This design comes from an exercise in tuning for small area, a short achievable clock period and few clock cycles on the open sky130 flow, not from production work. RTL that was checked went through simulation tests only; none was proved equivalent to the original. Some runs may be left out. An edit can pass the tests and still lose a function that they never use. Only the layout flow was run in run 2; the RTL was not checked for function there. Power figures rest on the tool's default switching activity, not on a simulated workload.

run_1/metal_density.png
26 x 26 tiles, from dark blue (low) to red (high), scaled to the fullest tile. Values are wire area over tile area, all layers added.
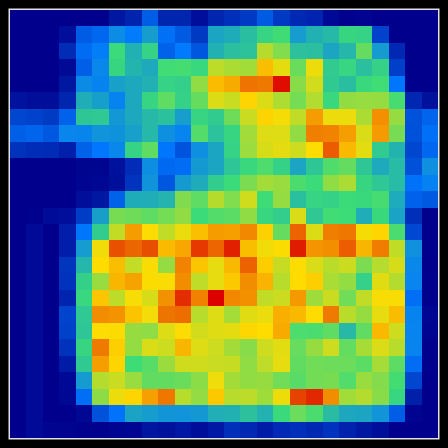
run_1/layer_met3.png
(1 px per um) Cells faint in the background.
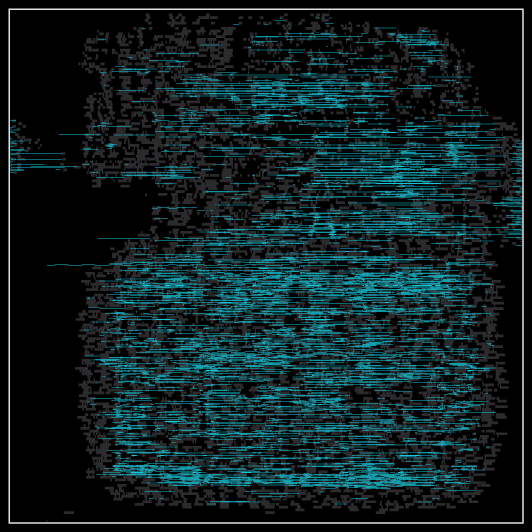
run_1/chip.png
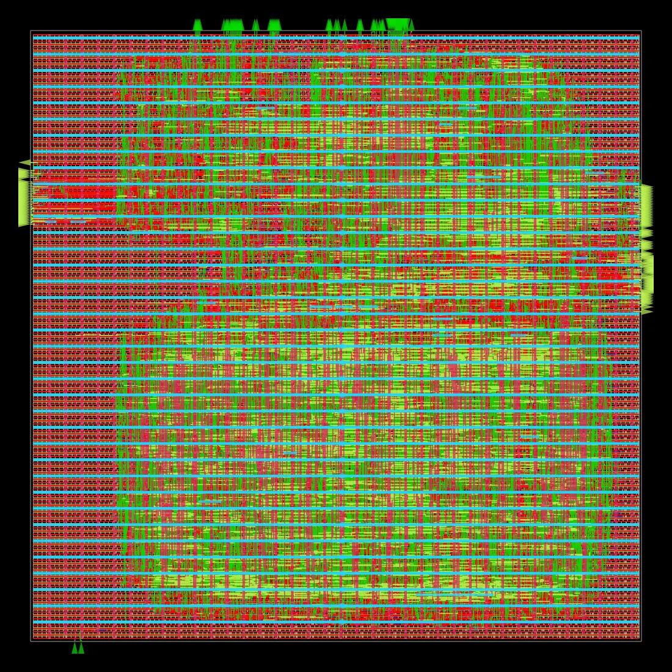
File: design/flow/design.v
module dff
#(
    parameter DW        = 32,
    parameter RESET_VAL = 0
)
(
    input           clk,
    input           rst_n,
    input           wen,
    input  [DW-1:0] din,
    output [DW-1:0] qout
);
    reg [DW-1:0] qout_r;
    assign qout = qout_r;
    always @(posedge clk or negedge rst_n) begin
        if(~rst_n)
            qout_r <= RESET_VAL;
        else if(wen)
            qout_r <= din;
    end
endmodule
module pc_reg(
    input                  clk,
    input                  rst_n,
    input                  stall_i,
    input                  pipe_flush_i,
    input  [32-1:0] pipe_flush_pc_i,
    input  [32-1:0] pc_next_i,
    output [32-1:0] pc_o
);
    wire [32-1:0] pc_din = pipe_flush_i ? pipe_flush_pc_i : pc_next_i;
    wire wen = pipe_flush_i | ~stall_i;
    dff #(.DW(32), .RESET_VAL(0)) pc_dff(.clk(clk), .rst_n(rst_n), .wen(wen), .din(pc_din), .qout(pc_o));
endmodule
module fetch_mini_dec(
    input [32-1:0]    instr_i,
    output                      dec_bjp_o,  
    output                      dec_bxx_o,
    output                      dec_jal_o,
    output                      dec_jalr_o,
    output [5-1:0] dec_jalr_rs1_idx_o,
    output [32-1:0]          dec_bjp_imm_o
);
    wire [6:0] opcode = instr_i[6:0];
    assign dec_bxx_o  = (opcode == 7'b1100011);
    assign dec_jal_o  = (opcode == 7'b1101111);
    assign dec_jalr_o = (opcode == 7'b1100111);
    assign dec_bjp_o = dec_bxx_o | dec_jal_o | dec_jalr_o;
    assign dec_jalr_rs1_idx_o = instr_i[19:15];
    wire [32-1:0] bjp_imm_bxx  = { {19{instr_i[31]}}, instr_i[31],   instr_i[7],     instr_i[30:25], instr_i[11:8],  1'b0 };
    wire [32-1:0] bjp_imm_jal  = { {11{instr_i[31]}}, instr_i[31],   instr_i[19:12], instr_i[20],    instr_i[30:21], 1'b0};
    wire [32-1:0] bjp_imm_jalr = { {20{instr_i[31]}}, instr_i[31:20]};
    assign dec_bjp_imm_o = ({32{dec_bxx_o}}  & bjp_imm_bxx)
                         | ({32{dec_jal_o}}  & bjp_imm_jal)
                         | ({32{dec_jalr_o}} & bjp_imm_jalr);
endmodule
module ifu(
    input  [32-1:0]    pc_i,
    output [32-1:0]    if_pc_next_o,
    output [32-1:0]    imem_addr_o,
    input  [32-1:0] imem_rdata_i,
    output                    if_prdt_taken_o,
    output [32-1:0] if_instr_o,
    output [32-1:0]    if_pc_o
);
    wire [32-1:0] instr = imem_rdata_i;
    assign imem_addr_o = pc_i;
    assign if_pc_o     = pc_i;
    assign if_instr_o  = instr;
    wire                      dec_bjp;
    wire                      dec_bxx;
    wire                      dec_jal;
    wire                      dec_jalr;
    wire [5-1:0] dec_jalr_rs1_idx;
    wire [32-1:0]          dec_bjp_imm;
    fetch_mini_dec mini_dec_u(
        .instr_i            (instr),
        .dec_bjp_o          (dec_bjp),
        .dec_bxx_o          (dec_bxx),
        .dec_jal_o          (dec_jal),
        .dec_jalr_o         (dec_jalr),
        .dec_jalr_rs1_idx_o (dec_jalr_rs1_idx),
        .dec_bjp_imm_o      (dec_bjp_imm)
    );
    wire   prdt_taken = dec_jal | (dec_bxx & dec_bjp_imm[31]);
    assign if_prdt_taken_o = prdt_taken;
    wire [32-1:0] pc_add_op1 = pc_i;
    wire [32-1:0] pc_add_op2 = prdt_taken ? dec_bjp_imm : 32'd4;
    assign if_pc_next_o = pc_add_op1 + pc_add_op2;
endmodule
module if_id(
    input                     clk,
    input                     rst_n,
    input                     stall_i,  
    input                     flush_i,  
    input [32-1:0]     if_pc_i,
    input [32-1:0]  if_instr_i,
    input                     if_prdt_taken_i,
    output [32-1:0]    if_id_pc_o,
    output [32-1:0] if_id_instr_o,
    output                    if_id_prdt_taken_o
);
    wire wen = flush_i | ~stall_i;
    wire [32-1:0] instr_d      = flush_i ? 32'h00000013 : if_instr_i;
    wire                    prdt_taken_d = flush_i ? 1'b0       : if_prdt_taken_i;
    dff #(.DW(32),    .RESET_VAL(0))          pc_dff        (clk, rst_n, wen, if_pc_i,      if_id_pc_o);
    dff #(.DW(32), .RESET_VAL(32'h00000013)) instr_dff     (clk, rst_n, wen, instr_d,      if_id_instr_o);
    dff #(.DW(1),            .RESET_VAL(0))          prdt_taken_dff(clk, rst_n, wen, prdt_taken_d, if_id_prdt_taken_o);
endmodule
module id(
    input      [32-1:0]      pc_i,
    input      [32-1:0]   instr_i,
    output     [5-1:0] id_rs1_idx_o,
    output     [5-1:0] id_rs2_idx_o,
    output                          id_rs1_en_o,
    output                          id_rs2_en_o,
    input      [32-1:0]          rs1_rdata_i,
    input      [32-1:0]          rs2_rdata_i,
    input [5-1:0]      ex_rd_idx_i,
    input                           ex_rd_en_i,
    input [32-1:0]               ex_rd_wdata_i,
    input                           ex_ld_i,
    input [5-1:0]      ex_mem_ex_rd_idx_i,
    input                           ex_mem_ex_rd_en_i,
    input [32-1:0]               ex_mem_ex_rd_wdata_i,
    input [5-1:0]      mem_rd_idx_i,
    input                           mem_rd_en_i,
    input [32-1:0]               mem_rd_wdata_i,
    output     [32-1:0]          id_rs1_rdata_o,
    output     [32-1:0]          id_rs2_rdata_o,
    output     [32-1:0]          id_imm_o,
    output     [5-1:0] id_rd_idx_o,
    output                          id_rd_en_o,
    output                          id_stall_o
);
    wire [6:0] opcode = instr_i[6:0];
    wire [4:0] rd     = instr_i[11:7];
    wire [2:0] fun3   = instr_i[14:12];
    wire [4:0] rs1    = instr_i[19:15];
    wire [4:0] rs2    = instr_i[24:20];
    wire [6:0] fun7   = instr_i[31:25];
    assign id_rs1_idx_o = rs1;
    assign id_rs2_idx_o = rs2;
    assign id_rd_idx_o  = rd;
    wire rv32_op_imm = (opcode == 7'b00_100_11);
    wire rv32_op     = (opcode == 7'b01_100_11);
    wire rv32_branch = (opcode == 7'b11_000_11);
    wire rv32_jal    = (opcode == 7'b11_011_11);
    wire rv32_jalr   = (opcode == 7'b11_001_11);
    wire rv32_load   = (opcode == 7'b00_000_11);
    wire rv32_store  = (opcode == 7'b01_000_11);
    wire rv32_lui    = (opcode == 7'b01_101_11);
    wire rv32_auipc  = (opcode == 7'b00_101_11);
    wire rv32_system = (opcode == 7'b11_100_11);
    wire rv32_ecall  = rv32_system & (fun3 == 3'b000) & (instr_i[31:20] == 12'b0000_0000_0000);
    wire rv32_ebreak = rv32_system & (fun3 == 3'b000) & (instr_i[31:20] == 12'b0000_0000_0001);
    wire rv32_csrrwi = rv32_system & (fun3 == 3'b101);
    wire rv32_csrrsi = rv32_system & (fun3 == 3'b110);
    wire rv32_csrrci = rv32_system & (fun3 == 3'b111);
    wire rv32_need_rs1 = (~rv32_lui)    & (~rv32_auipc)  & (~rv32_jal)
                       & (~rv32_csrrwi) & (~rv32_csrrsi) & (~rv32_csrrci)
                       & (~rv32_ecall)  & (~rv32_ebreak);
    wire rv32_need_rs2 = rv32_op | rv32_branch | rv32_store;
    wire rv32_need_rd = (~rv32_ecall) & (~rv32_ebreak) & (~rv32_branch) & (~rv32_store);
    assign id_rs1_en_o = rv32_need_rs1;
    assign id_rs2_en_o = rv32_need_rs2;
    assign id_rd_en_o  = rv32_need_rd;
    wire [32-1:0] rv32_i_imm = { {20{instr_i[31]}}, instr_i[31:20] };
    wire [32-1:0] rv32_s_imm = { {20{instr_i[31]}}, instr_i[31:25], instr_i[11:7 ]};
    wire [32-1:0] rv32_b_imm = { {19{instr_i[31]}}, instr_i[31],    instr_i[7],     instr_i[30:25], instr_i[11:8 ], 1'b0 };
    wire [32-1:0] rv32_j_imm = { {11{instr_i[31]}}, instr_i[31],    instr_i[19:12], instr_i[20],    instr_i[30:21], 1'b0};
    wire [32-1:0] rv32_u_imm = { instr_i[31:12],    12'b0 };
    wire rv32_imm_sel_i = rv32_op_imm | rv32_load | rv32_jalr;
    wire rv32_imm_sel_s = rv32_store;
    wire rv32_imm_sel_b = rv32_branch;
    wire rv32_imm_sel_j = rv32_jal;
    wire rv32_imm_sel_u = rv32_lui | rv32_auipc;
    assign id_imm_o = ({32{rv32_imm_sel_i}} & rv32_i_imm)
                    | ({32{rv32_imm_sel_s}} & rv32_s_imm)
                    | ({32{rv32_imm_sel_b}} & rv32_b_imm)
                    | ({32{rv32_imm_sel_j}} & rv32_j_imm)
                    | ({32{rv32_imm_sel_u}} & rv32_u_imm);
    wire rs1_not_x0 = (rs1 != 5'd0);
    wire rs2_not_x0 = (rs2 != 5'd0);
    wire rs1_ex_fwd     = ((ex_rd_en_i        & rv32_need_rs1 & rs1_not_x0) & (rs1 == ex_rd_idx_i));
    wire rs1_mem_ex_fwd = ((ex_mem_ex_rd_en_i & rv32_need_rs1 & rs1_not_x0) & (rs1 == ex_mem_ex_rd_idx_i));
    wire rs1_mem_fwd    = ((mem_rd_en_i       & rv32_need_rs1 & rs1_not_x0) & (rs1 == mem_rd_idx_i));
    assign id_rs1_rdata_o = rs1_ex_fwd     ? ex_rd_wdata_i
                          : rs1_mem_ex_fwd ? ex_mem_ex_rd_wdata_i
                          : rs1_mem_fwd    ? mem_rd_wdata_i
                          : rs1_rdata_i;
    wire rs2_ex_fwd     = ((ex_rd_en_i        & rv32_need_rs2 & rs2_not_x0) & (rs2 == ex_rd_idx_i));
    wire rs2_mem_ex_fwd = ((ex_mem_ex_rd_en_i & rv32_need_rs2 & rs2_not_x0) & (rs2 == ex_mem_ex_rd_idx_i));
    wire rs2_mem_fwd    = ((mem_rd_en_i       & rv32_need_rs2 & rs2_not_x0) & (rs2 == mem_rd_idx_i));
    assign id_rs2_rdata_o = rs2_ex_fwd     ? ex_rd_wdata_i
                          : rs2_mem_ex_fwd ? ex_mem_ex_rd_wdata_i
                          : rs2_mem_fwd    ? mem_rd_wdata_i
                          : rs2_rdata_i;
    wire rs1_ld_use = ex_ld_i & rv32_need_rs1 & rs1_not_x0 & (rs1 == ex_rd_idx_i);
    wire rs2_ld_use = ex_ld_i & rv32_need_rs2 & rs2_not_x0 & (rs2 == ex_rd_idx_i);
    assign id_stall_o = rs1_ld_use | rs2_ld_use;
endmodule
module regfile
#(
    parameter reg_num = 32
)
(
    input                      clk,
    input                      rst_n,
    input                      wb_rd_en_i,
    input [5-1:0] wb_rd_idx_i,
    input [32-1:0]          wb_rd_wdata_i,
    input                      id_rs1_en_i,
    input                      id_rs2_en_i,
    input [5-1:0] id_rs1_idx_i,
    input [5-1:0] id_rs2_idx_i,
    output [32-1:0]         rf_rs1_rdata_o,
    output [32-1:0]         rf_rs2_rdata_o
);
    reg [32-1:0] reg_data [1:reg_num-1];
    integer i;
    always @(posedge clk or negedge rst_n) begin
        if(~rst_n) begin
            for(i = 1; i < reg_num; i = i + 1) begin
                reg_data[i] <= 32'b0;
            end
        end else if(wb_rd_en_i & (wb_rd_idx_i != 5'd0)) begin
            reg_data[wb_rd_idx_i] <= wb_rd_wdata_i;
        end
    end
    assign rf_rs1_rdata_o = ((id_rs1_idx_i == 5'd0) | ~id_rs1_en_i)   ? 32'b0
                          : ((id_rs1_idx_i == wb_rd_idx_i) & wb_rd_en_i) ? wb_rd_wdata_i
                          : reg_data[id_rs1_idx_i];
    assign rf_rs2_rdata_o = ((id_rs2_idx_i == 5'd0) | ~id_rs2_en_i)   ? 32'b0
                          : ((id_rs2_idx_i == wb_rd_idx_i) & wb_rd_en_i) ? wb_rd_wdata_i
                          : reg_data[id_rs2_idx_i];
endmodule
module id_ex(
    input                       clk,
    input                       rst_n,
    input                       flush_i,
    input  [32-1:0]      if_id_pc_i,
    input  [32-1:0]   if_id_instr_i,
    input                       if_id_prdt_taken_i,
    input  [32-1:0]          id_rs1_rdata_i,
    input  [32-1:0]          id_rs2_rdata_i,
    input  [32-1:0]          id_imm_i,
    input  [5-1:0] id_rd_idx_i,
    input                       id_rd_en_i,
    output [32-1:0]      id_ex_pc_o,
    output [32-1:0]   id_ex_instr_o,
    output                      id_ex_prdt_taken_o,
    output [32-1:0]          id_ex_rs1_rdata_o,
    output [32-1:0]          id_ex_rs2_rdata_o,
    output [32-1:0]          id_ex_imm_o,
    output [5-1:0] id_ex_rd_idx_o,
    output                      id_ex_rd_en_o
);
    wire wen = 1'b1;
    wire [32-1:0] instr_d      = flush_i ? 32'h00000013 : if_id_instr_i;
    wire                    prdt_taken_d = flush_i ? 1'b0       : if_id_prdt_taken_i;
    wire                    rd_en_d      = flush_i ? 1'b0       : id_rd_en_i;
    dff #(32     , 0)          pc_dff        (clk, rst_n, wen, if_id_pc_i,     id_ex_pc_o);
    dff #(32  , 32'h00000013) instr_dff     (clk, rst_n, wen, instr_d,        id_ex_instr_o);
    dff #(32         , 0)          alu_op1_dff   (clk, rst_n, wen, id_rs1_rdata_i, id_ex_rs1_rdata_o);
    dff #(32         , 0)          alu_op2_dff   (clk, rst_n, wen, id_rs2_rdata_i, id_ex_rs2_rdata_o);
    dff #(32         , 0)          alu_fun_dff   (clk, rst_n, wen, id_imm_i,       id_ex_imm_o);
    dff #(5, 0)          rd_idx_dff    (clk, rst_n, wen, id_rd_idx_i,    id_ex_rd_idx_o);
    dff #(1             , 0)          rd_en_dff     (clk, rst_n, wen, rd_en_d,        id_ex_rd_en_o);
    dff #(1             , 0)          prdt_taken_dff(clk, rst_n, wen, prdt_taken_d,   id_ex_prdt_taken_o);
endmodule
module ex(
    input  [32-1:0]      pc_i,
    input  [32-1:0]   instr_i,
    input                       prdt_taken,
    input  [5-1:0] rd_idx_i,
    input                       rd_en_i,
    input  [32-1:0]          rs1_rdata_i,
    input  [32-1:0]          rs2_rdata_i,
    input  [32-1:0]          imm_i,
    output [32-1:0]          ex_alu_res_o,  
    output                      ex_pipe_flush_o,
    output [32-1:0]      ex_pipe_flush_pc_o,
    output [5-1:0] ex_rd_idx_o,
    output                      ex_rd_en_o,
    output [32-1:0]          ex_rd_wdata_o,
    output                      ex_ld_o
);
    wire [6:0] opcode = instr_i[6:0];
    wire [4:0] rd     = instr_i[11:7];
    wire [2:0] fun3   = instr_i[14:12];
    wire [6:0] fun7   = instr_i[31:25];
    wire al    = (opcode == 7'b01_100_11);
    wire ali   = (opcode == 7'b00_100_11);
    wire ld    = (opcode == 7'b00_000_11);
    wire st    = (opcode == 7'b01_000_11);
    wire ld_st = ld | st;
    wire bxx   = (opcode == 7'b11_000_11);
    wire jal   = (opcode == 7'b11_011_11);
    wire jalr  = (opcode == 7'b11_001_11);
    wire lui   = (opcode == 7'b01_101_11);
    wire auipc = (opcode == 7'b00_101_11);
    wire al_ali = al | ali;
    assign ex_rd_idx_o   = rd;
    assign ex_rd_en_o    = (al_ali | lui | auipc | jal | jalr);
    assign ex_rd_wdata_o = ex_alu_res_o;
    assign ex_ld_o       = ld;
    wire fun_add     = (fun3 == 3'b000);
    wire fun_sll     = (fun3 == 3'b001);
    wire fun_slt     = (fun3 == 3'b010);
    wire fun_sltu    = (fun3 == 3'b011);
    wire fun_xor     = (fun3 == 3'b100);
    wire fun_srl     = (fun3 == 3'b101 & ~fun7[5]);
    wire fun_sra     = (fun3 == 3'b101 &  fun7[5]);
    wire fun_or      = (fun3 == 3'b110);
    wire fun_and     = (fun3 == 3'b111);
    wire op_sub  = (al      & fun_add & fun7[5]);
    wire op_add  = ((al_ali & fun_add & ~op_sub) | ld_st | lui | auipc | jal | jalr);
    wire op_sll  = (al_ali  & fun_sll);
    wire op_srl  = (al_ali  & fun_srl);
    wire op_sra  = (al_ali  & fun_sra);
    wire op_and  = (al_ali  & fun_and);
    wire op_or   = (al_ali  & fun_or);
    wire op_xor  = (al_ali  & fun_xor);
    wire op_slt  = (al_ali  & fun_slt);
    wire op_sltu = (al_ali  & fun_sltu);
    wire [32-1:0] alu_op1;
    wire [32-1:0] alu_op2;
    assign alu_op1 = lui                  ? 32'b0
                   : (auipc | jal | jalr) ? pc_i
                   : rs1_rdata_i;
    assign alu_op2 = (al | bxx)   ? rs2_rdata_i
                   : (jal | jalr) ? 32'd4
                   : imm_i;
    wire [32-1:0] add_res = alu_op1 + alu_op2;
    wire [32:0]   sub_full = {1'b0, alu_op1} + {1'b0, ~alu_op2} + 1'b1;
    wire [32-1:0] sub_res  = sub_full[32-1:0];
    wire [4:0]       shamt   = alu_op2[4:0];
    wire [32-1:0] sll_res = alu_op1 << shamt;
    wire [32-1:0] srl_res = alu_op1 >> shamt;
    wire [32-1:0] sra_res = $signed(alu_op1) >>> shamt;
    wire [32-1:0] and_res = alu_op1 & alu_op2;
    wire [32-1:0] or_res  = alu_op1 | alu_op2;
    wire [32-1:0] xor_res = alu_op1 ^ alu_op2;
    wire ltu = ~sub_full[32];
    wire lt  = (alu_op1[32-1] ^ alu_op2[32-1]) ? alu_op1[32-1] : sub_res[32-1];
    wire [32-1:0] slt_res  = { {(32-1){1'b0}}, lt  };
    wire [32-1:0] sltu_res = { {(32-1){1'b0}}, ltu };
    assign ex_alu_res_o = ({32{op_add}}  & add_res)
                        | ({32{op_sub}}  & sub_res)
                        | ({32{op_sll}}  & sll_res)
                        | ({32{op_srl}}  & srl_res)
                        | ({32{op_sra}}  & sra_res)
                        | ({32{op_and}}  & and_res)
                        | ({32{op_or}}   & or_res)
                        | ({32{op_xor}}  & xor_res)
                        | ({32{op_slt}}  & slt_res)
                        | ({32{op_sltu}} & sltu_res);
    wire beq  = bxx & (fun3 == 3'b000);
    wire bne  = bxx & (fun3 == 3'b001);
    wire blt  = bxx & (fun3 == 3'b100);
    wire bge  = bxx & (fun3 == 3'b101);
    wire bltu = bxx & (fun3 == 3'b110);
    wire bgeu = bxx & (fun3 == 3'b111);
    wire neq = (|xor_res);
    wire branch_res = (beq  & ~neq)
                    | (bne  &  neq)
                    | (blt  &  lt )
                    | (bge  & ~lt )
                    | (bltu &  ltu)
                    | (bgeu & ~ltu);
    assign ex_pipe_flush_o = (bxx & (branch_res ^ prdt_taken)) | jalr;
    wire [32-1:0] pipe_flush_pc_op1 = jalr ? rs1_rdata_i : pc_i;
    wire [32-1:0] pipe_flush_pc_op2 = jalr ? imm_i
                                           : prdt_taken ? 32'd4 : imm_i;
    wire [32-1:0] pipe_flush_pc_sum = pipe_flush_pc_op1 + pipe_flush_pc_op2;
    assign ex_pipe_flush_pc_o = {pipe_flush_pc_sum[32-1:1], pipe_flush_pc_sum[0] & ~jalr};
endmodule
module ex_mem(
    input                       clk,
    input                       rst_n,
    input  [32-1:0]      id_ex_pc_i,
    input  [32-1:0]   id_ex_instr_i,
    input  [32-1:0]          id_ex_rs2_rdata_i,
    input  [32-1:0]          ex_alu_res_i,
    input  [5-1:0] ex_rd_idx_i,
    input                       ex_rd_en_i,
    input  [32-1:0]          ex_rd_wdata_i,
    output [32-1:0]      ex_mem_pc_o,
    output [32-1:0]   ex_mem_instr_o,
    output [32-1:0]          ex_mem_rs2_rdata_o,
    output [32-1:0]          ex_mem_alu_res_o,
    output [5-1:0] ex_mem_ex_rd_idx_o,
    output                      ex_mem_ex_rd_en_o,
    output [32-1:0]          ex_mem_ex_rd_wdata_o
);
    wire wen = 1'b1;
    dff #(.DW(32),      .RESET_VAL(0))          pc_dff         (clk, rst_n, wen, id_ex_pc_i,        ex_mem_pc_o);
    dff #(.DW(32),   .RESET_VAL(32'h00000013)) instr_dff      (clk, rst_n, wen, id_ex_instr_i,     ex_mem_instr_o);
    dff #(.DW(32),          .RESET_VAL(0))          rs2_rdata_dff  (clk, rst_n, wen, id_ex_rs2_rdata_i, ex_mem_rs2_rdata_o);
    dff #(.DW(32),          .RESET_VAL(0))          alu_res_dff    (clk, rst_n, wen, ex_alu_res_i,      ex_mem_alu_res_o);
    dff #(.DW(5), .RESET_VAL(0))          ex_rd_idx_dff  (clk, rst_n, wen, ex_rd_idx_i,       ex_mem_ex_rd_idx_o);
    dff #(.DW(1),              .RESET_VAL(0))          ex_rd_en_dff   (clk, rst_n, wen, ex_rd_en_i,        ex_mem_ex_rd_en_o);
    dff #(.DW(32),          .RESET_VAL(0))          ex_rd_wdata_dff(clk, rst_n, wen, ex_rd_wdata_i,     ex_mem_ex_rd_wdata_o);
endmodule
module mem(
    input  [32-1:0]   ex_mem_instr_i,
    input  [32-1:0]          ex_mem_rs2_rdata_i,
    input  [32-1:0]          ex_mem_alu_res_i,
    output [32-1:0]          dmem_addr_o,
    output                      dmem_wen_o,
    output [3:0]                dmem_wstrb_o,
    output [32-1:0]          dmem_wdata_o,
    input  [32-1:0]          dmem_rdata_i,
    output [5-1:0] mem_rd_idx_o,
    output                      mem_rd_en_o,
    output [32-1:0]          mem_rd_wdata_o
);
    wire [6:0] opcode = ex_mem_instr_i[6:0];
    wire [2:0] fun3   = ex_mem_instr_i[14:12];
    assign mem_rd_idx_o = ex_mem_instr_i[11:7];
    wire ld = (opcode == 7'b00_000_11);
    wire st = (opcode == 7'b01_000_11);
    assign mem_rd_en_o = ld;
    wire [32-1:0] mem_addr = ex_mem_alu_res_i;
    wire [1:0]       byte_off = mem_addr[1:0];
    assign dmem_addr_o = mem_addr;
    assign dmem_wen_o  = st;
    wire sb = (fun3[1:0] == 2'b00);
    wire sh = (fun3[1:0] == 2'b01);
    assign dmem_wstrb_o = sb ? (4'b0001 << byte_off)
                        : sh ? (byte_off[1] ? 4'b1100 : 4'b0011)
                        : 4'b1111;
    assign dmem_wdata_o = sb ? {4{ex_mem_rs2_rdata_i[7:0]}}
                        : sh ? {2{ex_mem_rs2_rdata_i[15:0]}}
                        : ex_mem_rs2_rdata_i;
    wire [32-1:0] ld_shift = dmem_rdata_i >> {byte_off, 3'b000};
    wire             ld_uns   = fun3[2];
    wire [32-1:0] ld_data = sb ? { {24{~ld_uns & ld_shift[7]}},  ld_shift[7:0] }
                             : sh ? { {16{~ld_uns & ld_shift[15]}}, ld_shift[15:0] }
                             : dmem_rdata_i;
    assign mem_rd_wdata_o = mem_rd_en_o ? ld_data : 32'b0;
endmodule
module mem_wb(
    input                       clk,
    input                       rst_n,
    input [5-1:0]  ex_mem_ex_rd_idx_i,
    input                       ex_mem_ex_rd_en_i,
    input [32-1:0]           ex_mem_ex_rd_wdata_i,
    input [5-1:0]  mem_rd_idx_i,
    input                       mem_rd_en_i,
    input [32-1:0]           mem_rd_wdata_i,
    output [5-1:0] mem_wb_ex_rd_idx_o,
    output                      mem_wb_ex_rd_en_o,
    output [32-1:0]          mem_wb_ex_rd_wdata_o,
    output [5-1:0] mem_wb_mem_rd_idx_o,
    output                      mem_wb_mem_rd_en_o,
    output [32-1:0]          mem_wb_mem_rd_wdata_o
);
    wire wen = 1'b1;
    dff #(.DW(5), .RESET_VAL(0)) ex_rd_idx_dff  (clk, rst_n, wen, ex_mem_ex_rd_idx_i,   mem_wb_ex_rd_idx_o);
    dff #(.DW(1),              .RESET_VAL(0)) ex_rd_en_dff   (clk, rst_n, wen, ex_mem_ex_rd_en_i,    mem_wb_ex_rd_en_o);
    dff #(.DW(32),          .RESET_VAL(0)) ex_rd_wdata_dff(clk, rst_n, wen, ex_mem_ex_rd_wdata_i, mem_wb_ex_rd_wdata_o);
    dff #(.DW(5), .RESET_VAL(0)) mem_rd_idx_dff  (clk, rst_n, wen, mem_rd_idx_i,   mem_wb_mem_rd_idx_o);
    dff #(.DW(1),              .RESET_VAL(0)) mem_rd_en_dff   (clk, rst_n, wen, mem_rd_en_i,    mem_wb_mem_rd_en_o);
    dff #(.DW(32),          .RESET_VAL(0)) mem_rd_wdata_dff(clk, rst_n, wen, mem_rd_wdata_i, mem_wb_mem_rd_wdata_o);
endmodule
module wb(
    input [5-1:0]  mem_wb_ex_rd_idx_i,
    input                       mem_wb_ex_rd_en_i,
    input [32-1:0]           mem_wb_ex_rd_wdata_i,
    input [5-1:0]  mem_wb_mem_rd_idx_i,
    input                       mem_wb_mem_rd_en_i,
    input [32-1:0]           mem_wb_mem_rd_wdata_i,
    output                      wb_rd_en_o,
    output [5-1:0] wb_rd_idx_o,
    output [32-1:0]          wb_rd_wdata_o
);
    assign wb_rd_en_o = mem_wb_ex_rd_en_i | mem_wb_mem_rd_en_i;
    assign wb_rd_idx_o = ({5{mem_wb_ex_rd_en_i}}  & mem_wb_ex_rd_idx_i)
                       | ({5{mem_wb_mem_rd_en_i}} & mem_wb_mem_rd_idx_i);
    assign wb_rd_wdata_o = ({32{mem_wb_ex_rd_en_i}}  & mem_wb_ex_rd_wdata_i)
                         | ({32{mem_wb_mem_rd_en_i}} & mem_wb_mem_rd_wdata_i);
endmodule
module riscx(
    input                      clk,
    input                      rst_n,
    output [32-1:0]     imem_addr,
    input  [32-1:0]  imem_rdata,
    output [32-1:0]         dmem_addr,
    output                     dmem_wen,
    output [3:0]               dmem_wstrb,
    output [32-1:0]         dmem_wdata,
    input  [32-1:0]         dmem_rdata
);
    wire [32-1:0]    if_pc_next;
    wire [32-1:0]    pr_pc;
    wire [32-1:0]    if_pc;
    wire [32-1:0] if_instr;
    wire                    if_prdt_taken;
    wire [32-1:0]    if_id_pc;
    wire [32-1:0] if_id_instr;
    wire                    if_id_prdt_taken;
    wire                      id_rs1_en;
    wire                      id_rs2_en;
    wire [5-1:0] id_rs1_idx;
    wire [5-1:0] id_rs2_idx;
    wire [32-1:0]          rf_rs1_rdata;
    wire [32-1:0]          rf_rs2_rdata;
    wire [32-1:0]          id_rs1_rdata;
    wire [32-1:0]          id_rs2_rdata;
    wire [32-1:0]          id_imm;
    wire [5-1:0] id_rd_idx;
    wire                      id_rd_en;
    wire                      id_stall;
    wire [32-1:0]      id_ex_pc;
    wire [32-1:0]   id_ex_instr;
    wire                      id_ex_prdt_taken;
    wire [32-1:0]          id_ex_rs1_rdata;
    wire [32-1:0]          id_ex_rs2_rdata;
    wire [32-1:0]          id_ex_imm;
    wire [5-1:0] id_ex_rd_idx;
    wire                      id_ex_rd_en;
    wire                      ex_pipe_flush;
    wire [32-1:0]      ex_pipe_flush_pc;
    wire [32-1:0]          ex_alu_res;
    wire [5-1:0] ex_rd_idx;
    wire                      ex_rd_en;
    wire [32-1:0]          ex_rd_wdata;
    wire                      ex_ld;
    wire [32-1:0]      ex_mem_pc;
    wire [32-1:0]   ex_mem_instr;
    wire [32-1:0]          ex_mem_rs2_rdata;
    wire [32-1:0]          ex_mem_alu_res;
    wire [5-1:0] ex_mem_ex_rd_idx;
    wire                      ex_mem_ex_rd_en;
    wire [32-1:0]          ex_mem_ex_rd_wdata;
    wire [5-1:0] mem_rd_idx;
    wire                      mem_rd_en;
    wire [32-1:0]          mem_rd_wdata;
    wire [5-1:0] mem_wb_ex_rd_idx;
    wire                      mem_wb_ex_rd_en;
    wire [32-1:0]          mem_wb_ex_rd_wdata;
    wire [5-1:0] mem_wb_mem_rd_idx;
    wire                      mem_wb_mem_rd_en;
    wire [32-1:0]          mem_wb_mem_rd_wdata;
    wire [5-1:0] wb_rd_idx;
    wire                      wb_rd_en;
    wire [32-1:0]          wb_rd_wdata;
    pc_reg pc_reg_u(
        .clk             (clk),
        .rst_n           (rst_n),
        .stall_i         (id_stall),
        .pipe_flush_i    (ex_pipe_flush),
        .pipe_flush_pc_i (ex_pipe_flush_pc),
        .pc_next_i       (if_pc_next),
        .pc_o            (pr_pc)
    );
    ifu if_u(
        .pc_i               (pr_pc),
        .if_pc_next_o       (if_pc_next),
        .imem_addr_o        (imem_addr),
        .imem_rdata_i       (imem_rdata),
        .if_prdt_taken_o    (if_prdt_taken),
        .if_instr_o         (if_instr),
        .if_pc_o            (if_pc)
    );
    if_id if_id_u(
        .clk                (clk),
        .rst_n              (rst_n),
        .stall_i            (id_stall),
        .flush_i            (ex_pipe_flush),
        .if_pc_i            (if_pc),
        .if_instr_i         (if_instr),
        .if_prdt_taken_i    (if_prdt_taken),
        .if_id_pc_o         (if_id_pc),
        .if_id_instr_o      (if_id_instr),
        .if_id_prdt_taken_o (if_id_prdt_taken)
    );
    id id_u(
        .pc_i                 (if_id_pc),
        .instr_i              (if_id_instr),
        .id_rs1_idx_o         (id_rs1_idx),
        .id_rs2_idx_o         (id_rs2_idx),
        .id_rs1_en_o          (id_rs1_en),
        .id_rs2_en_o          (id_rs2_en),
        .rs1_rdata_i          (rf_rs1_rdata),
        .rs2_rdata_i          (rf_rs2_rdata),
        .ex_rd_idx_i          (ex_rd_idx),
        .ex_rd_en_i           (ex_rd_en),
        .ex_rd_wdata_i        (ex_rd_wdata),
        .ex_ld_i              (ex_ld),
        .ex_mem_ex_rd_idx_i   (ex_mem_ex_rd_idx),
        .ex_mem_ex_rd_en_i    (ex_mem_ex_rd_en),
        .ex_mem_ex_rd_wdata_i (ex_mem_ex_rd_wdata),
        .mem_rd_idx_i         (mem_rd_idx),
        .mem_rd_en_i          (mem_rd_en),
        .mem_rd_wdata_i       (mem_rd_wdata),
        .id_rs1_rdata_o       (id_rs1_rdata),
        .id_rs2_rdata_o       (id_rs2_rdata),
        .id_imm_o             (id_imm),
        .id_rd_idx_o          (id_rd_idx),
        .id_rd_en_o           (id_rd_en),
        .id_stall_o           (id_stall)
    );
    regfile regfile_u(
        .clk               (clk),
        .rst_n             (rst_n),
        .wb_rd_en_i        (wb_rd_en),
        .wb_rd_idx_i       (wb_rd_idx),
        .wb_rd_wdata_i     (wb_rd_wdata),
        .id_rs1_en_i       (id_rs1_en),
        .id_rs2_en_i       (id_rs2_en),
        .id_rs1_idx_i      (id_rs1_idx),
        .id_rs2_idx_i      (id_rs2_idx),
        .rf_rs1_rdata_o    (rf_rs1_rdata),
        .rf_rs2_rdata_o    (rf_rs2_rdata)
    );
    id_ex id_ex_u(
        .clk                (clk),
        .rst_n              (rst_n),
        .flush_i            (ex_pipe_flush | id_stall),
        .if_id_pc_i         (if_id_pc),
        .if_id_instr_i      (if_id_instr),
        .if_id_prdt_taken_i (if_id_prdt_taken),
        .id_rs1_rdata_i     (id_rs1_rdata),
        .id_rs2_rdata_i     (id_rs2_rdata),
        .id_imm_i           (id_imm),
        .id_rd_idx_i        (id_rd_idx),
        .id_rd_en_i         (id_rd_en),
        .id_ex_pc_o         (id_ex_pc),
        .id_ex_instr_o      (id_ex_instr),
        .id_ex_prdt_taken_o (id_ex_prdt_taken),
        .id_ex_rs1_rdata_o  (id_ex_rs1_rdata),
        .id_ex_rs2_rdata_o  (id_ex_rs2_rdata),
        .id_ex_imm_o        (id_ex_imm),
        .id_ex_rd_idx_o     (id_ex_rd_idx),
        .id_ex_rd_en_o      (id_ex_rd_en)
    );
    ex ex_u(
        .pc_i               (id_ex_pc),
        .instr_i            (id_ex_instr),
        .prdt_taken         (id_ex_prdt_taken),
        .rd_idx_i           (id_ex_rd_idx),
        .rd_en_i            (id_ex_rd_en),
        .rs1_rdata_i        (id_ex_rs1_rdata),
        .rs2_rdata_i        (id_ex_rs2_rdata),
        .imm_i              (id_ex_imm),
        .ex_alu_res_o       (ex_alu_res),
        .ex_pipe_flush_o    (ex_pipe_flush),
        .ex_pipe_flush_pc_o (ex_pipe_flush_pc),
        .ex_rd_idx_o        (ex_rd_idx),
        .ex_rd_en_o         (ex_rd_en),
        .ex_rd_wdata_o      (ex_rd_wdata),
        .ex_ld_o            (ex_ld)
    );
    ex_mem ex_mem_u(
        .clk                  (clk),
        .rst_n                (rst_n),
        .id_ex_pc_i           (id_ex_pc),
        .id_ex_instr_i        (id_ex_instr),
        .id_ex_rs2_rdata_i    (id_ex_rs2_rdata),
        .ex_alu_res_i         (ex_alu_res),
        .ex_rd_idx_i          (ex_rd_idx),
        .ex_rd_en_i           (ex_rd_en),
        .ex_rd_wdata_i        (ex_rd_wdata),
        .ex_mem_pc_o          (ex_mem_pc),
        .ex_mem_instr_o       (ex_mem_instr),
        .ex_mem_rs2_rdata_o   (ex_mem_rs2_rdata),
        .ex_mem_alu_res_o     (ex_mem_alu_res),
        .ex_mem_ex_rd_idx_o   (ex_mem_ex_rd_idx),
        .ex_mem_ex_rd_en_o    (ex_mem_ex_rd_en),
        .ex_mem_ex_rd_wdata_o (ex_mem_ex_rd_wdata)
    );
    mem mem_u(
        .ex_mem_instr_i     (ex_mem_instr),
        .ex_mem_rs2_rdata_i (ex_mem_rs2_rdata),
        .ex_mem_alu_res_i   (ex_mem_alu_res),
        .dmem_addr_o        (dmem_addr),
        .dmem_wen_o         (dmem_wen),
        .dmem_wstrb_o       (dmem_wstrb),
        .dmem_wdata_o       (dmem_wdata),
        .dmem_rdata_i       (dmem_rdata),
        .mem_rd_idx_o       (mem_rd_idx),
        .mem_rd_en_o        (mem_rd_en),
        .mem_rd_wdata_o     (mem_rd_wdata)
    );
    mem_wb mem_wb_u(
        .clk                   (clk),
        .rst_n                 (rst_n),
        .ex_mem_ex_rd_idx_i    (ex_mem_ex_rd_idx),
        .ex_mem_ex_rd_en_i     (ex_mem_ex_rd_en),
        .ex_mem_ex_rd_wdata_i  (ex_mem_ex_rd_wdata),
        .mem_rd_idx_i          (mem_rd_idx),
        .mem_rd_en_i           (mem_rd_en),
        .mem_rd_wdata_i        (mem_rd_wdata),
        .mem_wb_ex_rd_idx_o    (mem_wb_ex_rd_idx),
        .mem_wb_ex_rd_en_o     (mem_wb_ex_rd_en),
        .mem_wb_ex_rd_wdata_o  (mem_wb_ex_rd_wdata),
        .mem_wb_mem_rd_idx_o   (mem_wb_mem_rd_idx),
        .mem_wb_mem_rd_en_o    (mem_wb_mem_rd_en),
        .mem_wb_mem_rd_wdata_o (mem_wb_mem_rd_wdata)
    );
    wb wb_u(
        .mem_wb_ex_rd_idx_i    (mem_wb_ex_rd_idx),
        .mem_wb_ex_rd_en_i     (mem_wb_ex_rd_en),
        .mem_wb_ex_rd_wdata_i  (mem_wb_ex_rd_wdata),
        .mem_wb_mem_rd_idx_i   (mem_wb_mem_rd_idx),
        .mem_wb_mem_rd_en_i    (mem_wb_mem_rd_en),
        .mem_wb_mem_rd_wdata_i (mem_wb_mem_rd_wdata),
        .wb_rd_en_o            (wb_rd_en),
        .wb_rd_idx_o           (wb_rd_idx),
        .wb_rd_wdata_o         (wb_rd_wdata)
    );
endmodule
File: design/flow/run.sh
#!/bin/bash
# synth_recipe.tcl (not shown) runs the flow's synth.tcl, then flattens the netlist and writes it again
# the make line also repeats each setting of config.mk as NAME=value (left out here)
make -C /OpenROAD-flow-scripts/flow DESIGN_CONFIG=/design/flow/config.mk WORK_HOME=/design/flow/orfs CLKGATE_MAP_FILE= SYNTH_SCRIPT=/design/flow/synth_recipe.tcl finish
File: design/flow/config.mk
export PLATFORM = sky130hd
export DESIGN_NAME = riscx
export DESIGN_NICKNAME = riscx
export VERILOG_FILES = /design/flow/design.v
export SDC_FILE = /design/flow/constraint.sdc
export NUM_CORES = 4
export LEC_CHECK = 0
export CAP_MARGIN = 20
export CORE_MARGIN = 2
export CORE_UTILIZATION = 30
export PLACE_DENSITY = 0.5
export SLEW_MARGIN = 20
File: design/flow/constraint.sdc
create_clock -name core_clock -period 10.0 [get_ports {clk}]
set_input_delay 2.0000 -clock core_clock [delete_from_list [all_inputs] [get_ports {clk}]]
set_output_delay 2.0000 -clock core_clock [all_outputs]
set_load 0.01 [all_outputs]
==> run notes, run 1 <==
status complete, no violations; worst ir drop on vdd 0.212 mV; Rows 186; DRT iter0 DRCs 14081; cell area after synthesis 77500 um2; mux share of post-synthesis cell area 1.91%; final setup violation count 0; Worst slew margin 8.12%; hold-fix buffers at CTS 0; Core Footprint 257000 um2; die area 262000 um2; Max Fclk 117 MHz; post-cts gate resize count 0; Final Max Tran Viols 0; grt total ovfl 0; Worst setup SP type flop; gr usage total 33.7%; Seq/Total Area, Yosys 46.0%; CTS HTree Levels 4; Post-Route Skew 0.0630 ns; I/O Pins 167; DRT Pass-1 Iters 9; CTS tree built; layout cell share with drive strength beyond 1 8.84%; top_reg_cell synth dfrtp_1; Routed Antenna Nets 0; Num CTS Buffers 161; CTS clk-pin slew, worst paths 0.06 ns; Vias per Instance 6.37; Netlist cell types 100; HPWL after DPL 294000 um; R2R Path End pc_reg_u.pc_dff.qout_r[24]; #FFs+latches synth 1417; Synth area leader dfrtp_1; Post-synth EDFFs 32; initial antenna violation count 51; clk root buf clkbuf_16; vias in the first global route 74019; largest cells by area after synthesis dfrtp_1 44%, a22oi_1 8.9%, a21oi_1 7.0%; Post-CTS Setup Repair Bufs 0; dpl cell area 83600 um2; largest net degree at the start of global routing 158; Initial Util 30.1%; Clock Path Buffers 3; first-pass GRT wire length 621000 um; Synth top area share 44.5%; Synth Area in Simple Gates 15.7%; Reg2Reg Setup Slack 1.48 ns; CP max-delay cell a2111oi_0; worst hold path type reg2reg; TNS Setup 0 ns; crit path kind reg2reg; Min Hold Slack 0.375 ns; IO buf count 166; fin crit share 85.2%; HP Start if_id_u.pc_dff.qout_r[29]; nets@finish 9072; Mapped Cells 8983; GP Congestion 1.02; area delta synth->final 15.5%; largest family of logic cells by synthesized area compound AO/OA/AOI/OAI gates; placed cells 12062; RSZ-0062 raised after global routing no; Leak Pwr 40.0 nW; max-cap check violation count 0; min Tclk post-route 8.52 ns; Worst Tran Pin Value 1.38 ns; Crit. End Element flop; Data required, critical path 10.76 ns; worst reg2reg startpoint id_ex_u.instr_dff.qout_r[4]; Largest stage delay, worst path 0.75 ns; DRC 0; commonest non-fill, non-tap cell in the layout dfrtp_1; hold depth 0; YS warnings 6; average cell area after synthesis 8.62 um2; Post-Synth Adder-Cell Area 2.70%; Synth Area in XOR/XNOR 1.14%; Hold Fails Final Rpt 0; Critical Path AT 9.27 ns; Synth async-reset ratio 97.7%; commonest non-fill, non-tap cells in the layout 1372 x dfrtp_1, 1140 x nand2_1, 1088 x a21oi_1; CTS Sinks 1417; Synth Area in Compound Gates 27.8%; cell depth of the worst flop-to-flop path 26; Min-Delay Endpoint id_ex_u.pc_dff.qout_r[29]; power density over the cells 181 nW/um2; fin cells 12402; crit path max fanout 29; Clock Latency Late Sink 0.86 ns
-- metal_density.png (at the start) --
mean over tiles: 0.31
nearly empty tiles: 15%
emptiest ninth of the die: top left
fullest tile: 0.74
tiles over half the peak: 45%
Routed WL per cell: 36.9 um
final wirelength: 457000 um

-- layer_met3.png (at the start) --
longest straight run: 248 um
wire length on this layer: 57.1 mm
share of all routed wire: 12%
nets with wire on the layer: 1299
met3 Usage GRT: 10.9%
Vias: 79010

-- chip.png (at the start) --
Final Cell Area: 89500 um2
fin util: 34.8%
width of the die: 512 um

==> run 1: Yosys cell counts, types with 55 or more instances <==
| cell type | n |
|---|---|
| mux2i_1 | 80 |
| nand2_1 | 1150 |
| nand4_1 | 85 |
| nor3_1 | 113 |
| xnor2_1 | 55 |
| nor4_1 | 61 |
| inv_1 | 194 |
| o21ai_0 | 602 |
| a21o_1 | 93 |
| a21oi_1 | 1091 |
| nand3_1 | 88 |
| and2_1 | 66 |
| clkbuf_1 | 667 |
| dfrtp_1 | 1376 |
| ha_1 | 159 |
| a211oi_1 | 68 |
| and3_1 | 61 |
| o221ai_1 | 61 |
| o211ai_1 | 89 |
| nor2_1 | 1069 |
| a22oi_1 | 923 |
==> run 1: sequential cells by signal, indices dropped and copies added, names as in the netlist, 5 cells and up <==
signal                            flops
ex_mem_u.ex_rd_wdata_dff.qout_r      32
mem_wb_u.mem_rd_wdata_dff.qout_r     32
id_ex_u.instr_dff.qout_r             16
pc_reg_u.pc_dff.qout_r               32
if_id_u.instr_dff.qout_r             32
id_ex_u.alu_op2_dff.qout_r           32
if_id_u.pc_dff.qout_r                32
ex_mem_u.rs2_rdata_dff.qout_r        32
id_ex_u.alu_fun_dff.qout_r           32
regfile_u.reg_data                 1024
id_ex_u.pc_dff.qout_r                32
ex_mem_u.instr_dff.qout_r            15
mem_wb_u.ex_rd_idx_dff.qout_r         5
mem_wb_u.ex_rd_wdata_dff.qout_r      32
id_ex_u.alu_op1_dff.qout_r           32
==> run 1: layer usage <==
metal / global-route usage, % / up-vias / routed length (um)
li1: - / 32220 / -
met5: 0.183 / - / 303
met2: 46.2 / 6056 / 182000
met1: 46.0 / 39261 / 187000
met4: 19.5 / 38 / 30300
met3: 10.9 / 1435 / 57100
==> run 1: area by class of cell <==
type	count	area [um2]
inverter	197	742
multi-input combinational	6638	39300
timing repair buffer	427	3740
clock buffer	234	4760
tap	3384	4230
fill	26505	167000
clock inverter	66	1010
antenna	39	97.6
sequential	1417	35600
==> run 1: power breakdown <==
group          switching [W]  internal [W]
clock network        0.00270       0.00383
logic                0.00177      0.000934
registers           0.000732       0.00623
==> run 1: worst max path at each step <==
stage,startpoint,to,slack [ns],cells after the start
after CTS,id_ex_u.instr_dff.qout_r[4],pc_reg_u.pc_dff.qout_r[24],1.76,26
after global routing,id_ex_u.instr_dff.qout_r[4],pc_reg_u.pc_dff.qout_r[24],1.17,26
after global placement,id_ex_u.instr_dff.qout_r[4],pc_reg_u.pc_dff.qout_r[24],1.80,26
final,id_ex_u.instr_dff.qout_r[4],pc_reg_u.pc_dff.qout_r[24],1.48,26
after detailed placement,id_ex_u.instr_dff.qout_r[4],pc_reg_u.pc_dff.qout_r[24],1.83,26
after floorplan,id_ex_u.instr_dff.qout_r[1],pc_reg_u.pc_dff.qout_r[24],3.30,30
==> run 1: kinds of logic after synthesis <==
family                   Yosys count
flip-flops                      1417
multiplexers                     131
XOR/XNOR                         101
other                              1
AND/OR/NAND/NOR                 2851
adder cells (fa/ha/maj)          164
buffers and inverters            960
AO/OA/AOI/OAI                   3358
==> run 1: metrics by stage <==
step                      total power, W  setup slack [ns]
final                             0.0162              1.48
after global routing              0.0167              1.17
after CTS                         0.0161              1.76
after detailed placement         0.00964              1.83
after global placement           0.00963              1.80
after floorplan                  0.00811              3.30
==> run 1: worst max-delay path, delay by kind of cell, from the launching register on <==
| kind | cells | cell delay, ns |
|---|---|---|
| xor gates and xnor gates | 1 | 0.28 |
| DFF | 1 | 0.61 |
| AOI/OAI and AO/OA | 16 | 4.26 |
| muxes | 1 | 0.39 |
| buffers and inverters | 2 | 0.67 |
| and+or+nand+nor | 4 | 1.17 |
| adders and majority gates | 2 | 1.04 |
--- run 2 (changed files replaced; the others as in run 1) ---
==> design/flow/design.v <==
module regfile(
    input             clk,
    input             we,
    input      [4:0]  waddr,
    input      [31:0] wdata,
    input      [4:0]  raddr1,
    input      [4:0]  raddr2,
    output     [31:0] rdata1,
    output     [31:0] rdata2
);
    reg [31:0] rf [1:31];
    always @(posedge clk)
        if (we && waddr != 5'd0)
            rf[waddr] <= wdata;
    assign rdata1 = (raddr1 == 5'd0) ? 32'd0 : rf[raddr1];
    assign rdata2 = (raddr2 == 5'd0) ? 32'd0 : rf[raddr2];
endmodule
module riscx(
    input                      clk,
    input                      rst_n,
    output [32-1:0]     imem_addr,
    input  [32-1:0]  imem_rdata,
    output [32-1:0]         dmem_addr,
    output                     dmem_wen,
    output [3:0]               dmem_wstrb,
    output [32-1:0]         dmem_wdata,
    input  [32-1:0]         dmem_rdata
);
    reg  [31:2] pc_f;
    reg         v_d;
    reg  [31:0] ir_d;
    reg  [31:2] pc_d;
    reg  [31:0] a_e, b_e, s_e;
    reg  [31:2] t_e;
    reg  [4:0]  rd_e;
    reg  [2:0]  f3_e, mf_e;
    reg         we_e, ld_e, st_e, br_e, jalr_e, alu_e, sub_e, sra_e;
    reg  [31:0] res_m, wdata_m;
    reg  [3:0]  wstrb_m;
    reg  [4:0]  rd_m;
    reg  [2:0]  f3_m;
    reg         we_m, ld_m, wen_m;
    assign dmem_addr  = res_m;
    assign dmem_wen   = wen_m;
    assign dmem_wstrb = wstrb_m;
    assign dmem_wdata = wdata_m;
    wire [15:0] ld_h = res_m[1] ? dmem_rdata[31:16] : dmem_rdata[15:0];
    wire [7:0]  ld_b = res_m[0] ? ld_h[15:8] : ld_h[7:0];
    wire [31:0] ld_val = (f3_m[1:0] == 2'b00) ? {{24{~f3_m[2] & ld_b[7]}}, ld_b}
                       : (f3_m[1:0] == 2'b01) ? {{16{~f3_m[2] & ld_h[15]}}, ld_h}
                       : dmem_rdata;
    wire [31:0] wb_m = ld_m ? ld_val : res_m;
    wire [31:0] b_inv = sub_e ? ~b_e : b_e;
    wire [32:0] sum_c = {1'b0, a_e} + {1'b0, b_inv} + {32'd0, sub_e};
    wire [31:0] sum   = sum_c[31:0];
    wire        ltu   = ~sum_c[32];
    wire        lt    = (a_e[31] ^ b_e[31]) ? a_e[31] : sum[31];
    wire        eq    = (a_e == b_e);
    wire        sh_left = ~f3_e[2];
    reg  [31:0] a_rev;
    integer k;
    always @(*) for (k = 0; k < 32; k = k + 1) a_rev[k] = a_e[31-k];
    wire [31:0] sh_in  = sh_left ? a_rev : a_e;
    wire [32:0] sh_ext = {sra_e & a_e[31], sh_in};
    wire [32:0] sh_out = $signed(sh_ext) >>> b_e[4:0];
    reg  [31:0] sh_rev;
    always @(*) for (k = 0; k < 32; k = k + 1) sh_rev[k] = sh_out[31-k];
    wire [31:0] sh_res = sh_left ? sh_rev : sh_out[31:0];
    reg  [31:0] alu_res;
    always @(*) begin
        case (f3_e)
            3'b000: alu_res = sum;
            3'b001: alu_res = sh_res;
            3'b010: alu_res = {31'd0, lt};
            3'b011: alu_res = {31'd0, ltu};
            3'b100: alu_res = a_e ^ b_e;
            3'b101: alu_res = sh_res;
            3'b110: alu_res = a_e | b_e;
            default: alu_res = a_e & b_e;
        endcase
    end
    wire [31:0] res_e = jalr_e ? {t_e, 2'b00} : alu_res;
    reg br_cond;
    always @(*) begin
        case (f3_e[2:1])
            2'b00:   br_cond = eq  ^ f3_e[0];
            2'b10:   br_cond = lt  ^ f3_e[0];
            2'b11:   br_cond = ltu ^ f3_e[0];
            default: br_cond = 1'b0;
        endcase
    end
    wire        redir_e = (br_e & br_cond) | jalr_e;
    wire [31:2] tgt_e   = jalr_e ? sum[31:2] : t_e;
    wire [31:0] st_data = (mf_e[1:0] == 2'b00) ? {4{s_e[7:0]}}
                        : (mf_e[1:0] == 2'b01) ? {2{s_e[15:0]}}
                        : s_e;
    wire [3:0]  st_strb = (mf_e[1:0] == 2'b00) ? (4'b0001 << sum[1:0])
                        : (mf_e[1:0] == 2'b01) ? (sum[1] ? 4'b1100 : 4'b0011)
                        : 4'b1111;
    wire [4:0] op  = ir_d[6:2];
    wire [4:0] rd  = ir_d[11:7];
    wire [2:0] f3  = ir_d[14:12];
    wire [4:0] rs1 = ir_d[19:15];
    wire [4:0] rs2 = ir_d[24:20];
    wire d_lui   = (op == 5'b01101);
    wire d_auipc = (op == 5'b00101);
    wire d_jal   = (op == 5'b11011);
    wire d_jalr  = (op == 5'b11001);
    wire d_br    = (op == 5'b11000);
    wire d_ld    = (op == 5'b00000);
    wire d_st    = (op == 5'b01000);
    wire d_opi   = (op == 5'b00100);
    wire d_op    = (op == 5'b01100);
    wire use1 = d_jalr | d_br | d_ld | d_st | d_opi | d_op;
    wire use2 = d_br | d_st | d_op;
    wire d_we = (d_lui | d_auipc | d_jal | d_jalr | d_ld | d_opi | d_op) & (rd != 5'd0);
    wire [31:0] imm_i = {{20{ir_d[31]}}, ir_d[31:20]};
    wire [31:0] imm_s = {{20{ir_d[31]}}, ir_d[31:25], ir_d[11:7]};
    wire [31:0] imm_b = {{19{ir_d[31]}}, ir_d[31], ir_d[7], ir_d[30:25], ir_d[11:8], 1'b0};
    wire [31:0] imm_j = {{11{ir_d[31]}}, ir_d[31], ir_d[19:12], ir_d[20], ir_d[30:21], 1'b0};
    wire [31:0] imm_u = {ir_d[31:12], 12'd0};
    wire [31:0] rf1, rf2;
    regfile rf_u(
        .clk    (clk),
        .we     (we_m),
        .waddr  (rd_m),
        .wdata  (wb_m),
        .raddr1 (rs1),
        .raddr2 (rs2),
        .rdata1 (rf1),
        .rdata2 (rf2)
    );
    wire fe1 = we_e & (rd_e == rs1);
    wire fe2 = we_e & (rd_e == rs2);
    wire fm1 = we_m & (rd_m == rs1);
    wire fm2 = we_m & (rd_m == rs2);
    wire [31:0] r1_mr = fm1 ? wb_m : rf1;
    wire [31:0] r2_mr = fm2 ? wb_m : rf2;
    wire stall = v_d & ld_e & ((use1 & fe1) | (use2 & fe2));
    wire        a_is_r = ~(d_lui | d_auipc | d_jal);
    wire [31:0] a_nf   = d_lui ? 32'd0 : (d_auipc | d_jal) ? {pc_d, 2'b00} : r1_mr;
    wire [31:0] a_d    = (a_is_r & fe1) ? res_e : a_nf;
    wire        b_is_r = d_op | d_br;
    wire [31:0] b_imm  = d_st ? imm_s : (d_lui | d_auipc) ? imm_u : d_jal ? 32'd4 : imm_i;
    wire [31:0] b_nf   = b_is_r ? r2_mr : b_imm;
    wire [31:0] b_d    = (b_is_r & fe2) ? res_e : b_nf;
    wire [31:0] s_d    = fe2 ? res_e : r2_mr;
    wire [31:0] t_off  = d_jal ? imm_j : d_br ? imm_b : 32'd4;
    wire [31:2] t_d    = pc_d + t_off[31:2];
    wire redir_d = v_d & d_jal;
    wire [31:2] pc_next = redir_e ? tgt_e
                        : redir_d ? t_d
                        : stall   ? pc_f
                        : pc_f + 30'd1;
    assign imem_addr = {pc_f, 2'b00};
    wire kill_d = redir_e | ~v_d;           
    wire go_e   = ~kill_d & ~stall;
    always @(posedge clk or negedge rst_n) begin
        if (~rst_n) begin
            pc_f   <= 30'd0;
            v_d    <= 1'b0;
            we_e   <= 1'b0;
            ld_e   <= 1'b0;
            st_e   <= 1'b0;
            br_e   <= 1'b0;
            jalr_e <= 1'b0;
            we_m   <= 1'b0;
            wen_m  <= 1'b0;
        end else begin
            pc_f   <= pc_next;
            if (~stall)
                v_d <= ~(redir_e | redir_d);
            we_e   <= go_e & d_we;
            ld_e   <= go_e & d_ld;
            st_e   <= go_e & d_st;
            br_e   <= go_e & d_br;
            jalr_e <= go_e & d_jalr;
            we_m   <= we_e;
            wen_m  <= st_e;
        end
    end
    always @(posedge clk) begin
        if (~stall) begin
            ir_d <= imem_rdata;
            pc_d <= pc_f;
        end
        a_e    <= a_d;
        b_e    <= b_d;
        s_e    <= s_d;
        t_e    <= t_d;
        rd_e   <= rd;
        f3_e   <= (d_op | d_opi | d_br) ? f3 : 3'b000;
        mf_e   <= f3;
        alu_e  <= d_op | d_opi;
        sub_e  <= (d_op & f3 == 3'b000 & ir_d[30]) | d_br | ((d_op | d_opi) & f3[2:1] == 2'b01);
        sra_e  <= ir_d[30];
        res_m   <= res_e;
        wdata_m <= st_data;
        wstrb_m <= st_strb;
        rd_m    <= rd_e;
        f3_m    <= mf_e;
        ld_m    <= ld_e;
    end
endmodule
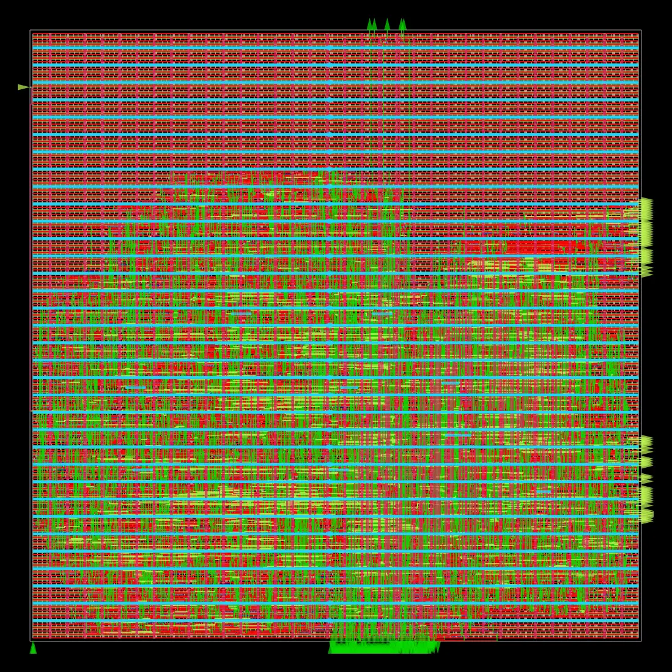
run_2/chip.png
die area: 229000 um2
fin cells: 7850
fin util: 34.5%
Chip Height: 479 um

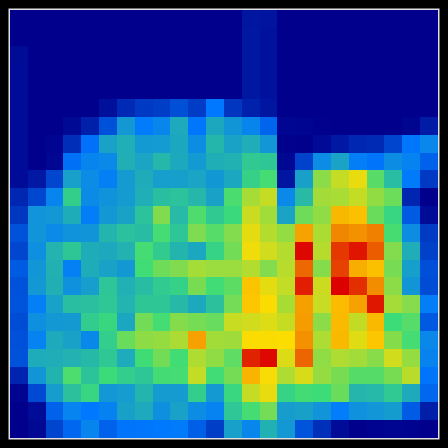
run_2/metal_density.png
24 x 24 tiles, from dark blue (low) to red (high), scaled to the fullest tile. Values are wire area over tile area, all layers added.
mean over tiles: 0.19
nearly empty tiles: 26%
fullest tile: 0.61
tiles over half the peak: 27%
Vias: 45570
Routed WL per cell: 33.8 um

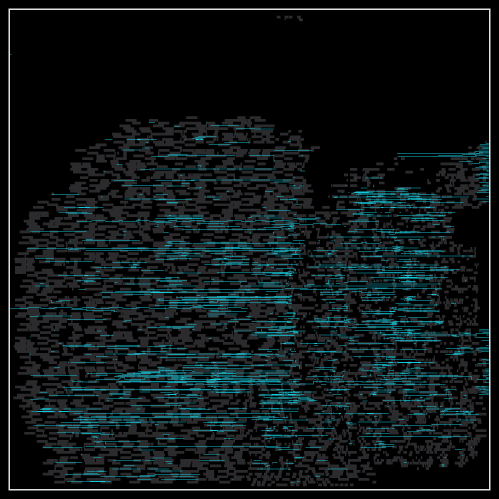
run_2/layer_met3.png
(1 px per um) Cells faint in the background.
wire length on this layer: 21.5 mm
nets with wire on the layer: 661
share of all routed wire: 8.1%
met3 Usage GRT: 4.90%
final wirelength: 265000 um

==> run notes, run 2 <==
status complete, no violations; gr usage total 22.7% (-11 points); hold-fix buffers at CTS 0 (unchanged); Post-CTS Setup Repair Bufs 0 (unchanged); I/O Pins 167 (unchanged); Final Max Tran Viols 0 (unchanged); Mapped Cells 4672 (-48%); grt total ovfl 0 (unchanged); Largest Register rf_u.rf; DRT Pass-1 Iters 6 (-3); commonest non-fill, non-tap cell in the layout edfxtp_1; fin crit share 57.6% (-28 points); power density over the cells 216 nW/um2 (+19%); DRC 0 (unchanged); CTS HTree Levels 4 (unchanged); Worst setup SP type flop; Largest register FFs 992 (-3.1%); Hold Fails Final Rpt 0 (unchanged); post-cts gate resize count 0 (unchanged); R2R Path End pc_f[29]; min Tclk post-route 5.76 ns (-2.75 ns); Max Fclk 173 MHz (+48%); Netlist cell types 92 (-8.0%); Num CTS Buffers 142 (-12%); max-cap check violation count 0 (unchanged); sequential power share 46.1% (+3.1 points); top cells by count, synth 1052 x edfxtp_1, 601 x mux4_2, 324 x a21oi_1; Routed Antenna Nets 0 (unchanged); Post-synth EDFFs 1052 (+3200%); width of the die 479 um (-6.5%); Reg2Reg Setup Slack 4.24 ns (+2.75 ns); Rows 174 (-6.5%); GP Congestion 0.995 (-2.4%); YS warnings 2 (-4); Synth async-reset ratio 2.89% (-95 points); CTS Sinks 1316 (-7.1%); average cell area after synthesis 14.5 um2 (+68%); cell area after synthesis 67700 um2 (-13%); Synth area leader edfxtp_1; commonest non-fill, non-tap cells in the layout 1052 x edfxtp_1, 601 x mux4_2, 323 x a21oi_1; Synth top area share 46.7% (+2.2 points); clk root buf clkbuf_16; layout cell share with drive strength beyond 1 22.1% (+13 points); register area 37100 um2 (+4.1%); worst ir drop on vdd 0.139 mV (-35%); Clock Path Buffers 3 (unchanged); Clk pwr share 31.0% (-9.3 points); HP Start mf_e[2]; IO buf count 162 (-2.4%); Min-Delay Endpoint f3_m[2]; Worst slew margin 14.0% (+5.9 points); CTS tree built; vias in the first global route 44682 (-40%); DRT iter0 DRCs 5574 (-60%); Worst Tran Pin Value 1.29 ns (-0.0882 ns); final critical-path setup slack 4.24 ns (+2.75 ns); #FFs+latches synth 1316 (-7.1%); Clock Latency Late Sink 0.80 ns (-0.06 ns); Int Pwr 0.0111 W (+0.75%); RSZ-0062 raised after global routing no; crit path kind reg2reg; Leak Pwr 26.3 nW (-34%); Seq/Total Area, Yosys 54.8% (+8.8 points); Fillers 21564 (-19%); most common cell in the netlist edfxtp_1; switching pwr 0.00568 W (+9.3%); Comb pwr share 22.9% (+6.2 points); Core Footprint 224000 um2 (-13%); nets@finish 4938 (-46%); worst hold path type reg2reg; Initial Util 30.2% (about the same); Vias per Instance 5.81 (-8.9%); initial antenna violation count 17 (-67%); top_reg_cell synth edfxtp_1; HPWL after DPL 173000 um (-41%); area delta synth->final 14.5%; TNS Setup 0 ns (unchanged); worst reg2reg startpoint ir_d[5]; hold depth 0 (unchanged); pre-CTS setup slack 3.90 ns (+2.08 ns); largest net degree at the start of global routing 115 (-27%); Post-Route Skew 0.0680 ns (+0.00498 ns); CTS clk-pin slew, worst paths 0.06 ns (about the same); Crit. End Element flop; switching part of the total power 33.9% (+1.8 points); Critical Path AT 6.45 ns (-2.82 ns); Multi-input gate area 29100 um2 (-26%); final setup violation count 0 (unchanged); Data required, critical path 10.68 ns (-0.08 ns); cell depth of the worst flop-to-flop path 15 (-42%); first-pass GRT wire length 366000 um (-41%); crit path max fanout 11 (-62%); largest cells by area after synthesis edfxtp_1 47%, mux4_2 20%, dfxtp_1 6.7%
## run 2: logic make-up after synthesis
kind of cell	share of synthesized area, %
flip-flops	54.8
AO/OA/AOI/OAI	9.38
multiplexers	23.7
AND/OR/NAND/NOR	5.30
buffers and inverters	2.90
adder cells (fa/ha/maj)	2.37
XOR/XNOR	1.60
other	0.00554
## run 2: worst max-delay path by stage
| stage | endpoint | depth (start not counted) | slack [ns] | startpoint |
|---|---|---|---|---|
| floorplan | a_e[22] | 10 | 5.31 | dmem_rdata[31] |
| global placement | rf_u.rf[26][20] | 9 | 3.97 | dmem_rdata[31] |
| detailed placement | rf_u.rf[25][20] | 9 | 3.90 | dmem_rdata[31] |
| CTS | pc_f[29] | 15 | 4.24 | ir_d[5] |
| global route | pc_f[29] | 15 | 3.55 | ir_d[5] |
| finish | pc_f[29] | 15 | 4.24 | ir_d[5] |
## run 2: layer usage
layer / vias up / GRT usage [%] / part of all wire, %
met5: - / 0 / 0.045
met4: 18 / 11.5 / 5.7
met3: 478 / 4.90 / 8.1
met2: 2197 / 34.6 / 45
met1: 24009 / 30.5 / 41
li1: 18868 / - / -
## run 2: power groups by stage
stage	logic (W)	clock network, W	registers [W]
2_1_floorplan	0.00211	0	0.00728
3_3_place_gp	0.00374	0	0.00781
3_5_place_dp	0.00377	0	0.00779
4_1_cts	0.00379	0.00529	0.00769
5_1_grt	0.00408	0.00550	0.00771
6_report	0.00384	0.00519	0.00772
## run 2: cell type report
class | count | area share [%]
Inverter | 143 | 0.694
Clock buffer | 179 | 4.97
Antenna cell | 7 | 0.0226
Clock inverter | 71 | 0.883
Sequential cell | 1316 | 47.9
Tap cell | 2992 | 4.83
Multi-Input combinational cell | 2866 | 37.5
Timing Repair Buffer | 276 | 3.25
## run 2: through the flow
stage          hold slack (ns)  instances  util [%]  power [W]  instance area, um2
4_1_cts                  0.330       7843      34.5     0.0168               77500
3_3_place_gp             0.316       7593      32.5     0.0115               72900
6_report                 0.331       7850      34.5     0.0168               77500
3_5_place_dp             0.313       7593      32.5     0.0116               73000
2_1_floorplan            0.310       4673         -    0.00938               67700
5_1_grt                  0.340       7845      34.5     0.0173               77500
## run 2: critical path, stage by stage, from the launching register on
cell and delay (ns):
edfxtp_1 0.54, and3b_1 0.32, and3_1 0.36, o21ai_0 0.70
inv_1 0.44, ha_1 0.48, a21o_1 0.20, a21oi_1 0.31
nand2_1 0.11, nor4b_1 0.42, nor2_1 0.15, o311ai_0 0.63
o21ai_0 0.23, xor2_1 0.41, o21ai_0 0.17, o221ai_1 0.18
## Run 3: files that changed since run 2, shown whole
==> design/flow/design.v <==
module regfile(
    input             clk,
    input             we,
    input      [4:0]  waddr,
    input      [31:0] wdata,
    input      [4:0]  raddr1,
    input      [4:0]  raddr2,
    output reg [31:0] rdata1,
    output reg [31:0] rdata2
);
    reg [31:0] rf [1:31];
    always @(posedge clk)
        if (we && waddr != 5'd0)
            rf[waddr] <= wdata;
    integer i;
    always @(*) begin
        rdata1 = 32'd0;
        rdata2 = 32'd0;
        for (i = 1; i < 32; i = i + 1) begin
            rdata1 = rdata1 | (rf[i] & {32{raddr1 == i}});
            rdata2 = rdata2 | (rf[i] & {32{raddr2 == i}});
        end
    end
endmodule
module riscx(
    input                      clk,
    input                      rst_n,
    output [32-1:0]     imem_addr,
    input  [32-1:0]  imem_rdata,
    output [32-1:0]         dmem_addr,
    output                     dmem_wen,
    output [3:0]               dmem_wstrb,
    output [32-1:0]         dmem_wdata,
    input  [32-1:0]         dmem_rdata
);
    reg  [31:2] pc_f;
    reg         v_d;
    reg  [31:0] ir_d;
    reg  [31:0] a_e, b_e;
    reg  [31:0] t_e;    
    reg  [4:0]  rd_e;
    reg  [2:0]  f3_e, mf_e;
    reg         we_e, ld_e, st_e, br_e, jalr_e, link_e, alu_e, sub_e, sra_e;
    reg         dead_e, sgn_e, is_sum_e;
    reg  [4:0]  sh_e;
    reg  [31:0] res_m, wdata_m;
    reg  [3:0]  wstrb_m;
    reg  [4:0]  rd_m;
    reg  [2:0]  f3_m;
    reg         we_m, ld_m, wen_m;
    assign dmem_addr  = res_m;
    assign dmem_wen   = wen_m;
    assign dmem_wstrb = wstrb_m;
    assign dmem_wdata = wdata_m;
    wire [15:0] ld_h = res_m[1] ? dmem_rdata[31:16] : dmem_rdata[15:0];
    wire [7:0]  ld_b = res_m[0] ? ld_h[15:8] : ld_h[7:0];
    wire [31:0] ld_val = (f3_m[1:0] == 2'b00) ? {{24{~f3_m[2] & ld_b[7]}}, ld_b}
                       : (f3_m[1:0] == 2'b01) ? {{16{~f3_m[2] & ld_h[15]}}, ld_h}
                       : dmem_rdata;
    wire [31:0] wb_m = ld_m ? ld_val : res_m;
    wire        ok_e  = ~dead_e;
    wire [31:0] b_inv = sub_e ? ~b_e : b_e;
    wire [31:0] sum   = a_e + b_inv + {31'd0, sub_e};
    wire        ltx   = {a_e[31] ^ sgn_e, a_e[30:0]} < {b_e[31] ^ sgn_e, b_e[30:0]};
    wire        eq    = (a_e == b_e);
    wire        sh_left = ~f3_e[2];
    reg  [31:0] a_rev;
    integer k;
    always @(*) for (k = 0; k < 32; k = k + 1) a_rev[k] = a_e[31-k];
    wire [31:0] sh_in  = sh_left ? a_rev : a_e;
    wire [32:0] sh_ext = {sra_e & a_e[31], sh_in};
    wire [32:0] sh_out = $signed(sh_ext) >>> sh_e;
    reg  [31:0] sh_rev;
    always @(*) for (k = 0; k < 32; k = k + 1) sh_rev[k] = sh_out[31-k];
    wire [31:0] sh_res = sh_left ? sh_rev : sh_out[31:0];
    reg  [31:0] oth_res;
    always @(*) begin
        case (f3_e)
            3'b001: oth_res = sh_res;
            3'b010: oth_res = {31'd0, ltx};
            3'b011: oth_res = {31'd0, ltx};
            3'b100: oth_res = a_e ^ b_e;
            3'b101: oth_res = sh_res;
            3'b110: oth_res = a_e | b_e;
            3'b111: oth_res = a_e & b_e;
            default: oth_res = t_e;
        endcase
    end
    wire [31:0] res_e = is_sum_e ? sum : oth_res;
    wire br_cond = (f3_e[2] ? ltx : eq) ^ f3_e[0];
    wire redir_e = ok_e & ((br_e & br_cond) | jalr_e);
    wire [31:2] tgt_e   = jalr_e ? sum[31:2] : t_e[31:2];
    wire [31:0] st_data = (mf_e[1:0] == 2'b00) ? {4{t_e[7:0]}}
                        : (mf_e[1:0] == 2'b01) ? {2{t_e[15:0]}}
                        : t_e;
    wire [3:0]  st_strb = (mf_e[1:0] == 2'b00) ? (4'b0001 << sum[1:0])
                        : (mf_e[1:0] == 2'b01) ? (sum[1] ? 4'b1100 : 4'b0011)
                        : 4'b1111;
    wire [4:0] op  = ir_d[6:2];
    wire [4:0] rd  = ir_d[11:7];
    wire [2:0] f3  = ir_d[14:12];
    wire [4:0] rs1 = ir_d[19:15];
    wire [4:0] rs2 = ir_d[24:20];
    wire d_lui   = (op == 5'b01101);
    wire d_auipc = (op == 5'b00101);
    wire d_jal   = (op == 5'b11011);
    wire d_jalr  = (op == 5'b11001);
    wire d_br    = (op == 5'b11000);
    wire d_ld    = (op == 5'b00000);
    wire d_st    = (op == 5'b01000);
    wire d_opi   = (op == 5'b00100);
    wire d_op    = (op == 5'b01100);
    wire use1 = d_jalr | d_br | d_ld | d_st | d_opi | d_op;
    wire use2 = d_br | d_st | d_op;
    wire d_we = (d_lui | d_auipc | d_jal | d_jalr | d_ld | d_opi | d_op) & (rd != 5'd0);
    wire [31:0] imm_i = {{20{ir_d[31]}}, ir_d[31:20]};
    wire [31:0] imm_s = {{20{ir_d[31]}}, ir_d[31:25], ir_d[11:7]};
    wire [31:0] imm_b = {{19{ir_d[31]}}, ir_d[31], ir_d[7], ir_d[30:25], ir_d[11:8], 1'b0};
    wire [31:0] imm_j = {{11{ir_d[31]}}, ir_d[31], ir_d[19:12], ir_d[20], ir_d[30:21], 1'b0};
    wire [31:0] imm_u = {ir_d[31:12], 12'd0};
    wire [19:0] imm_u_hi_m1 = ir_d[31:12] - 20'd1;
    wire [31:0] imm_u_m4 = {imm_u_hi_m1, 12'hffc};
    wire [31:0] rf1, rf2;
    regfile rf_u(
        .clk    (clk),
        .we     (we_m),
        .waddr  (rd_m),
        .wdata  (wb_m),
        .raddr1 (rs1),
        .raddr2 (rs2),
        .rdata1 (rf1),
        .rdata2 (rf2)
    );
    wire fe1 = we_e & ok_e & (rd_e == rs1);
    wire fe2 = we_e & ok_e & (rd_e == rs2);
    wire fm1 = we_m & (rd_m == rs1);
    wire fm2 = we_m & (rd_m == rs2);
    wire [31:0] r1_mr = fm1 ? wb_m : rf1;
    wire [31:0] r2_mr = fm2 ? wb_m : rf2;
    wire stall = v_d & ld_e & ((use1 & fe1) | (use2 & fe2));
    wire        a_is_r = ~(d_lui | d_auipc);
    wire [31:0] a_nf   = d_lui ? 32'd0 : d_auipc ? {pc_f, 2'b00} : r1_mr;
    wire [31:0] a_d    = (a_is_r & fe1) ? res_e : a_nf;
    wire        b_is_r = d_op | d_br;
    wire [31:0] b_imm  = d_st ? imm_s : d_lui ? imm_u : d_auipc ? imm_u_m4 : imm_i;
    wire [31:0] b_nf   = b_is_r ? r2_mr : b_imm;
    wire [31:0] b_d    = (b_is_r & fe2) ? res_e : b_nf;
    wire [31:0] s_d    = fe2 ? res_e : r2_mr;
    wire [31:0] t_off  = ir_d[3] ? imm_j : imm_b;
    wire [31:2] t_s    = ~(pc_f ^ t_off[31:2]);
    wire [31:2] t_c    = pc_f | t_off[31:2];
    wire [31:2] t_d    = t_s + {t_c[30:2], 1'b0};
    wire [31:0] t_de   = d_st ? s_d : d_br ? {t_d, 2'b00} : {pc_f, 2'b00};
    wire redir_d = v_d & d_jal;
    wire [31:2] pc_next = redir_e ? tgt_e
                        : redir_d ? t_d
                        : stall   ? pc_f
                        : pc_f + 30'd1;
    assign imem_addr = {pc_f, 2'b00};
    wire go_e   = v_d & ~stall;
    always @(posedge clk or negedge rst_n) begin
        if (~rst_n) begin
            pc_f   <= 30'd0;
            v_d    <= 1'b0;
            we_e   <= 1'b0;
            ld_e   <= 1'b0;
            st_e   <= 1'b0;
            br_e   <= 1'b0;
            jalr_e <= 1'b0;
            dead_e <= 1'b0;
            we_m   <= 1'b0;
            wen_m  <= 1'b0;
        end else begin
            pc_f   <= pc_next;
            if (~stall)
                v_d <= ~(redir_e | redir_d);
            we_e   <= go_e & d_we;
            ld_e   <= go_e & d_ld;
            st_e   <= go_e & d_st;
            br_e   <= go_e & d_br;
            jalr_e <= go_e & d_jalr;
            dead_e <= redir_e;
            we_m   <= we_e & ok_e;
            wen_m  <= st_e & ok_e;
        end
    end
    always @(posedge clk) begin
        if (~stall) begin
            ir_d <= imem_rdata;
        end
        a_e    <= a_d;
        b_e    <= b_d;
        t_e    <= t_de;
        rd_e   <= rd;
        f3_e   <= (d_op | d_opi | d_br) ? f3 : 3'b000;
        sgn_e  <= d_br ? ~f3[1] : ~f3[0];
        is_sum_e <= ~(d_op | d_opi | d_jal | d_jalr) | ((d_op | d_opi) & f3 == 3'b000);
        sh_e   <= b_d[4:0];
        mf_e   <= f3;
        alu_e  <= d_op | d_opi;
        sub_e  <= d_op & f3 == 3'b000 & ir_d[30];
        sra_e  <= ir_d[30];
        link_e <= d_jal | d_jalr;
        res_m   <= res_e;
        wdata_m <= st_data;
        wstrb_m <= st_strb;
        rd_m    <= rd_e;
        f3_m    <= mf_e;
        ld_m    <= ld_e;
    end
endmodule
==> design/flow/config.mk <==
export PLATFORM = sky130hd
export DESIGN_NAME = riscx
export DESIGN_NICKNAME = riscx
export VERILOG_FILES = /design/flow/design.v
export SDC_FILE = /design/flow/constraint.sdc
export NUM_CORES = 4
export LEC_CHECK = 0
export CAP_MARGIN = 20
export CORE_MARGIN = 2
export CORE_UTILIZATION = 40
export PLACE_DENSITY = 0.6
export SETUP_SLACK_MARGIN = 5
export SLEW_MARGIN = 20
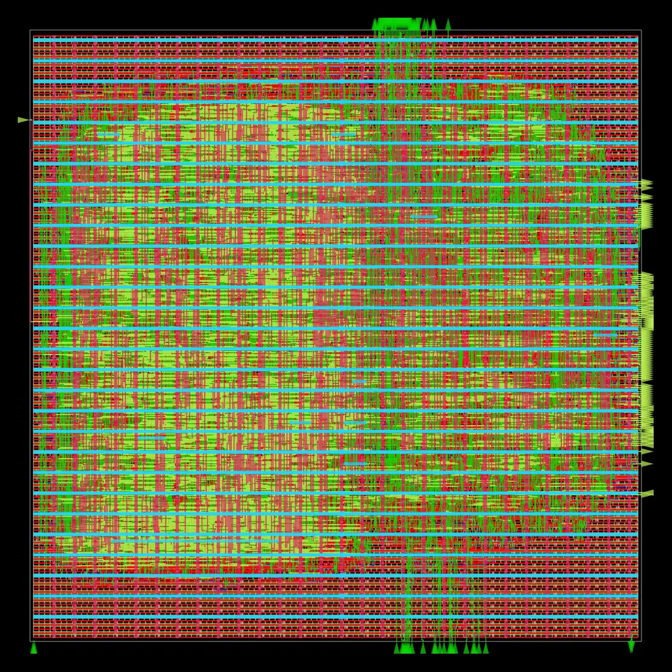
run_3/chip.png
fin cells: 7998
fin util: 46.4%
Chip Height: 404 um
die area: 163000 um2

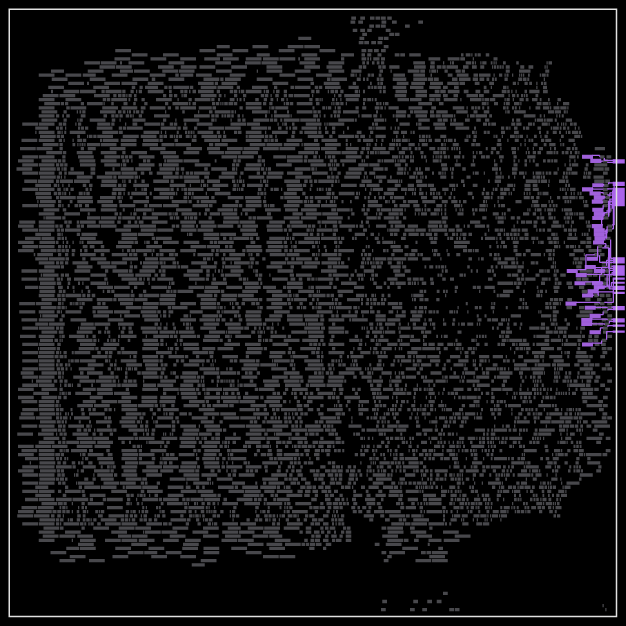
run_3/io_fan.png
(1.5 px per um)
| color | port | bits | direction | edge | end cells | wire |
|---|---|---|---|---|---|---|
| purple | dmem_wdata | 32 | output | right | 32 | 532 um |
IO buf count: 162
I/O Pins: 167

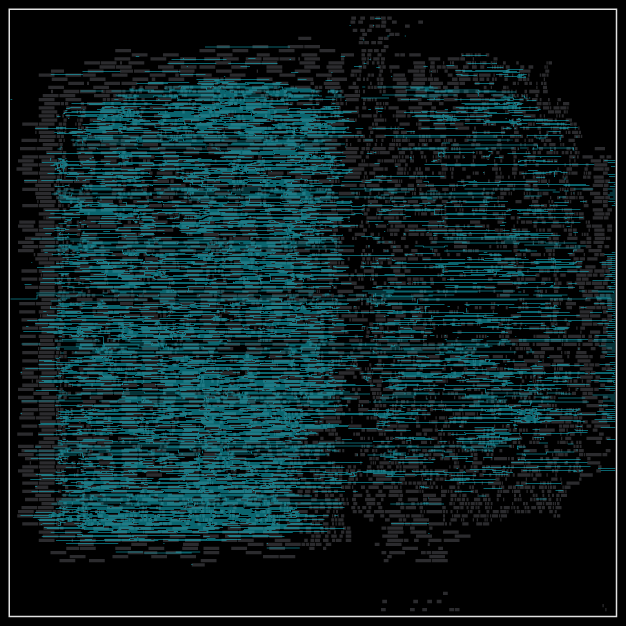
run_3/layer_met3.png
(1.5 px per um) Cells faint in the background.
share of all routed wire: 17%
longest straight run: 202 um
nets with wire on the layer: 1177
main direction: horizontal
wire length on this layer: 57.8 mm
final wirelength: 339000 um
met3 Usage GRT: 17.4%
Vias: 59208

==> run notes, run 3 <==
Comb pwr share 28.9% (+6.0 points); CP max-delay cell edfxtp_1; Synth Area in Compound Gates 21.7% (+12 points); Final Cell Area 73600 um2 (-5.1%); commonest non-fill, non-tap cells in the layout 1022 x edfxtp_1, 874 x a22oi_1, 501 x nand2_1; CTS Sinks 1249 (-5.1%); min Tclk post-route 5.26 ns (-0.506 ns); Clk pwr share 29.5% (-1.5 points); #FFs+latches synth 1249 (-5.1%); hold depth 0 (unchanged); Critical Path AT 5.93 ns (-0.52 ns); crit path cell chain nand2_1 > nor2_4 > buf_4 > a22oi_1 > nand2_1 > nor4_1 > a31oi_1 > o21ai_0 > o211a_1 > a221oi_1; Largest Register rf_u.rf; largest family of logic cells by synthesized area compound AO/OA/AOI/OAI gates; Reg2Reg Setup Slack 4.74 ns (+0.51 ns); Post-synth EDFFs 1022 (-2.9%); top_reg_cell synth edfxtp_1; max-cap check violation count 0 (unchanged); Multi-input gate area 26900 um2 (-7.3%); Mapped Cells 5699 (+22%); largest net degree at the start of global routing 72 (-37%); Synth async-reset ratio 3.12% (+0.23 points); Clock Latency Late Sink 0.83 ns (+0.03 ns); GP Congestion 1.03 (+3.8%); WP buf/inv 1 (unchanged); Leak Pwr 26.2 nW (-0.56%); Crit. End Element flop; Synth Area in XOR/XNOR 1.56% (-0.043 points); status complete, no violations; Fillers 14492 (-33%); nets@finish 6062 (+23%); width of the die 404 um (-16%); Worst Tran Pin Value 1.32 ns (+0.0254 ns); Largest stage delay, worst path 0.89 ns (+0.19 ns); cell depth of the worst flop-to-flop path 10 (-5); average cell area after synthesis 11.2 um2 (-23%); worst hold path type reg2reg; clk root buf clkbuf_16; switching pwr 0.00637 W (+12%); Worst setup SP type flop; Worst slew margin 12.1% (-1.9 points); Routed WL per cell 42.4 um (+25%); CTS tree built; mux share of post-synthesis cell area 3.66% (-20 points); Data required, critical path 10.67 ns (about the same); Clock Path Buffers 3 (unchanged); Initial Util 40.3% (+10 points); DRT Pass-1 Iters 9 (+3); switching part of the total power 36.6% (+2.7 points); Max Fclk 190 MHz (+9.6%); power density over the cells 236 nW/um2 (+9.3%); HPWL after DPL 201000 um (+17%); vias in the first global route 53963 (+21%); CTS clk-pin slew, worst paths 0.06 ns (about the same); crit path kind reg2reg; Post-Synth Adder-Cell Area 3.68% (+1.3 points); initial antenna violation count 21 (+4); gr usage total 40.2% (+18 points); final setup violation count 0 (unchanged); Synth area leader edfxtp_1; commonest non-fill, non-tap cell in the layout edfxtp_1; YS warnings 2 (unchanged); largest cells by area after synthesis edfxtp_1 48%, a22oi_1 10%, dfxtp_1 5.9%; grt total ovfl 0 (unchanged); register area 35400 um2 (-4.5%); area delta synth->final 15.1%; Largest register FFs 992 (unchanged); most common cell in the netlist edfxtp_1
Testbench counts for the RTL of run 3, summed over its fixed seeds: cycles 158,247.
## run 3: how the worst max path moves through the flow
stage	startpoint	end	slack [ns]	cells after the start
floorplan	dmem_rdata[15]	b_e[20]	5.27	9
global placement	dmem_rdata[31]	b_e[13]	3.95	9
detailed placement	dmem_rdata[31]	b_e[13]	3.97	9
CTS	dmem_rdata[31]	b_e[13]	5.03	9
global route	ir_d[20]	b_e[20]	5.00	11
finish	ir_d[20]	t_e[21]	4.74	10
## run 3: power groups by stage
stage,combinational [W],clock [W],sequential [W]
global placement,0.00467,0,0.00729
finish,0.00503,0.00512,0.00724
CTS,0.00474,0.00509,0.00718
detailed placement,0.00471,0,0.00729
floorplan,0.00258,0,0.00693
global route,0.00524,0.00531,0.00720
## run 3: through the flow
step / worst slack, ns / hold slack (ns)
after global placement: 3.95 / 0.312
after CTS: 5.03 / 0.360
after global routing: 5.00 / 0.358
final: 4.74 / 0.355
after detailed placement: 3.97 / 0.327
after floorplan: 5.27 / 0.310
## run 3: repair_timing
action,in CTS,in global routing
setup buffers,0,16
pin swaps,0,5
endpoints found under the setup margin,4,61
resized for setup,2,13
gates cloned,0,2
## run 3: layer usage
metal	track usage [%]	up-vias	share of wire [%]
li1	-	22573	-
met1	48.5	28460	33
met2	57.4	6421	41
met3	17.4	1732	17
met4	28.4	22	9.2
met5	0.0892	-	0.067
## run 3: cell families after synthesis
kind of cell / Yosys count
other: 1
buffers and inverters: 636
AO/OA/AOI/OAI: 1951
flip-flops: 1249
adder cells (fa/ha/maj): 187
multiplexers: 160
AND/OR/NAND/NOR: 1401
XOR/XNOR: 114
## run 3: final cells by class
class / instances / area share (%)
Antenna cell: 7 / 0.0238
Clock buffer: 162 / 4.77
Clock inverter: 83 / 1.26
Inverter: 230 / 1.19
Multi-Input combinational cell: 3815 / 36.6
Sequential cell: 1249 / 48.1
Tap cell: 2072 / 3.52
Timing Repair Buffer: 378 / 4.47
Timing Repair inverter: 2 / 0.0136
==> inputs of run 4 (changes only) <==
--- a/design/flow/design.v
+++ b/design/flow/design.v
@@ -42,7 +42,7 @@
     reg  [2:0]  f3_e, mf_e;
     reg         we_e, ld_e, st_e, br_e, jalr_e, link_e, alu_e, sub_e, sra_e;
     reg         dead_e, sgn_e, is_sum_e;
-    reg  [4:0]  sh_e;
+    reg  [4:0]  shl_e, shr_e;
     reg  [31:0] res_m, wdata_m;
     reg  [3:0]  wstrb_m;
     reg  [4:0]  rd_m;
@@ -63,24 +63,18 @@
     wire [31:0] sum   = a_e + b_inv + {31'd0, sub_e};
     wire        ltx   = {a_e[31] ^ sgn_e, a_e[30:0]} < {b_e[31] ^ sgn_e, b_e[30:0]};
     wire        eq    = (a_e == b_e);
-    wire        sh_left = ~f3_e[2];
-    reg  [31:0] a_rev;
-    integer k;
-    always @(*) for (k = 0; k < 32; k = k + 1) a_rev[k] = a_e[31-k];
-    wire [31:0] sh_in  = sh_left ? a_rev : a_e;
-    wire [32:0] sh_ext = {sra_e & a_e[31], sh_in};
-    wire [32:0] sh_out = $signed(sh_ext) >>> sh_e;
-    reg  [31:0] sh_rev;
-    always @(*) for (k = 0; k < 32; k = k + 1) sh_rev[k] = sh_out[31-k];
-    wire [31:0] sh_res = sh_left ? sh_rev : sh_out[31:0];
+    wire [31:0] sll_res = a_e << shl_e;
+    wire [32:0] sr_ext  = {sra_e & a_e[31], a_e};
+    wire [32:0] sr_out  = $signed(sr_ext) >>> shr_e;
+    wire [31:0] sr_res  = sr_out[31:0];
     reg  [31:0] oth_res;
     always @(*) begin
         case (f3_e)
-            3'b001: oth_res = sh_res;
+            3'b001: oth_res = sll_res;
             3'b010: oth_res = {31'd0, ltx};
             3'b011: oth_res = {31'd0, ltx};
             3'b100: oth_res = a_e ^ b_e;
-            3'b101: oth_res = sh_res;
+            3'b101: oth_res = sr_res;
             3'b110: oth_res = a_e | b_e;
             3'b111: oth_res = a_e & b_e;
             default: oth_res = t_e;
@@ -146,16 +140,18 @@
     wire [31:0] b_nf   = b_is_r ? r2_mr : b_imm;
     wire [31:0] b_d    = (b_is_r & fe2) ? res_e : b_nf;
     wire [31:0] s_d    = fe2 ? res_e : r2_mr;
-    wire [31:0] t_off  = ir_d[3] ? imm_j : imm_b;
-    wire [31:2] t_s    = ~(pc_f ^ t_off[31:2]);
-    wire [31:2] t_c    = pc_f | t_off[31:2];
-    wire [31:2] t_d    = t_s + {t_c[30:2], 1'b0};
-    wire [31:0] t_de   = d_st ? s_d : d_br ? {t_d, 2'b00} : {pc_f, 2'b00};
+    wire [31:2] tj_s   = ~(pc_f ^ imm_j[31:2]);
+    wire [31:2] tj_c   = pc_f | imm_j[31:2];
+    wire [31:2] t_j    = tj_s + {tj_c[30:2], 1'b0};
+    wire [31:2] tb_s   = ~(pc_f ^ imm_b[31:2]);
+    wire [31:2] tb_c   = pc_f | imm_b[31:2];
+    wire [31:2] t_b    = tb_s + {tb_c[30:2], 1'b0};
+    wire [31:0] t_oth  = d_st ? s_d : {pc_f, 2'b00};
+    wire [31:0] t_de   = d_br ? {t_b, 2'b00} : t_oth;
     wire redir_d = v_d & d_jal;
-    wire [31:2] pc_next = redir_e ? tgt_e
-                        : redir_d ? t_d
-                        : stall   ? pc_f
-                        : pc_f + 30'd1;
+    wire [31:2] pc_seq  = stall ? pc_f : pc_f + 30'd1;
+    wire [31:2] pc_nd   = redir_d ? t_j : pc_seq;
+    wire [31:2] pc_next = redir_e ? tgt_e : pc_nd;
     assign imem_addr = {pc_f, 2'b00};
     wire go_e   = v_d & ~stall;
     always @(posedge clk or negedge rst_n) begin
@@ -195,7 +191,8 @@
         f3_e   <= (d_op | d_opi | d_br) ? f3 : 3'b000;
         sgn_e  <= d_br ? ~f3[1] : ~f3[0];
         is_sum_e <= ~(d_op | d_opi | d_jal | d_jalr) | ((d_op | d_opi) & f3 == 3'b000);
-        sh_e   <= b_d[4:0];
+        shl_e  <= b_d[4:0];
+        shr_e  <= b_d[4:0];
         mf_e   <= f3;
         alu_e  <= d_op | d_opi;
         sub_e  <= d_op & f3 == 3'b000 & ir_d[30];
==> design/flow/flow/run.sh (new file) <==
#!/bin/bash
set -euo pipefail
bash standard.sh SETUP_SLACK_MARGIN=6.5 "BUFFER_PORTS_ARGS=-buffer_cell sky130_fd_sc_hd__buf_4" finish > standard_flow.log 2>&1
==> design/flow/standard.sh (new file) <==
#!/bin/bash
# synth_recipe.tcl (not shown) runs the flow's synth.tcl, then flattens the netlist and writes it again
# the make line also repeats each setting of config.mk as NAME=value (left out here)
make -C /OpenROAD-flow-scripts/flow DESIGN_CONFIG=/design/flow/config.mk WORK_HOME=/design/flow/orfs CLKGATE_MAP_FILE= SYNTH_SCRIPT=/design/flow/synth_recipe.tcl "${@:-finish}"
--- a/design/flow/config.mk
+++ b/design/flow/config.mk
@@ -7,7 +7,6 @@
 export LEC_CHECK = 0
 export CAP_MARGIN = 20
 export CORE_MARGIN = 2
-export CORE_UTILIZATION = 40
-export PLACE_DENSITY = 0.6
-export SETUP_SLACK_MARGIN = 5
+export CORE_UTILIZATION = 30
+export PLACE_DENSITY = 0.5
 export SLEW_MARGIN = 20
removed: design/flow/run.sh
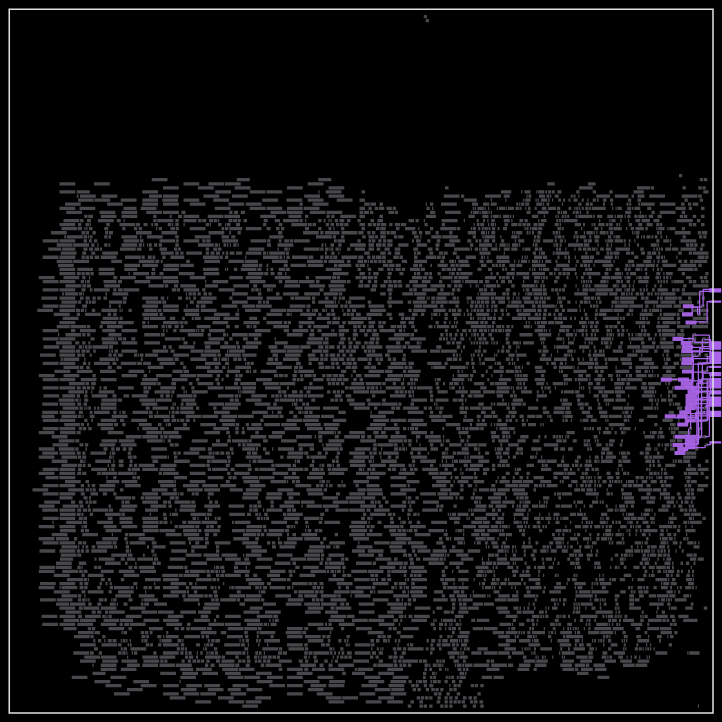
run_4/io_fan.png
(1.5 px per um)
| color | port | bits | direction | edge | end cells | wire |
|---|---|---|---|---|---|---|
| purple | dmem_wdata | 32 | output | right | 32 | 886 um |

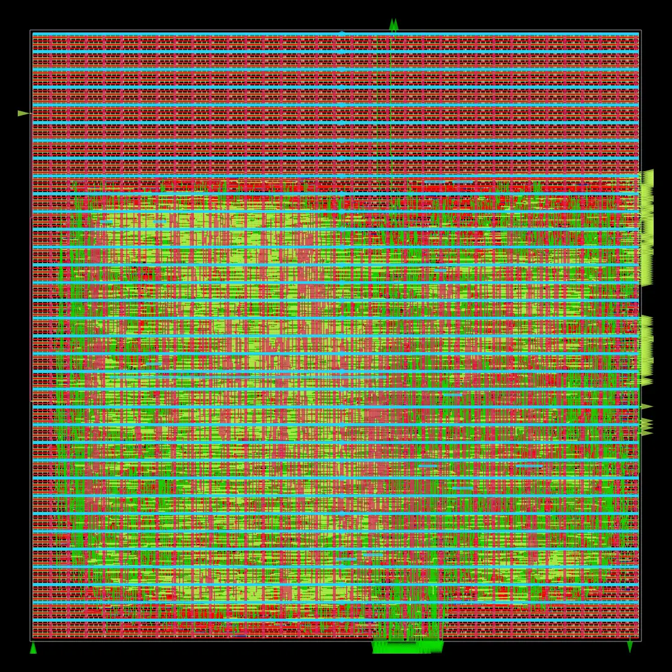
run_4/chip.png
fin cells: 9070
width of the die: 468 um
Final Cell Area: 81500 um2
fin util: 38.0%

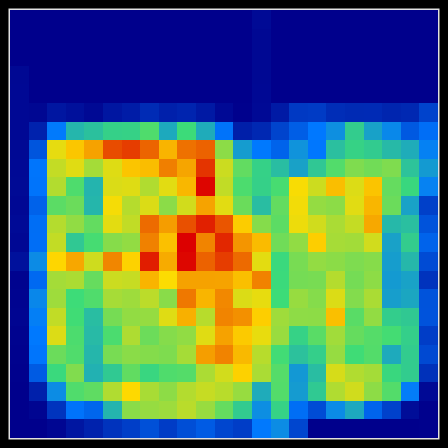
run_4/metal_density.png
23 x 23 tiles, from dark blue (low) to red (high), scaled to the fullest tile. Values are wire area over tile area, all layers added.
densest ninth of the die: middle
mean over tiles: 0.32
tiles over half the peak: 43%
Routed WL per cell: 42.3 um
Vias: 61771

==> run notes, run 4 <==
status complete, no violations; worst hold path type reg2reg; Mapped Cells 5637 (-1.1%); initial antenna violation count 20 (-4.8%); gr usage total 33.6% (-6.6 points); area delta synth->final 26.1%; Synth top area share 47.5%; Netlist cell types 103; final setup violation count 0 (unchanged); Comb pwr share 36.8% (+7.9 points); Worst setup SP type input pin; Fillers 20713 (+43%); CTS Sinks 1249 (unchanged); Max Fclk 268 MHz (+41%); DRT Pass-1 Iters 11 (+2); power density over the cells 243 nW/um2 (+2.8%); Clk pwr share 26.3% (-3.2 points); switching part of the total power 38.5% (+1.9 points); clk root buf clkbuf_16; Worst slew margin 6.83% (-5.3 points); Clock Path Buffers 3 (unchanged); commonest non-fill, non-tap cells in the layout 1022 x edfxtp_1, 590 x buf_4, 589 x a22oi_1; #FFs+latches synth 1249 (unchanged); Worst Tran Pin Value 1.39 ns (+0.0770 ns); top_reg_cell synth edfxtp_1; Synth async-reset ratio 3.12% (unchanged); Synth area leader edfxtp_1; cell depth of the worst flop-to-flop path 15 (+5); first-pass GRT wire length 503000 um; vias in the first global route 56711 (+5.1%); grt total ovfl 0 (unchanged); switching pwr 0.00762 W (+20%); average cell area after synthesis 11.5 um2 (+2.2%); min Tclk post-route 3.73 ns (-1.53 ns); Data required, critical path 10.51 ns (-0.16 ns); largest cells by area after synthesis edfxtp_1 47%, a22oi_1 7.0%, dfxtp_1 5.8%; commonest non-fill, non-tap cell in the layout edfxtp_1; I/O Pins 167 (unchanged); final wirelength 383000 um (+13%); crit path kind in2reg; hold depth 0 (unchanged); die area 219000 um2 (+34%); most common cell in the netlist edfxtp_1; R2R Path End t_e[22]; Reg2Reg Setup Slack 6.31 ns (+1.57 ns); largest net degree at the start of global routing 72 (unchanged); CTS clk-pin slew, worst paths 0.08 ns (+0.02 ns); nets@finish 6389 (+5.4%); Critical Path AT 4.24 ns (-1.69 ns); GP Congestion 0.983 (-4.8%); max-cap check violation count 0 (unchanged); Initial Util 30.1% (-10 points); YS warnings 2 (unchanged); Clock Latency Late Sink 0.83 ns (about the same); Largest Register rf_u.rf; CTS tree built; Crit. End Element flop; Leak Pwr 29.0 nW (+11%); IO buf count 162 (unchanged); Post-synth EDFFs 1022 (unchanged); worst ir drop on vdd 0.128 mV; Largest register FFs 992 (unchanged); Rows 170
Testbench counts for the RTL of run 4, summed over its fixed seeds: cycles 158,247.
## run 4: cell types whose count changed in the layout (fill, tap and decap cells not counted), sizes merged, moves of 26 or more
| cell | delta |
|---|---|
| nand4 | +41 |
| a31oi | -40 |
| a22o | +151 |
| clkdlybuf4s50 | -161 |
| nor2 | +42 |
| nand2 | -130 |
| inv | +45 |
| ha | +26 |
| a221oi | +155 |
| o2bb2ai | +33 |
| a22oi | -278 |
| o21ai | +26 |
| buf | +478 |
| nor3 | -30 |
## run 4: worst max path at each step
| stage | start | endpoint | cells past startpoint |
|---|---|---|---|
| after detailed placement | dmem_rdata[23] | t_e[21] | 10 |
| after global placement | pc_f[3] | t_e[29] | 15 |
| after CTS | res_m[17] | dmem_addr[17] | 1 |
| final | dmem_rdata[31] | rf_u.rf[13][17] | 5 |
| after floorplan | dmem_rdata[23] | t_e[23] | 10 |
| after global routing | sub_e | t_e[26] | 14 |
## run 4: cells by family (layout without fill, tap and decap cells)
logic type,after synthesis,in the layout,share of synthesized area (%)
buffers and inverters,674,1233,4.22
and+or+nand+nor,1259,1262,9.03
other,1,18,0.00580
xor gates and xnor gates,140,140,1.90
adders and majority gates,214,214,4.18
DFF,1249,1249,54.8
AOI/OAI and AO/OA,1931,1947,21.8
muxes,169,169,4.02
## run 4: layer usage
layer	global-route usage, %	vias to the layer above	part of all wire (%)
met3	15.3	1597	16
met1	41.0	30596	35
li1	-	23324	-
met2	47.6	6228	41
met4	21.4	26	8.0
met5	0.812	-	0.092
## run 4: power by group through the flow
stage / logic [W] / registers [W] / clock network (W)
3_3_place_gp: 0.00520 / 0.00743 / 0
2_1_floorplan: 0.00305 / 0.00697 / 0
5_1_grt: 0.00750 / 0.00727 / 0.00539
3_5_place_dp: 0.00520 / 0.00743 / 0
6_report: 0.00728 / 0.00730 / 0.00520
4_1_cts: 0.00641 / 0.00725 / 0.00518
## run 4: critical path, stage by stage
cell	delay, ns
buf_4	0.11
mux2i_4	0.08
o21ai_4	0.55
nand2_4	0.66
o2bb2ai_2	0.81
## run 4: per-stage QoR
stage / total power, W / util [%] / cells / hold WS [ns] / setup WS [ns]
5_1_grt: 0.0202 / 38.0 / 9057 / 0.310 / 6.26
4_1_cts: 0.0188 / 37.0 / 8958 / 0.305 / 6.28
3_5_place_dp: 0.0126 / 32.9 / 8453 / 0.317 / 4.94
3_3_place_gp: 0.0126 / 32.9 / 8453 / 0.316 / 4.95
2_1_floorplan: 0.0100 / - / 5638 / 0.310 / 6.21
6_report: 0.0198 / 38.0 / 9070 / 0.298 / 6.27
## run 4: what timing repair did
item / CTS / global route
resized for setup: 456 / 248
buffers inserted: 231 / 92
pin swaps: 98 / 78
setup endpoints to repair: 240 / 519
hold buffers: 0 / 0
gates cloned: 30 / 3
## run 4: cell type report
| cell class | instances | area [um2] | area share [%] |
|---|---|---|---|
| Timing Repair Buffer | 707 | 6440 | 7.91 |
| Timing Repair inverter | 2 | 12.5 | 0.0154 |
| Multi-Input combinational cell | 3734 | 30200 | 37.1 |
| Clock inverter | 70 | 757 | 0.929 |
| Clock buffer | 174 | 3670 | 4.50 |
| Antenna cell | 16 | 40.0 | 0.0491 |
| Sequential cell | 1249 | 35600 | 43.7 |
| Tap cell | 2838 | 3550 | 4.36 |
| Inverter | 280 | 1110 | 1.36 |

[separate check: timing with driven ports]
No port has a modelled driver above. Below, the same layouts with a new extraction and two added sets of constraints. Step 1: set_driving_cell puts a clkbuf_16 on clk and a buf_2 on each other input, an assumption about the parent block. Step 2 times the ports against the registers' clock, not the clock port: input delays grow and output delays shrink by t, the midpoint of the rising clock arrivals with the driver on. a / b / c = no drivers / after step 1 / after step 2; a / b = the first two.
run	t, ns	setup WS [ns]	slew at the worst register clock pin (ns)	pins driven straight from the clock port
run 1	0.924	1.484 / 1.484 / 1.484	0.09 / 0.09	1
run 2	0.861	4.236 / 4.236 / 3.810	0.07 / 0.07	1
run 3	0.871	4.742 / 4.742 / 4.039	0.07 / 0.07	1
run 4	0.892	6.272 / 6.297 / 5.405	0.08 / 0.08	1
After both steps every run listed still meets setup and hold. For run 4, which loses most, drivers alone change the setup slack by +0.025 ns; drivers and shift together by -0.867 ns.
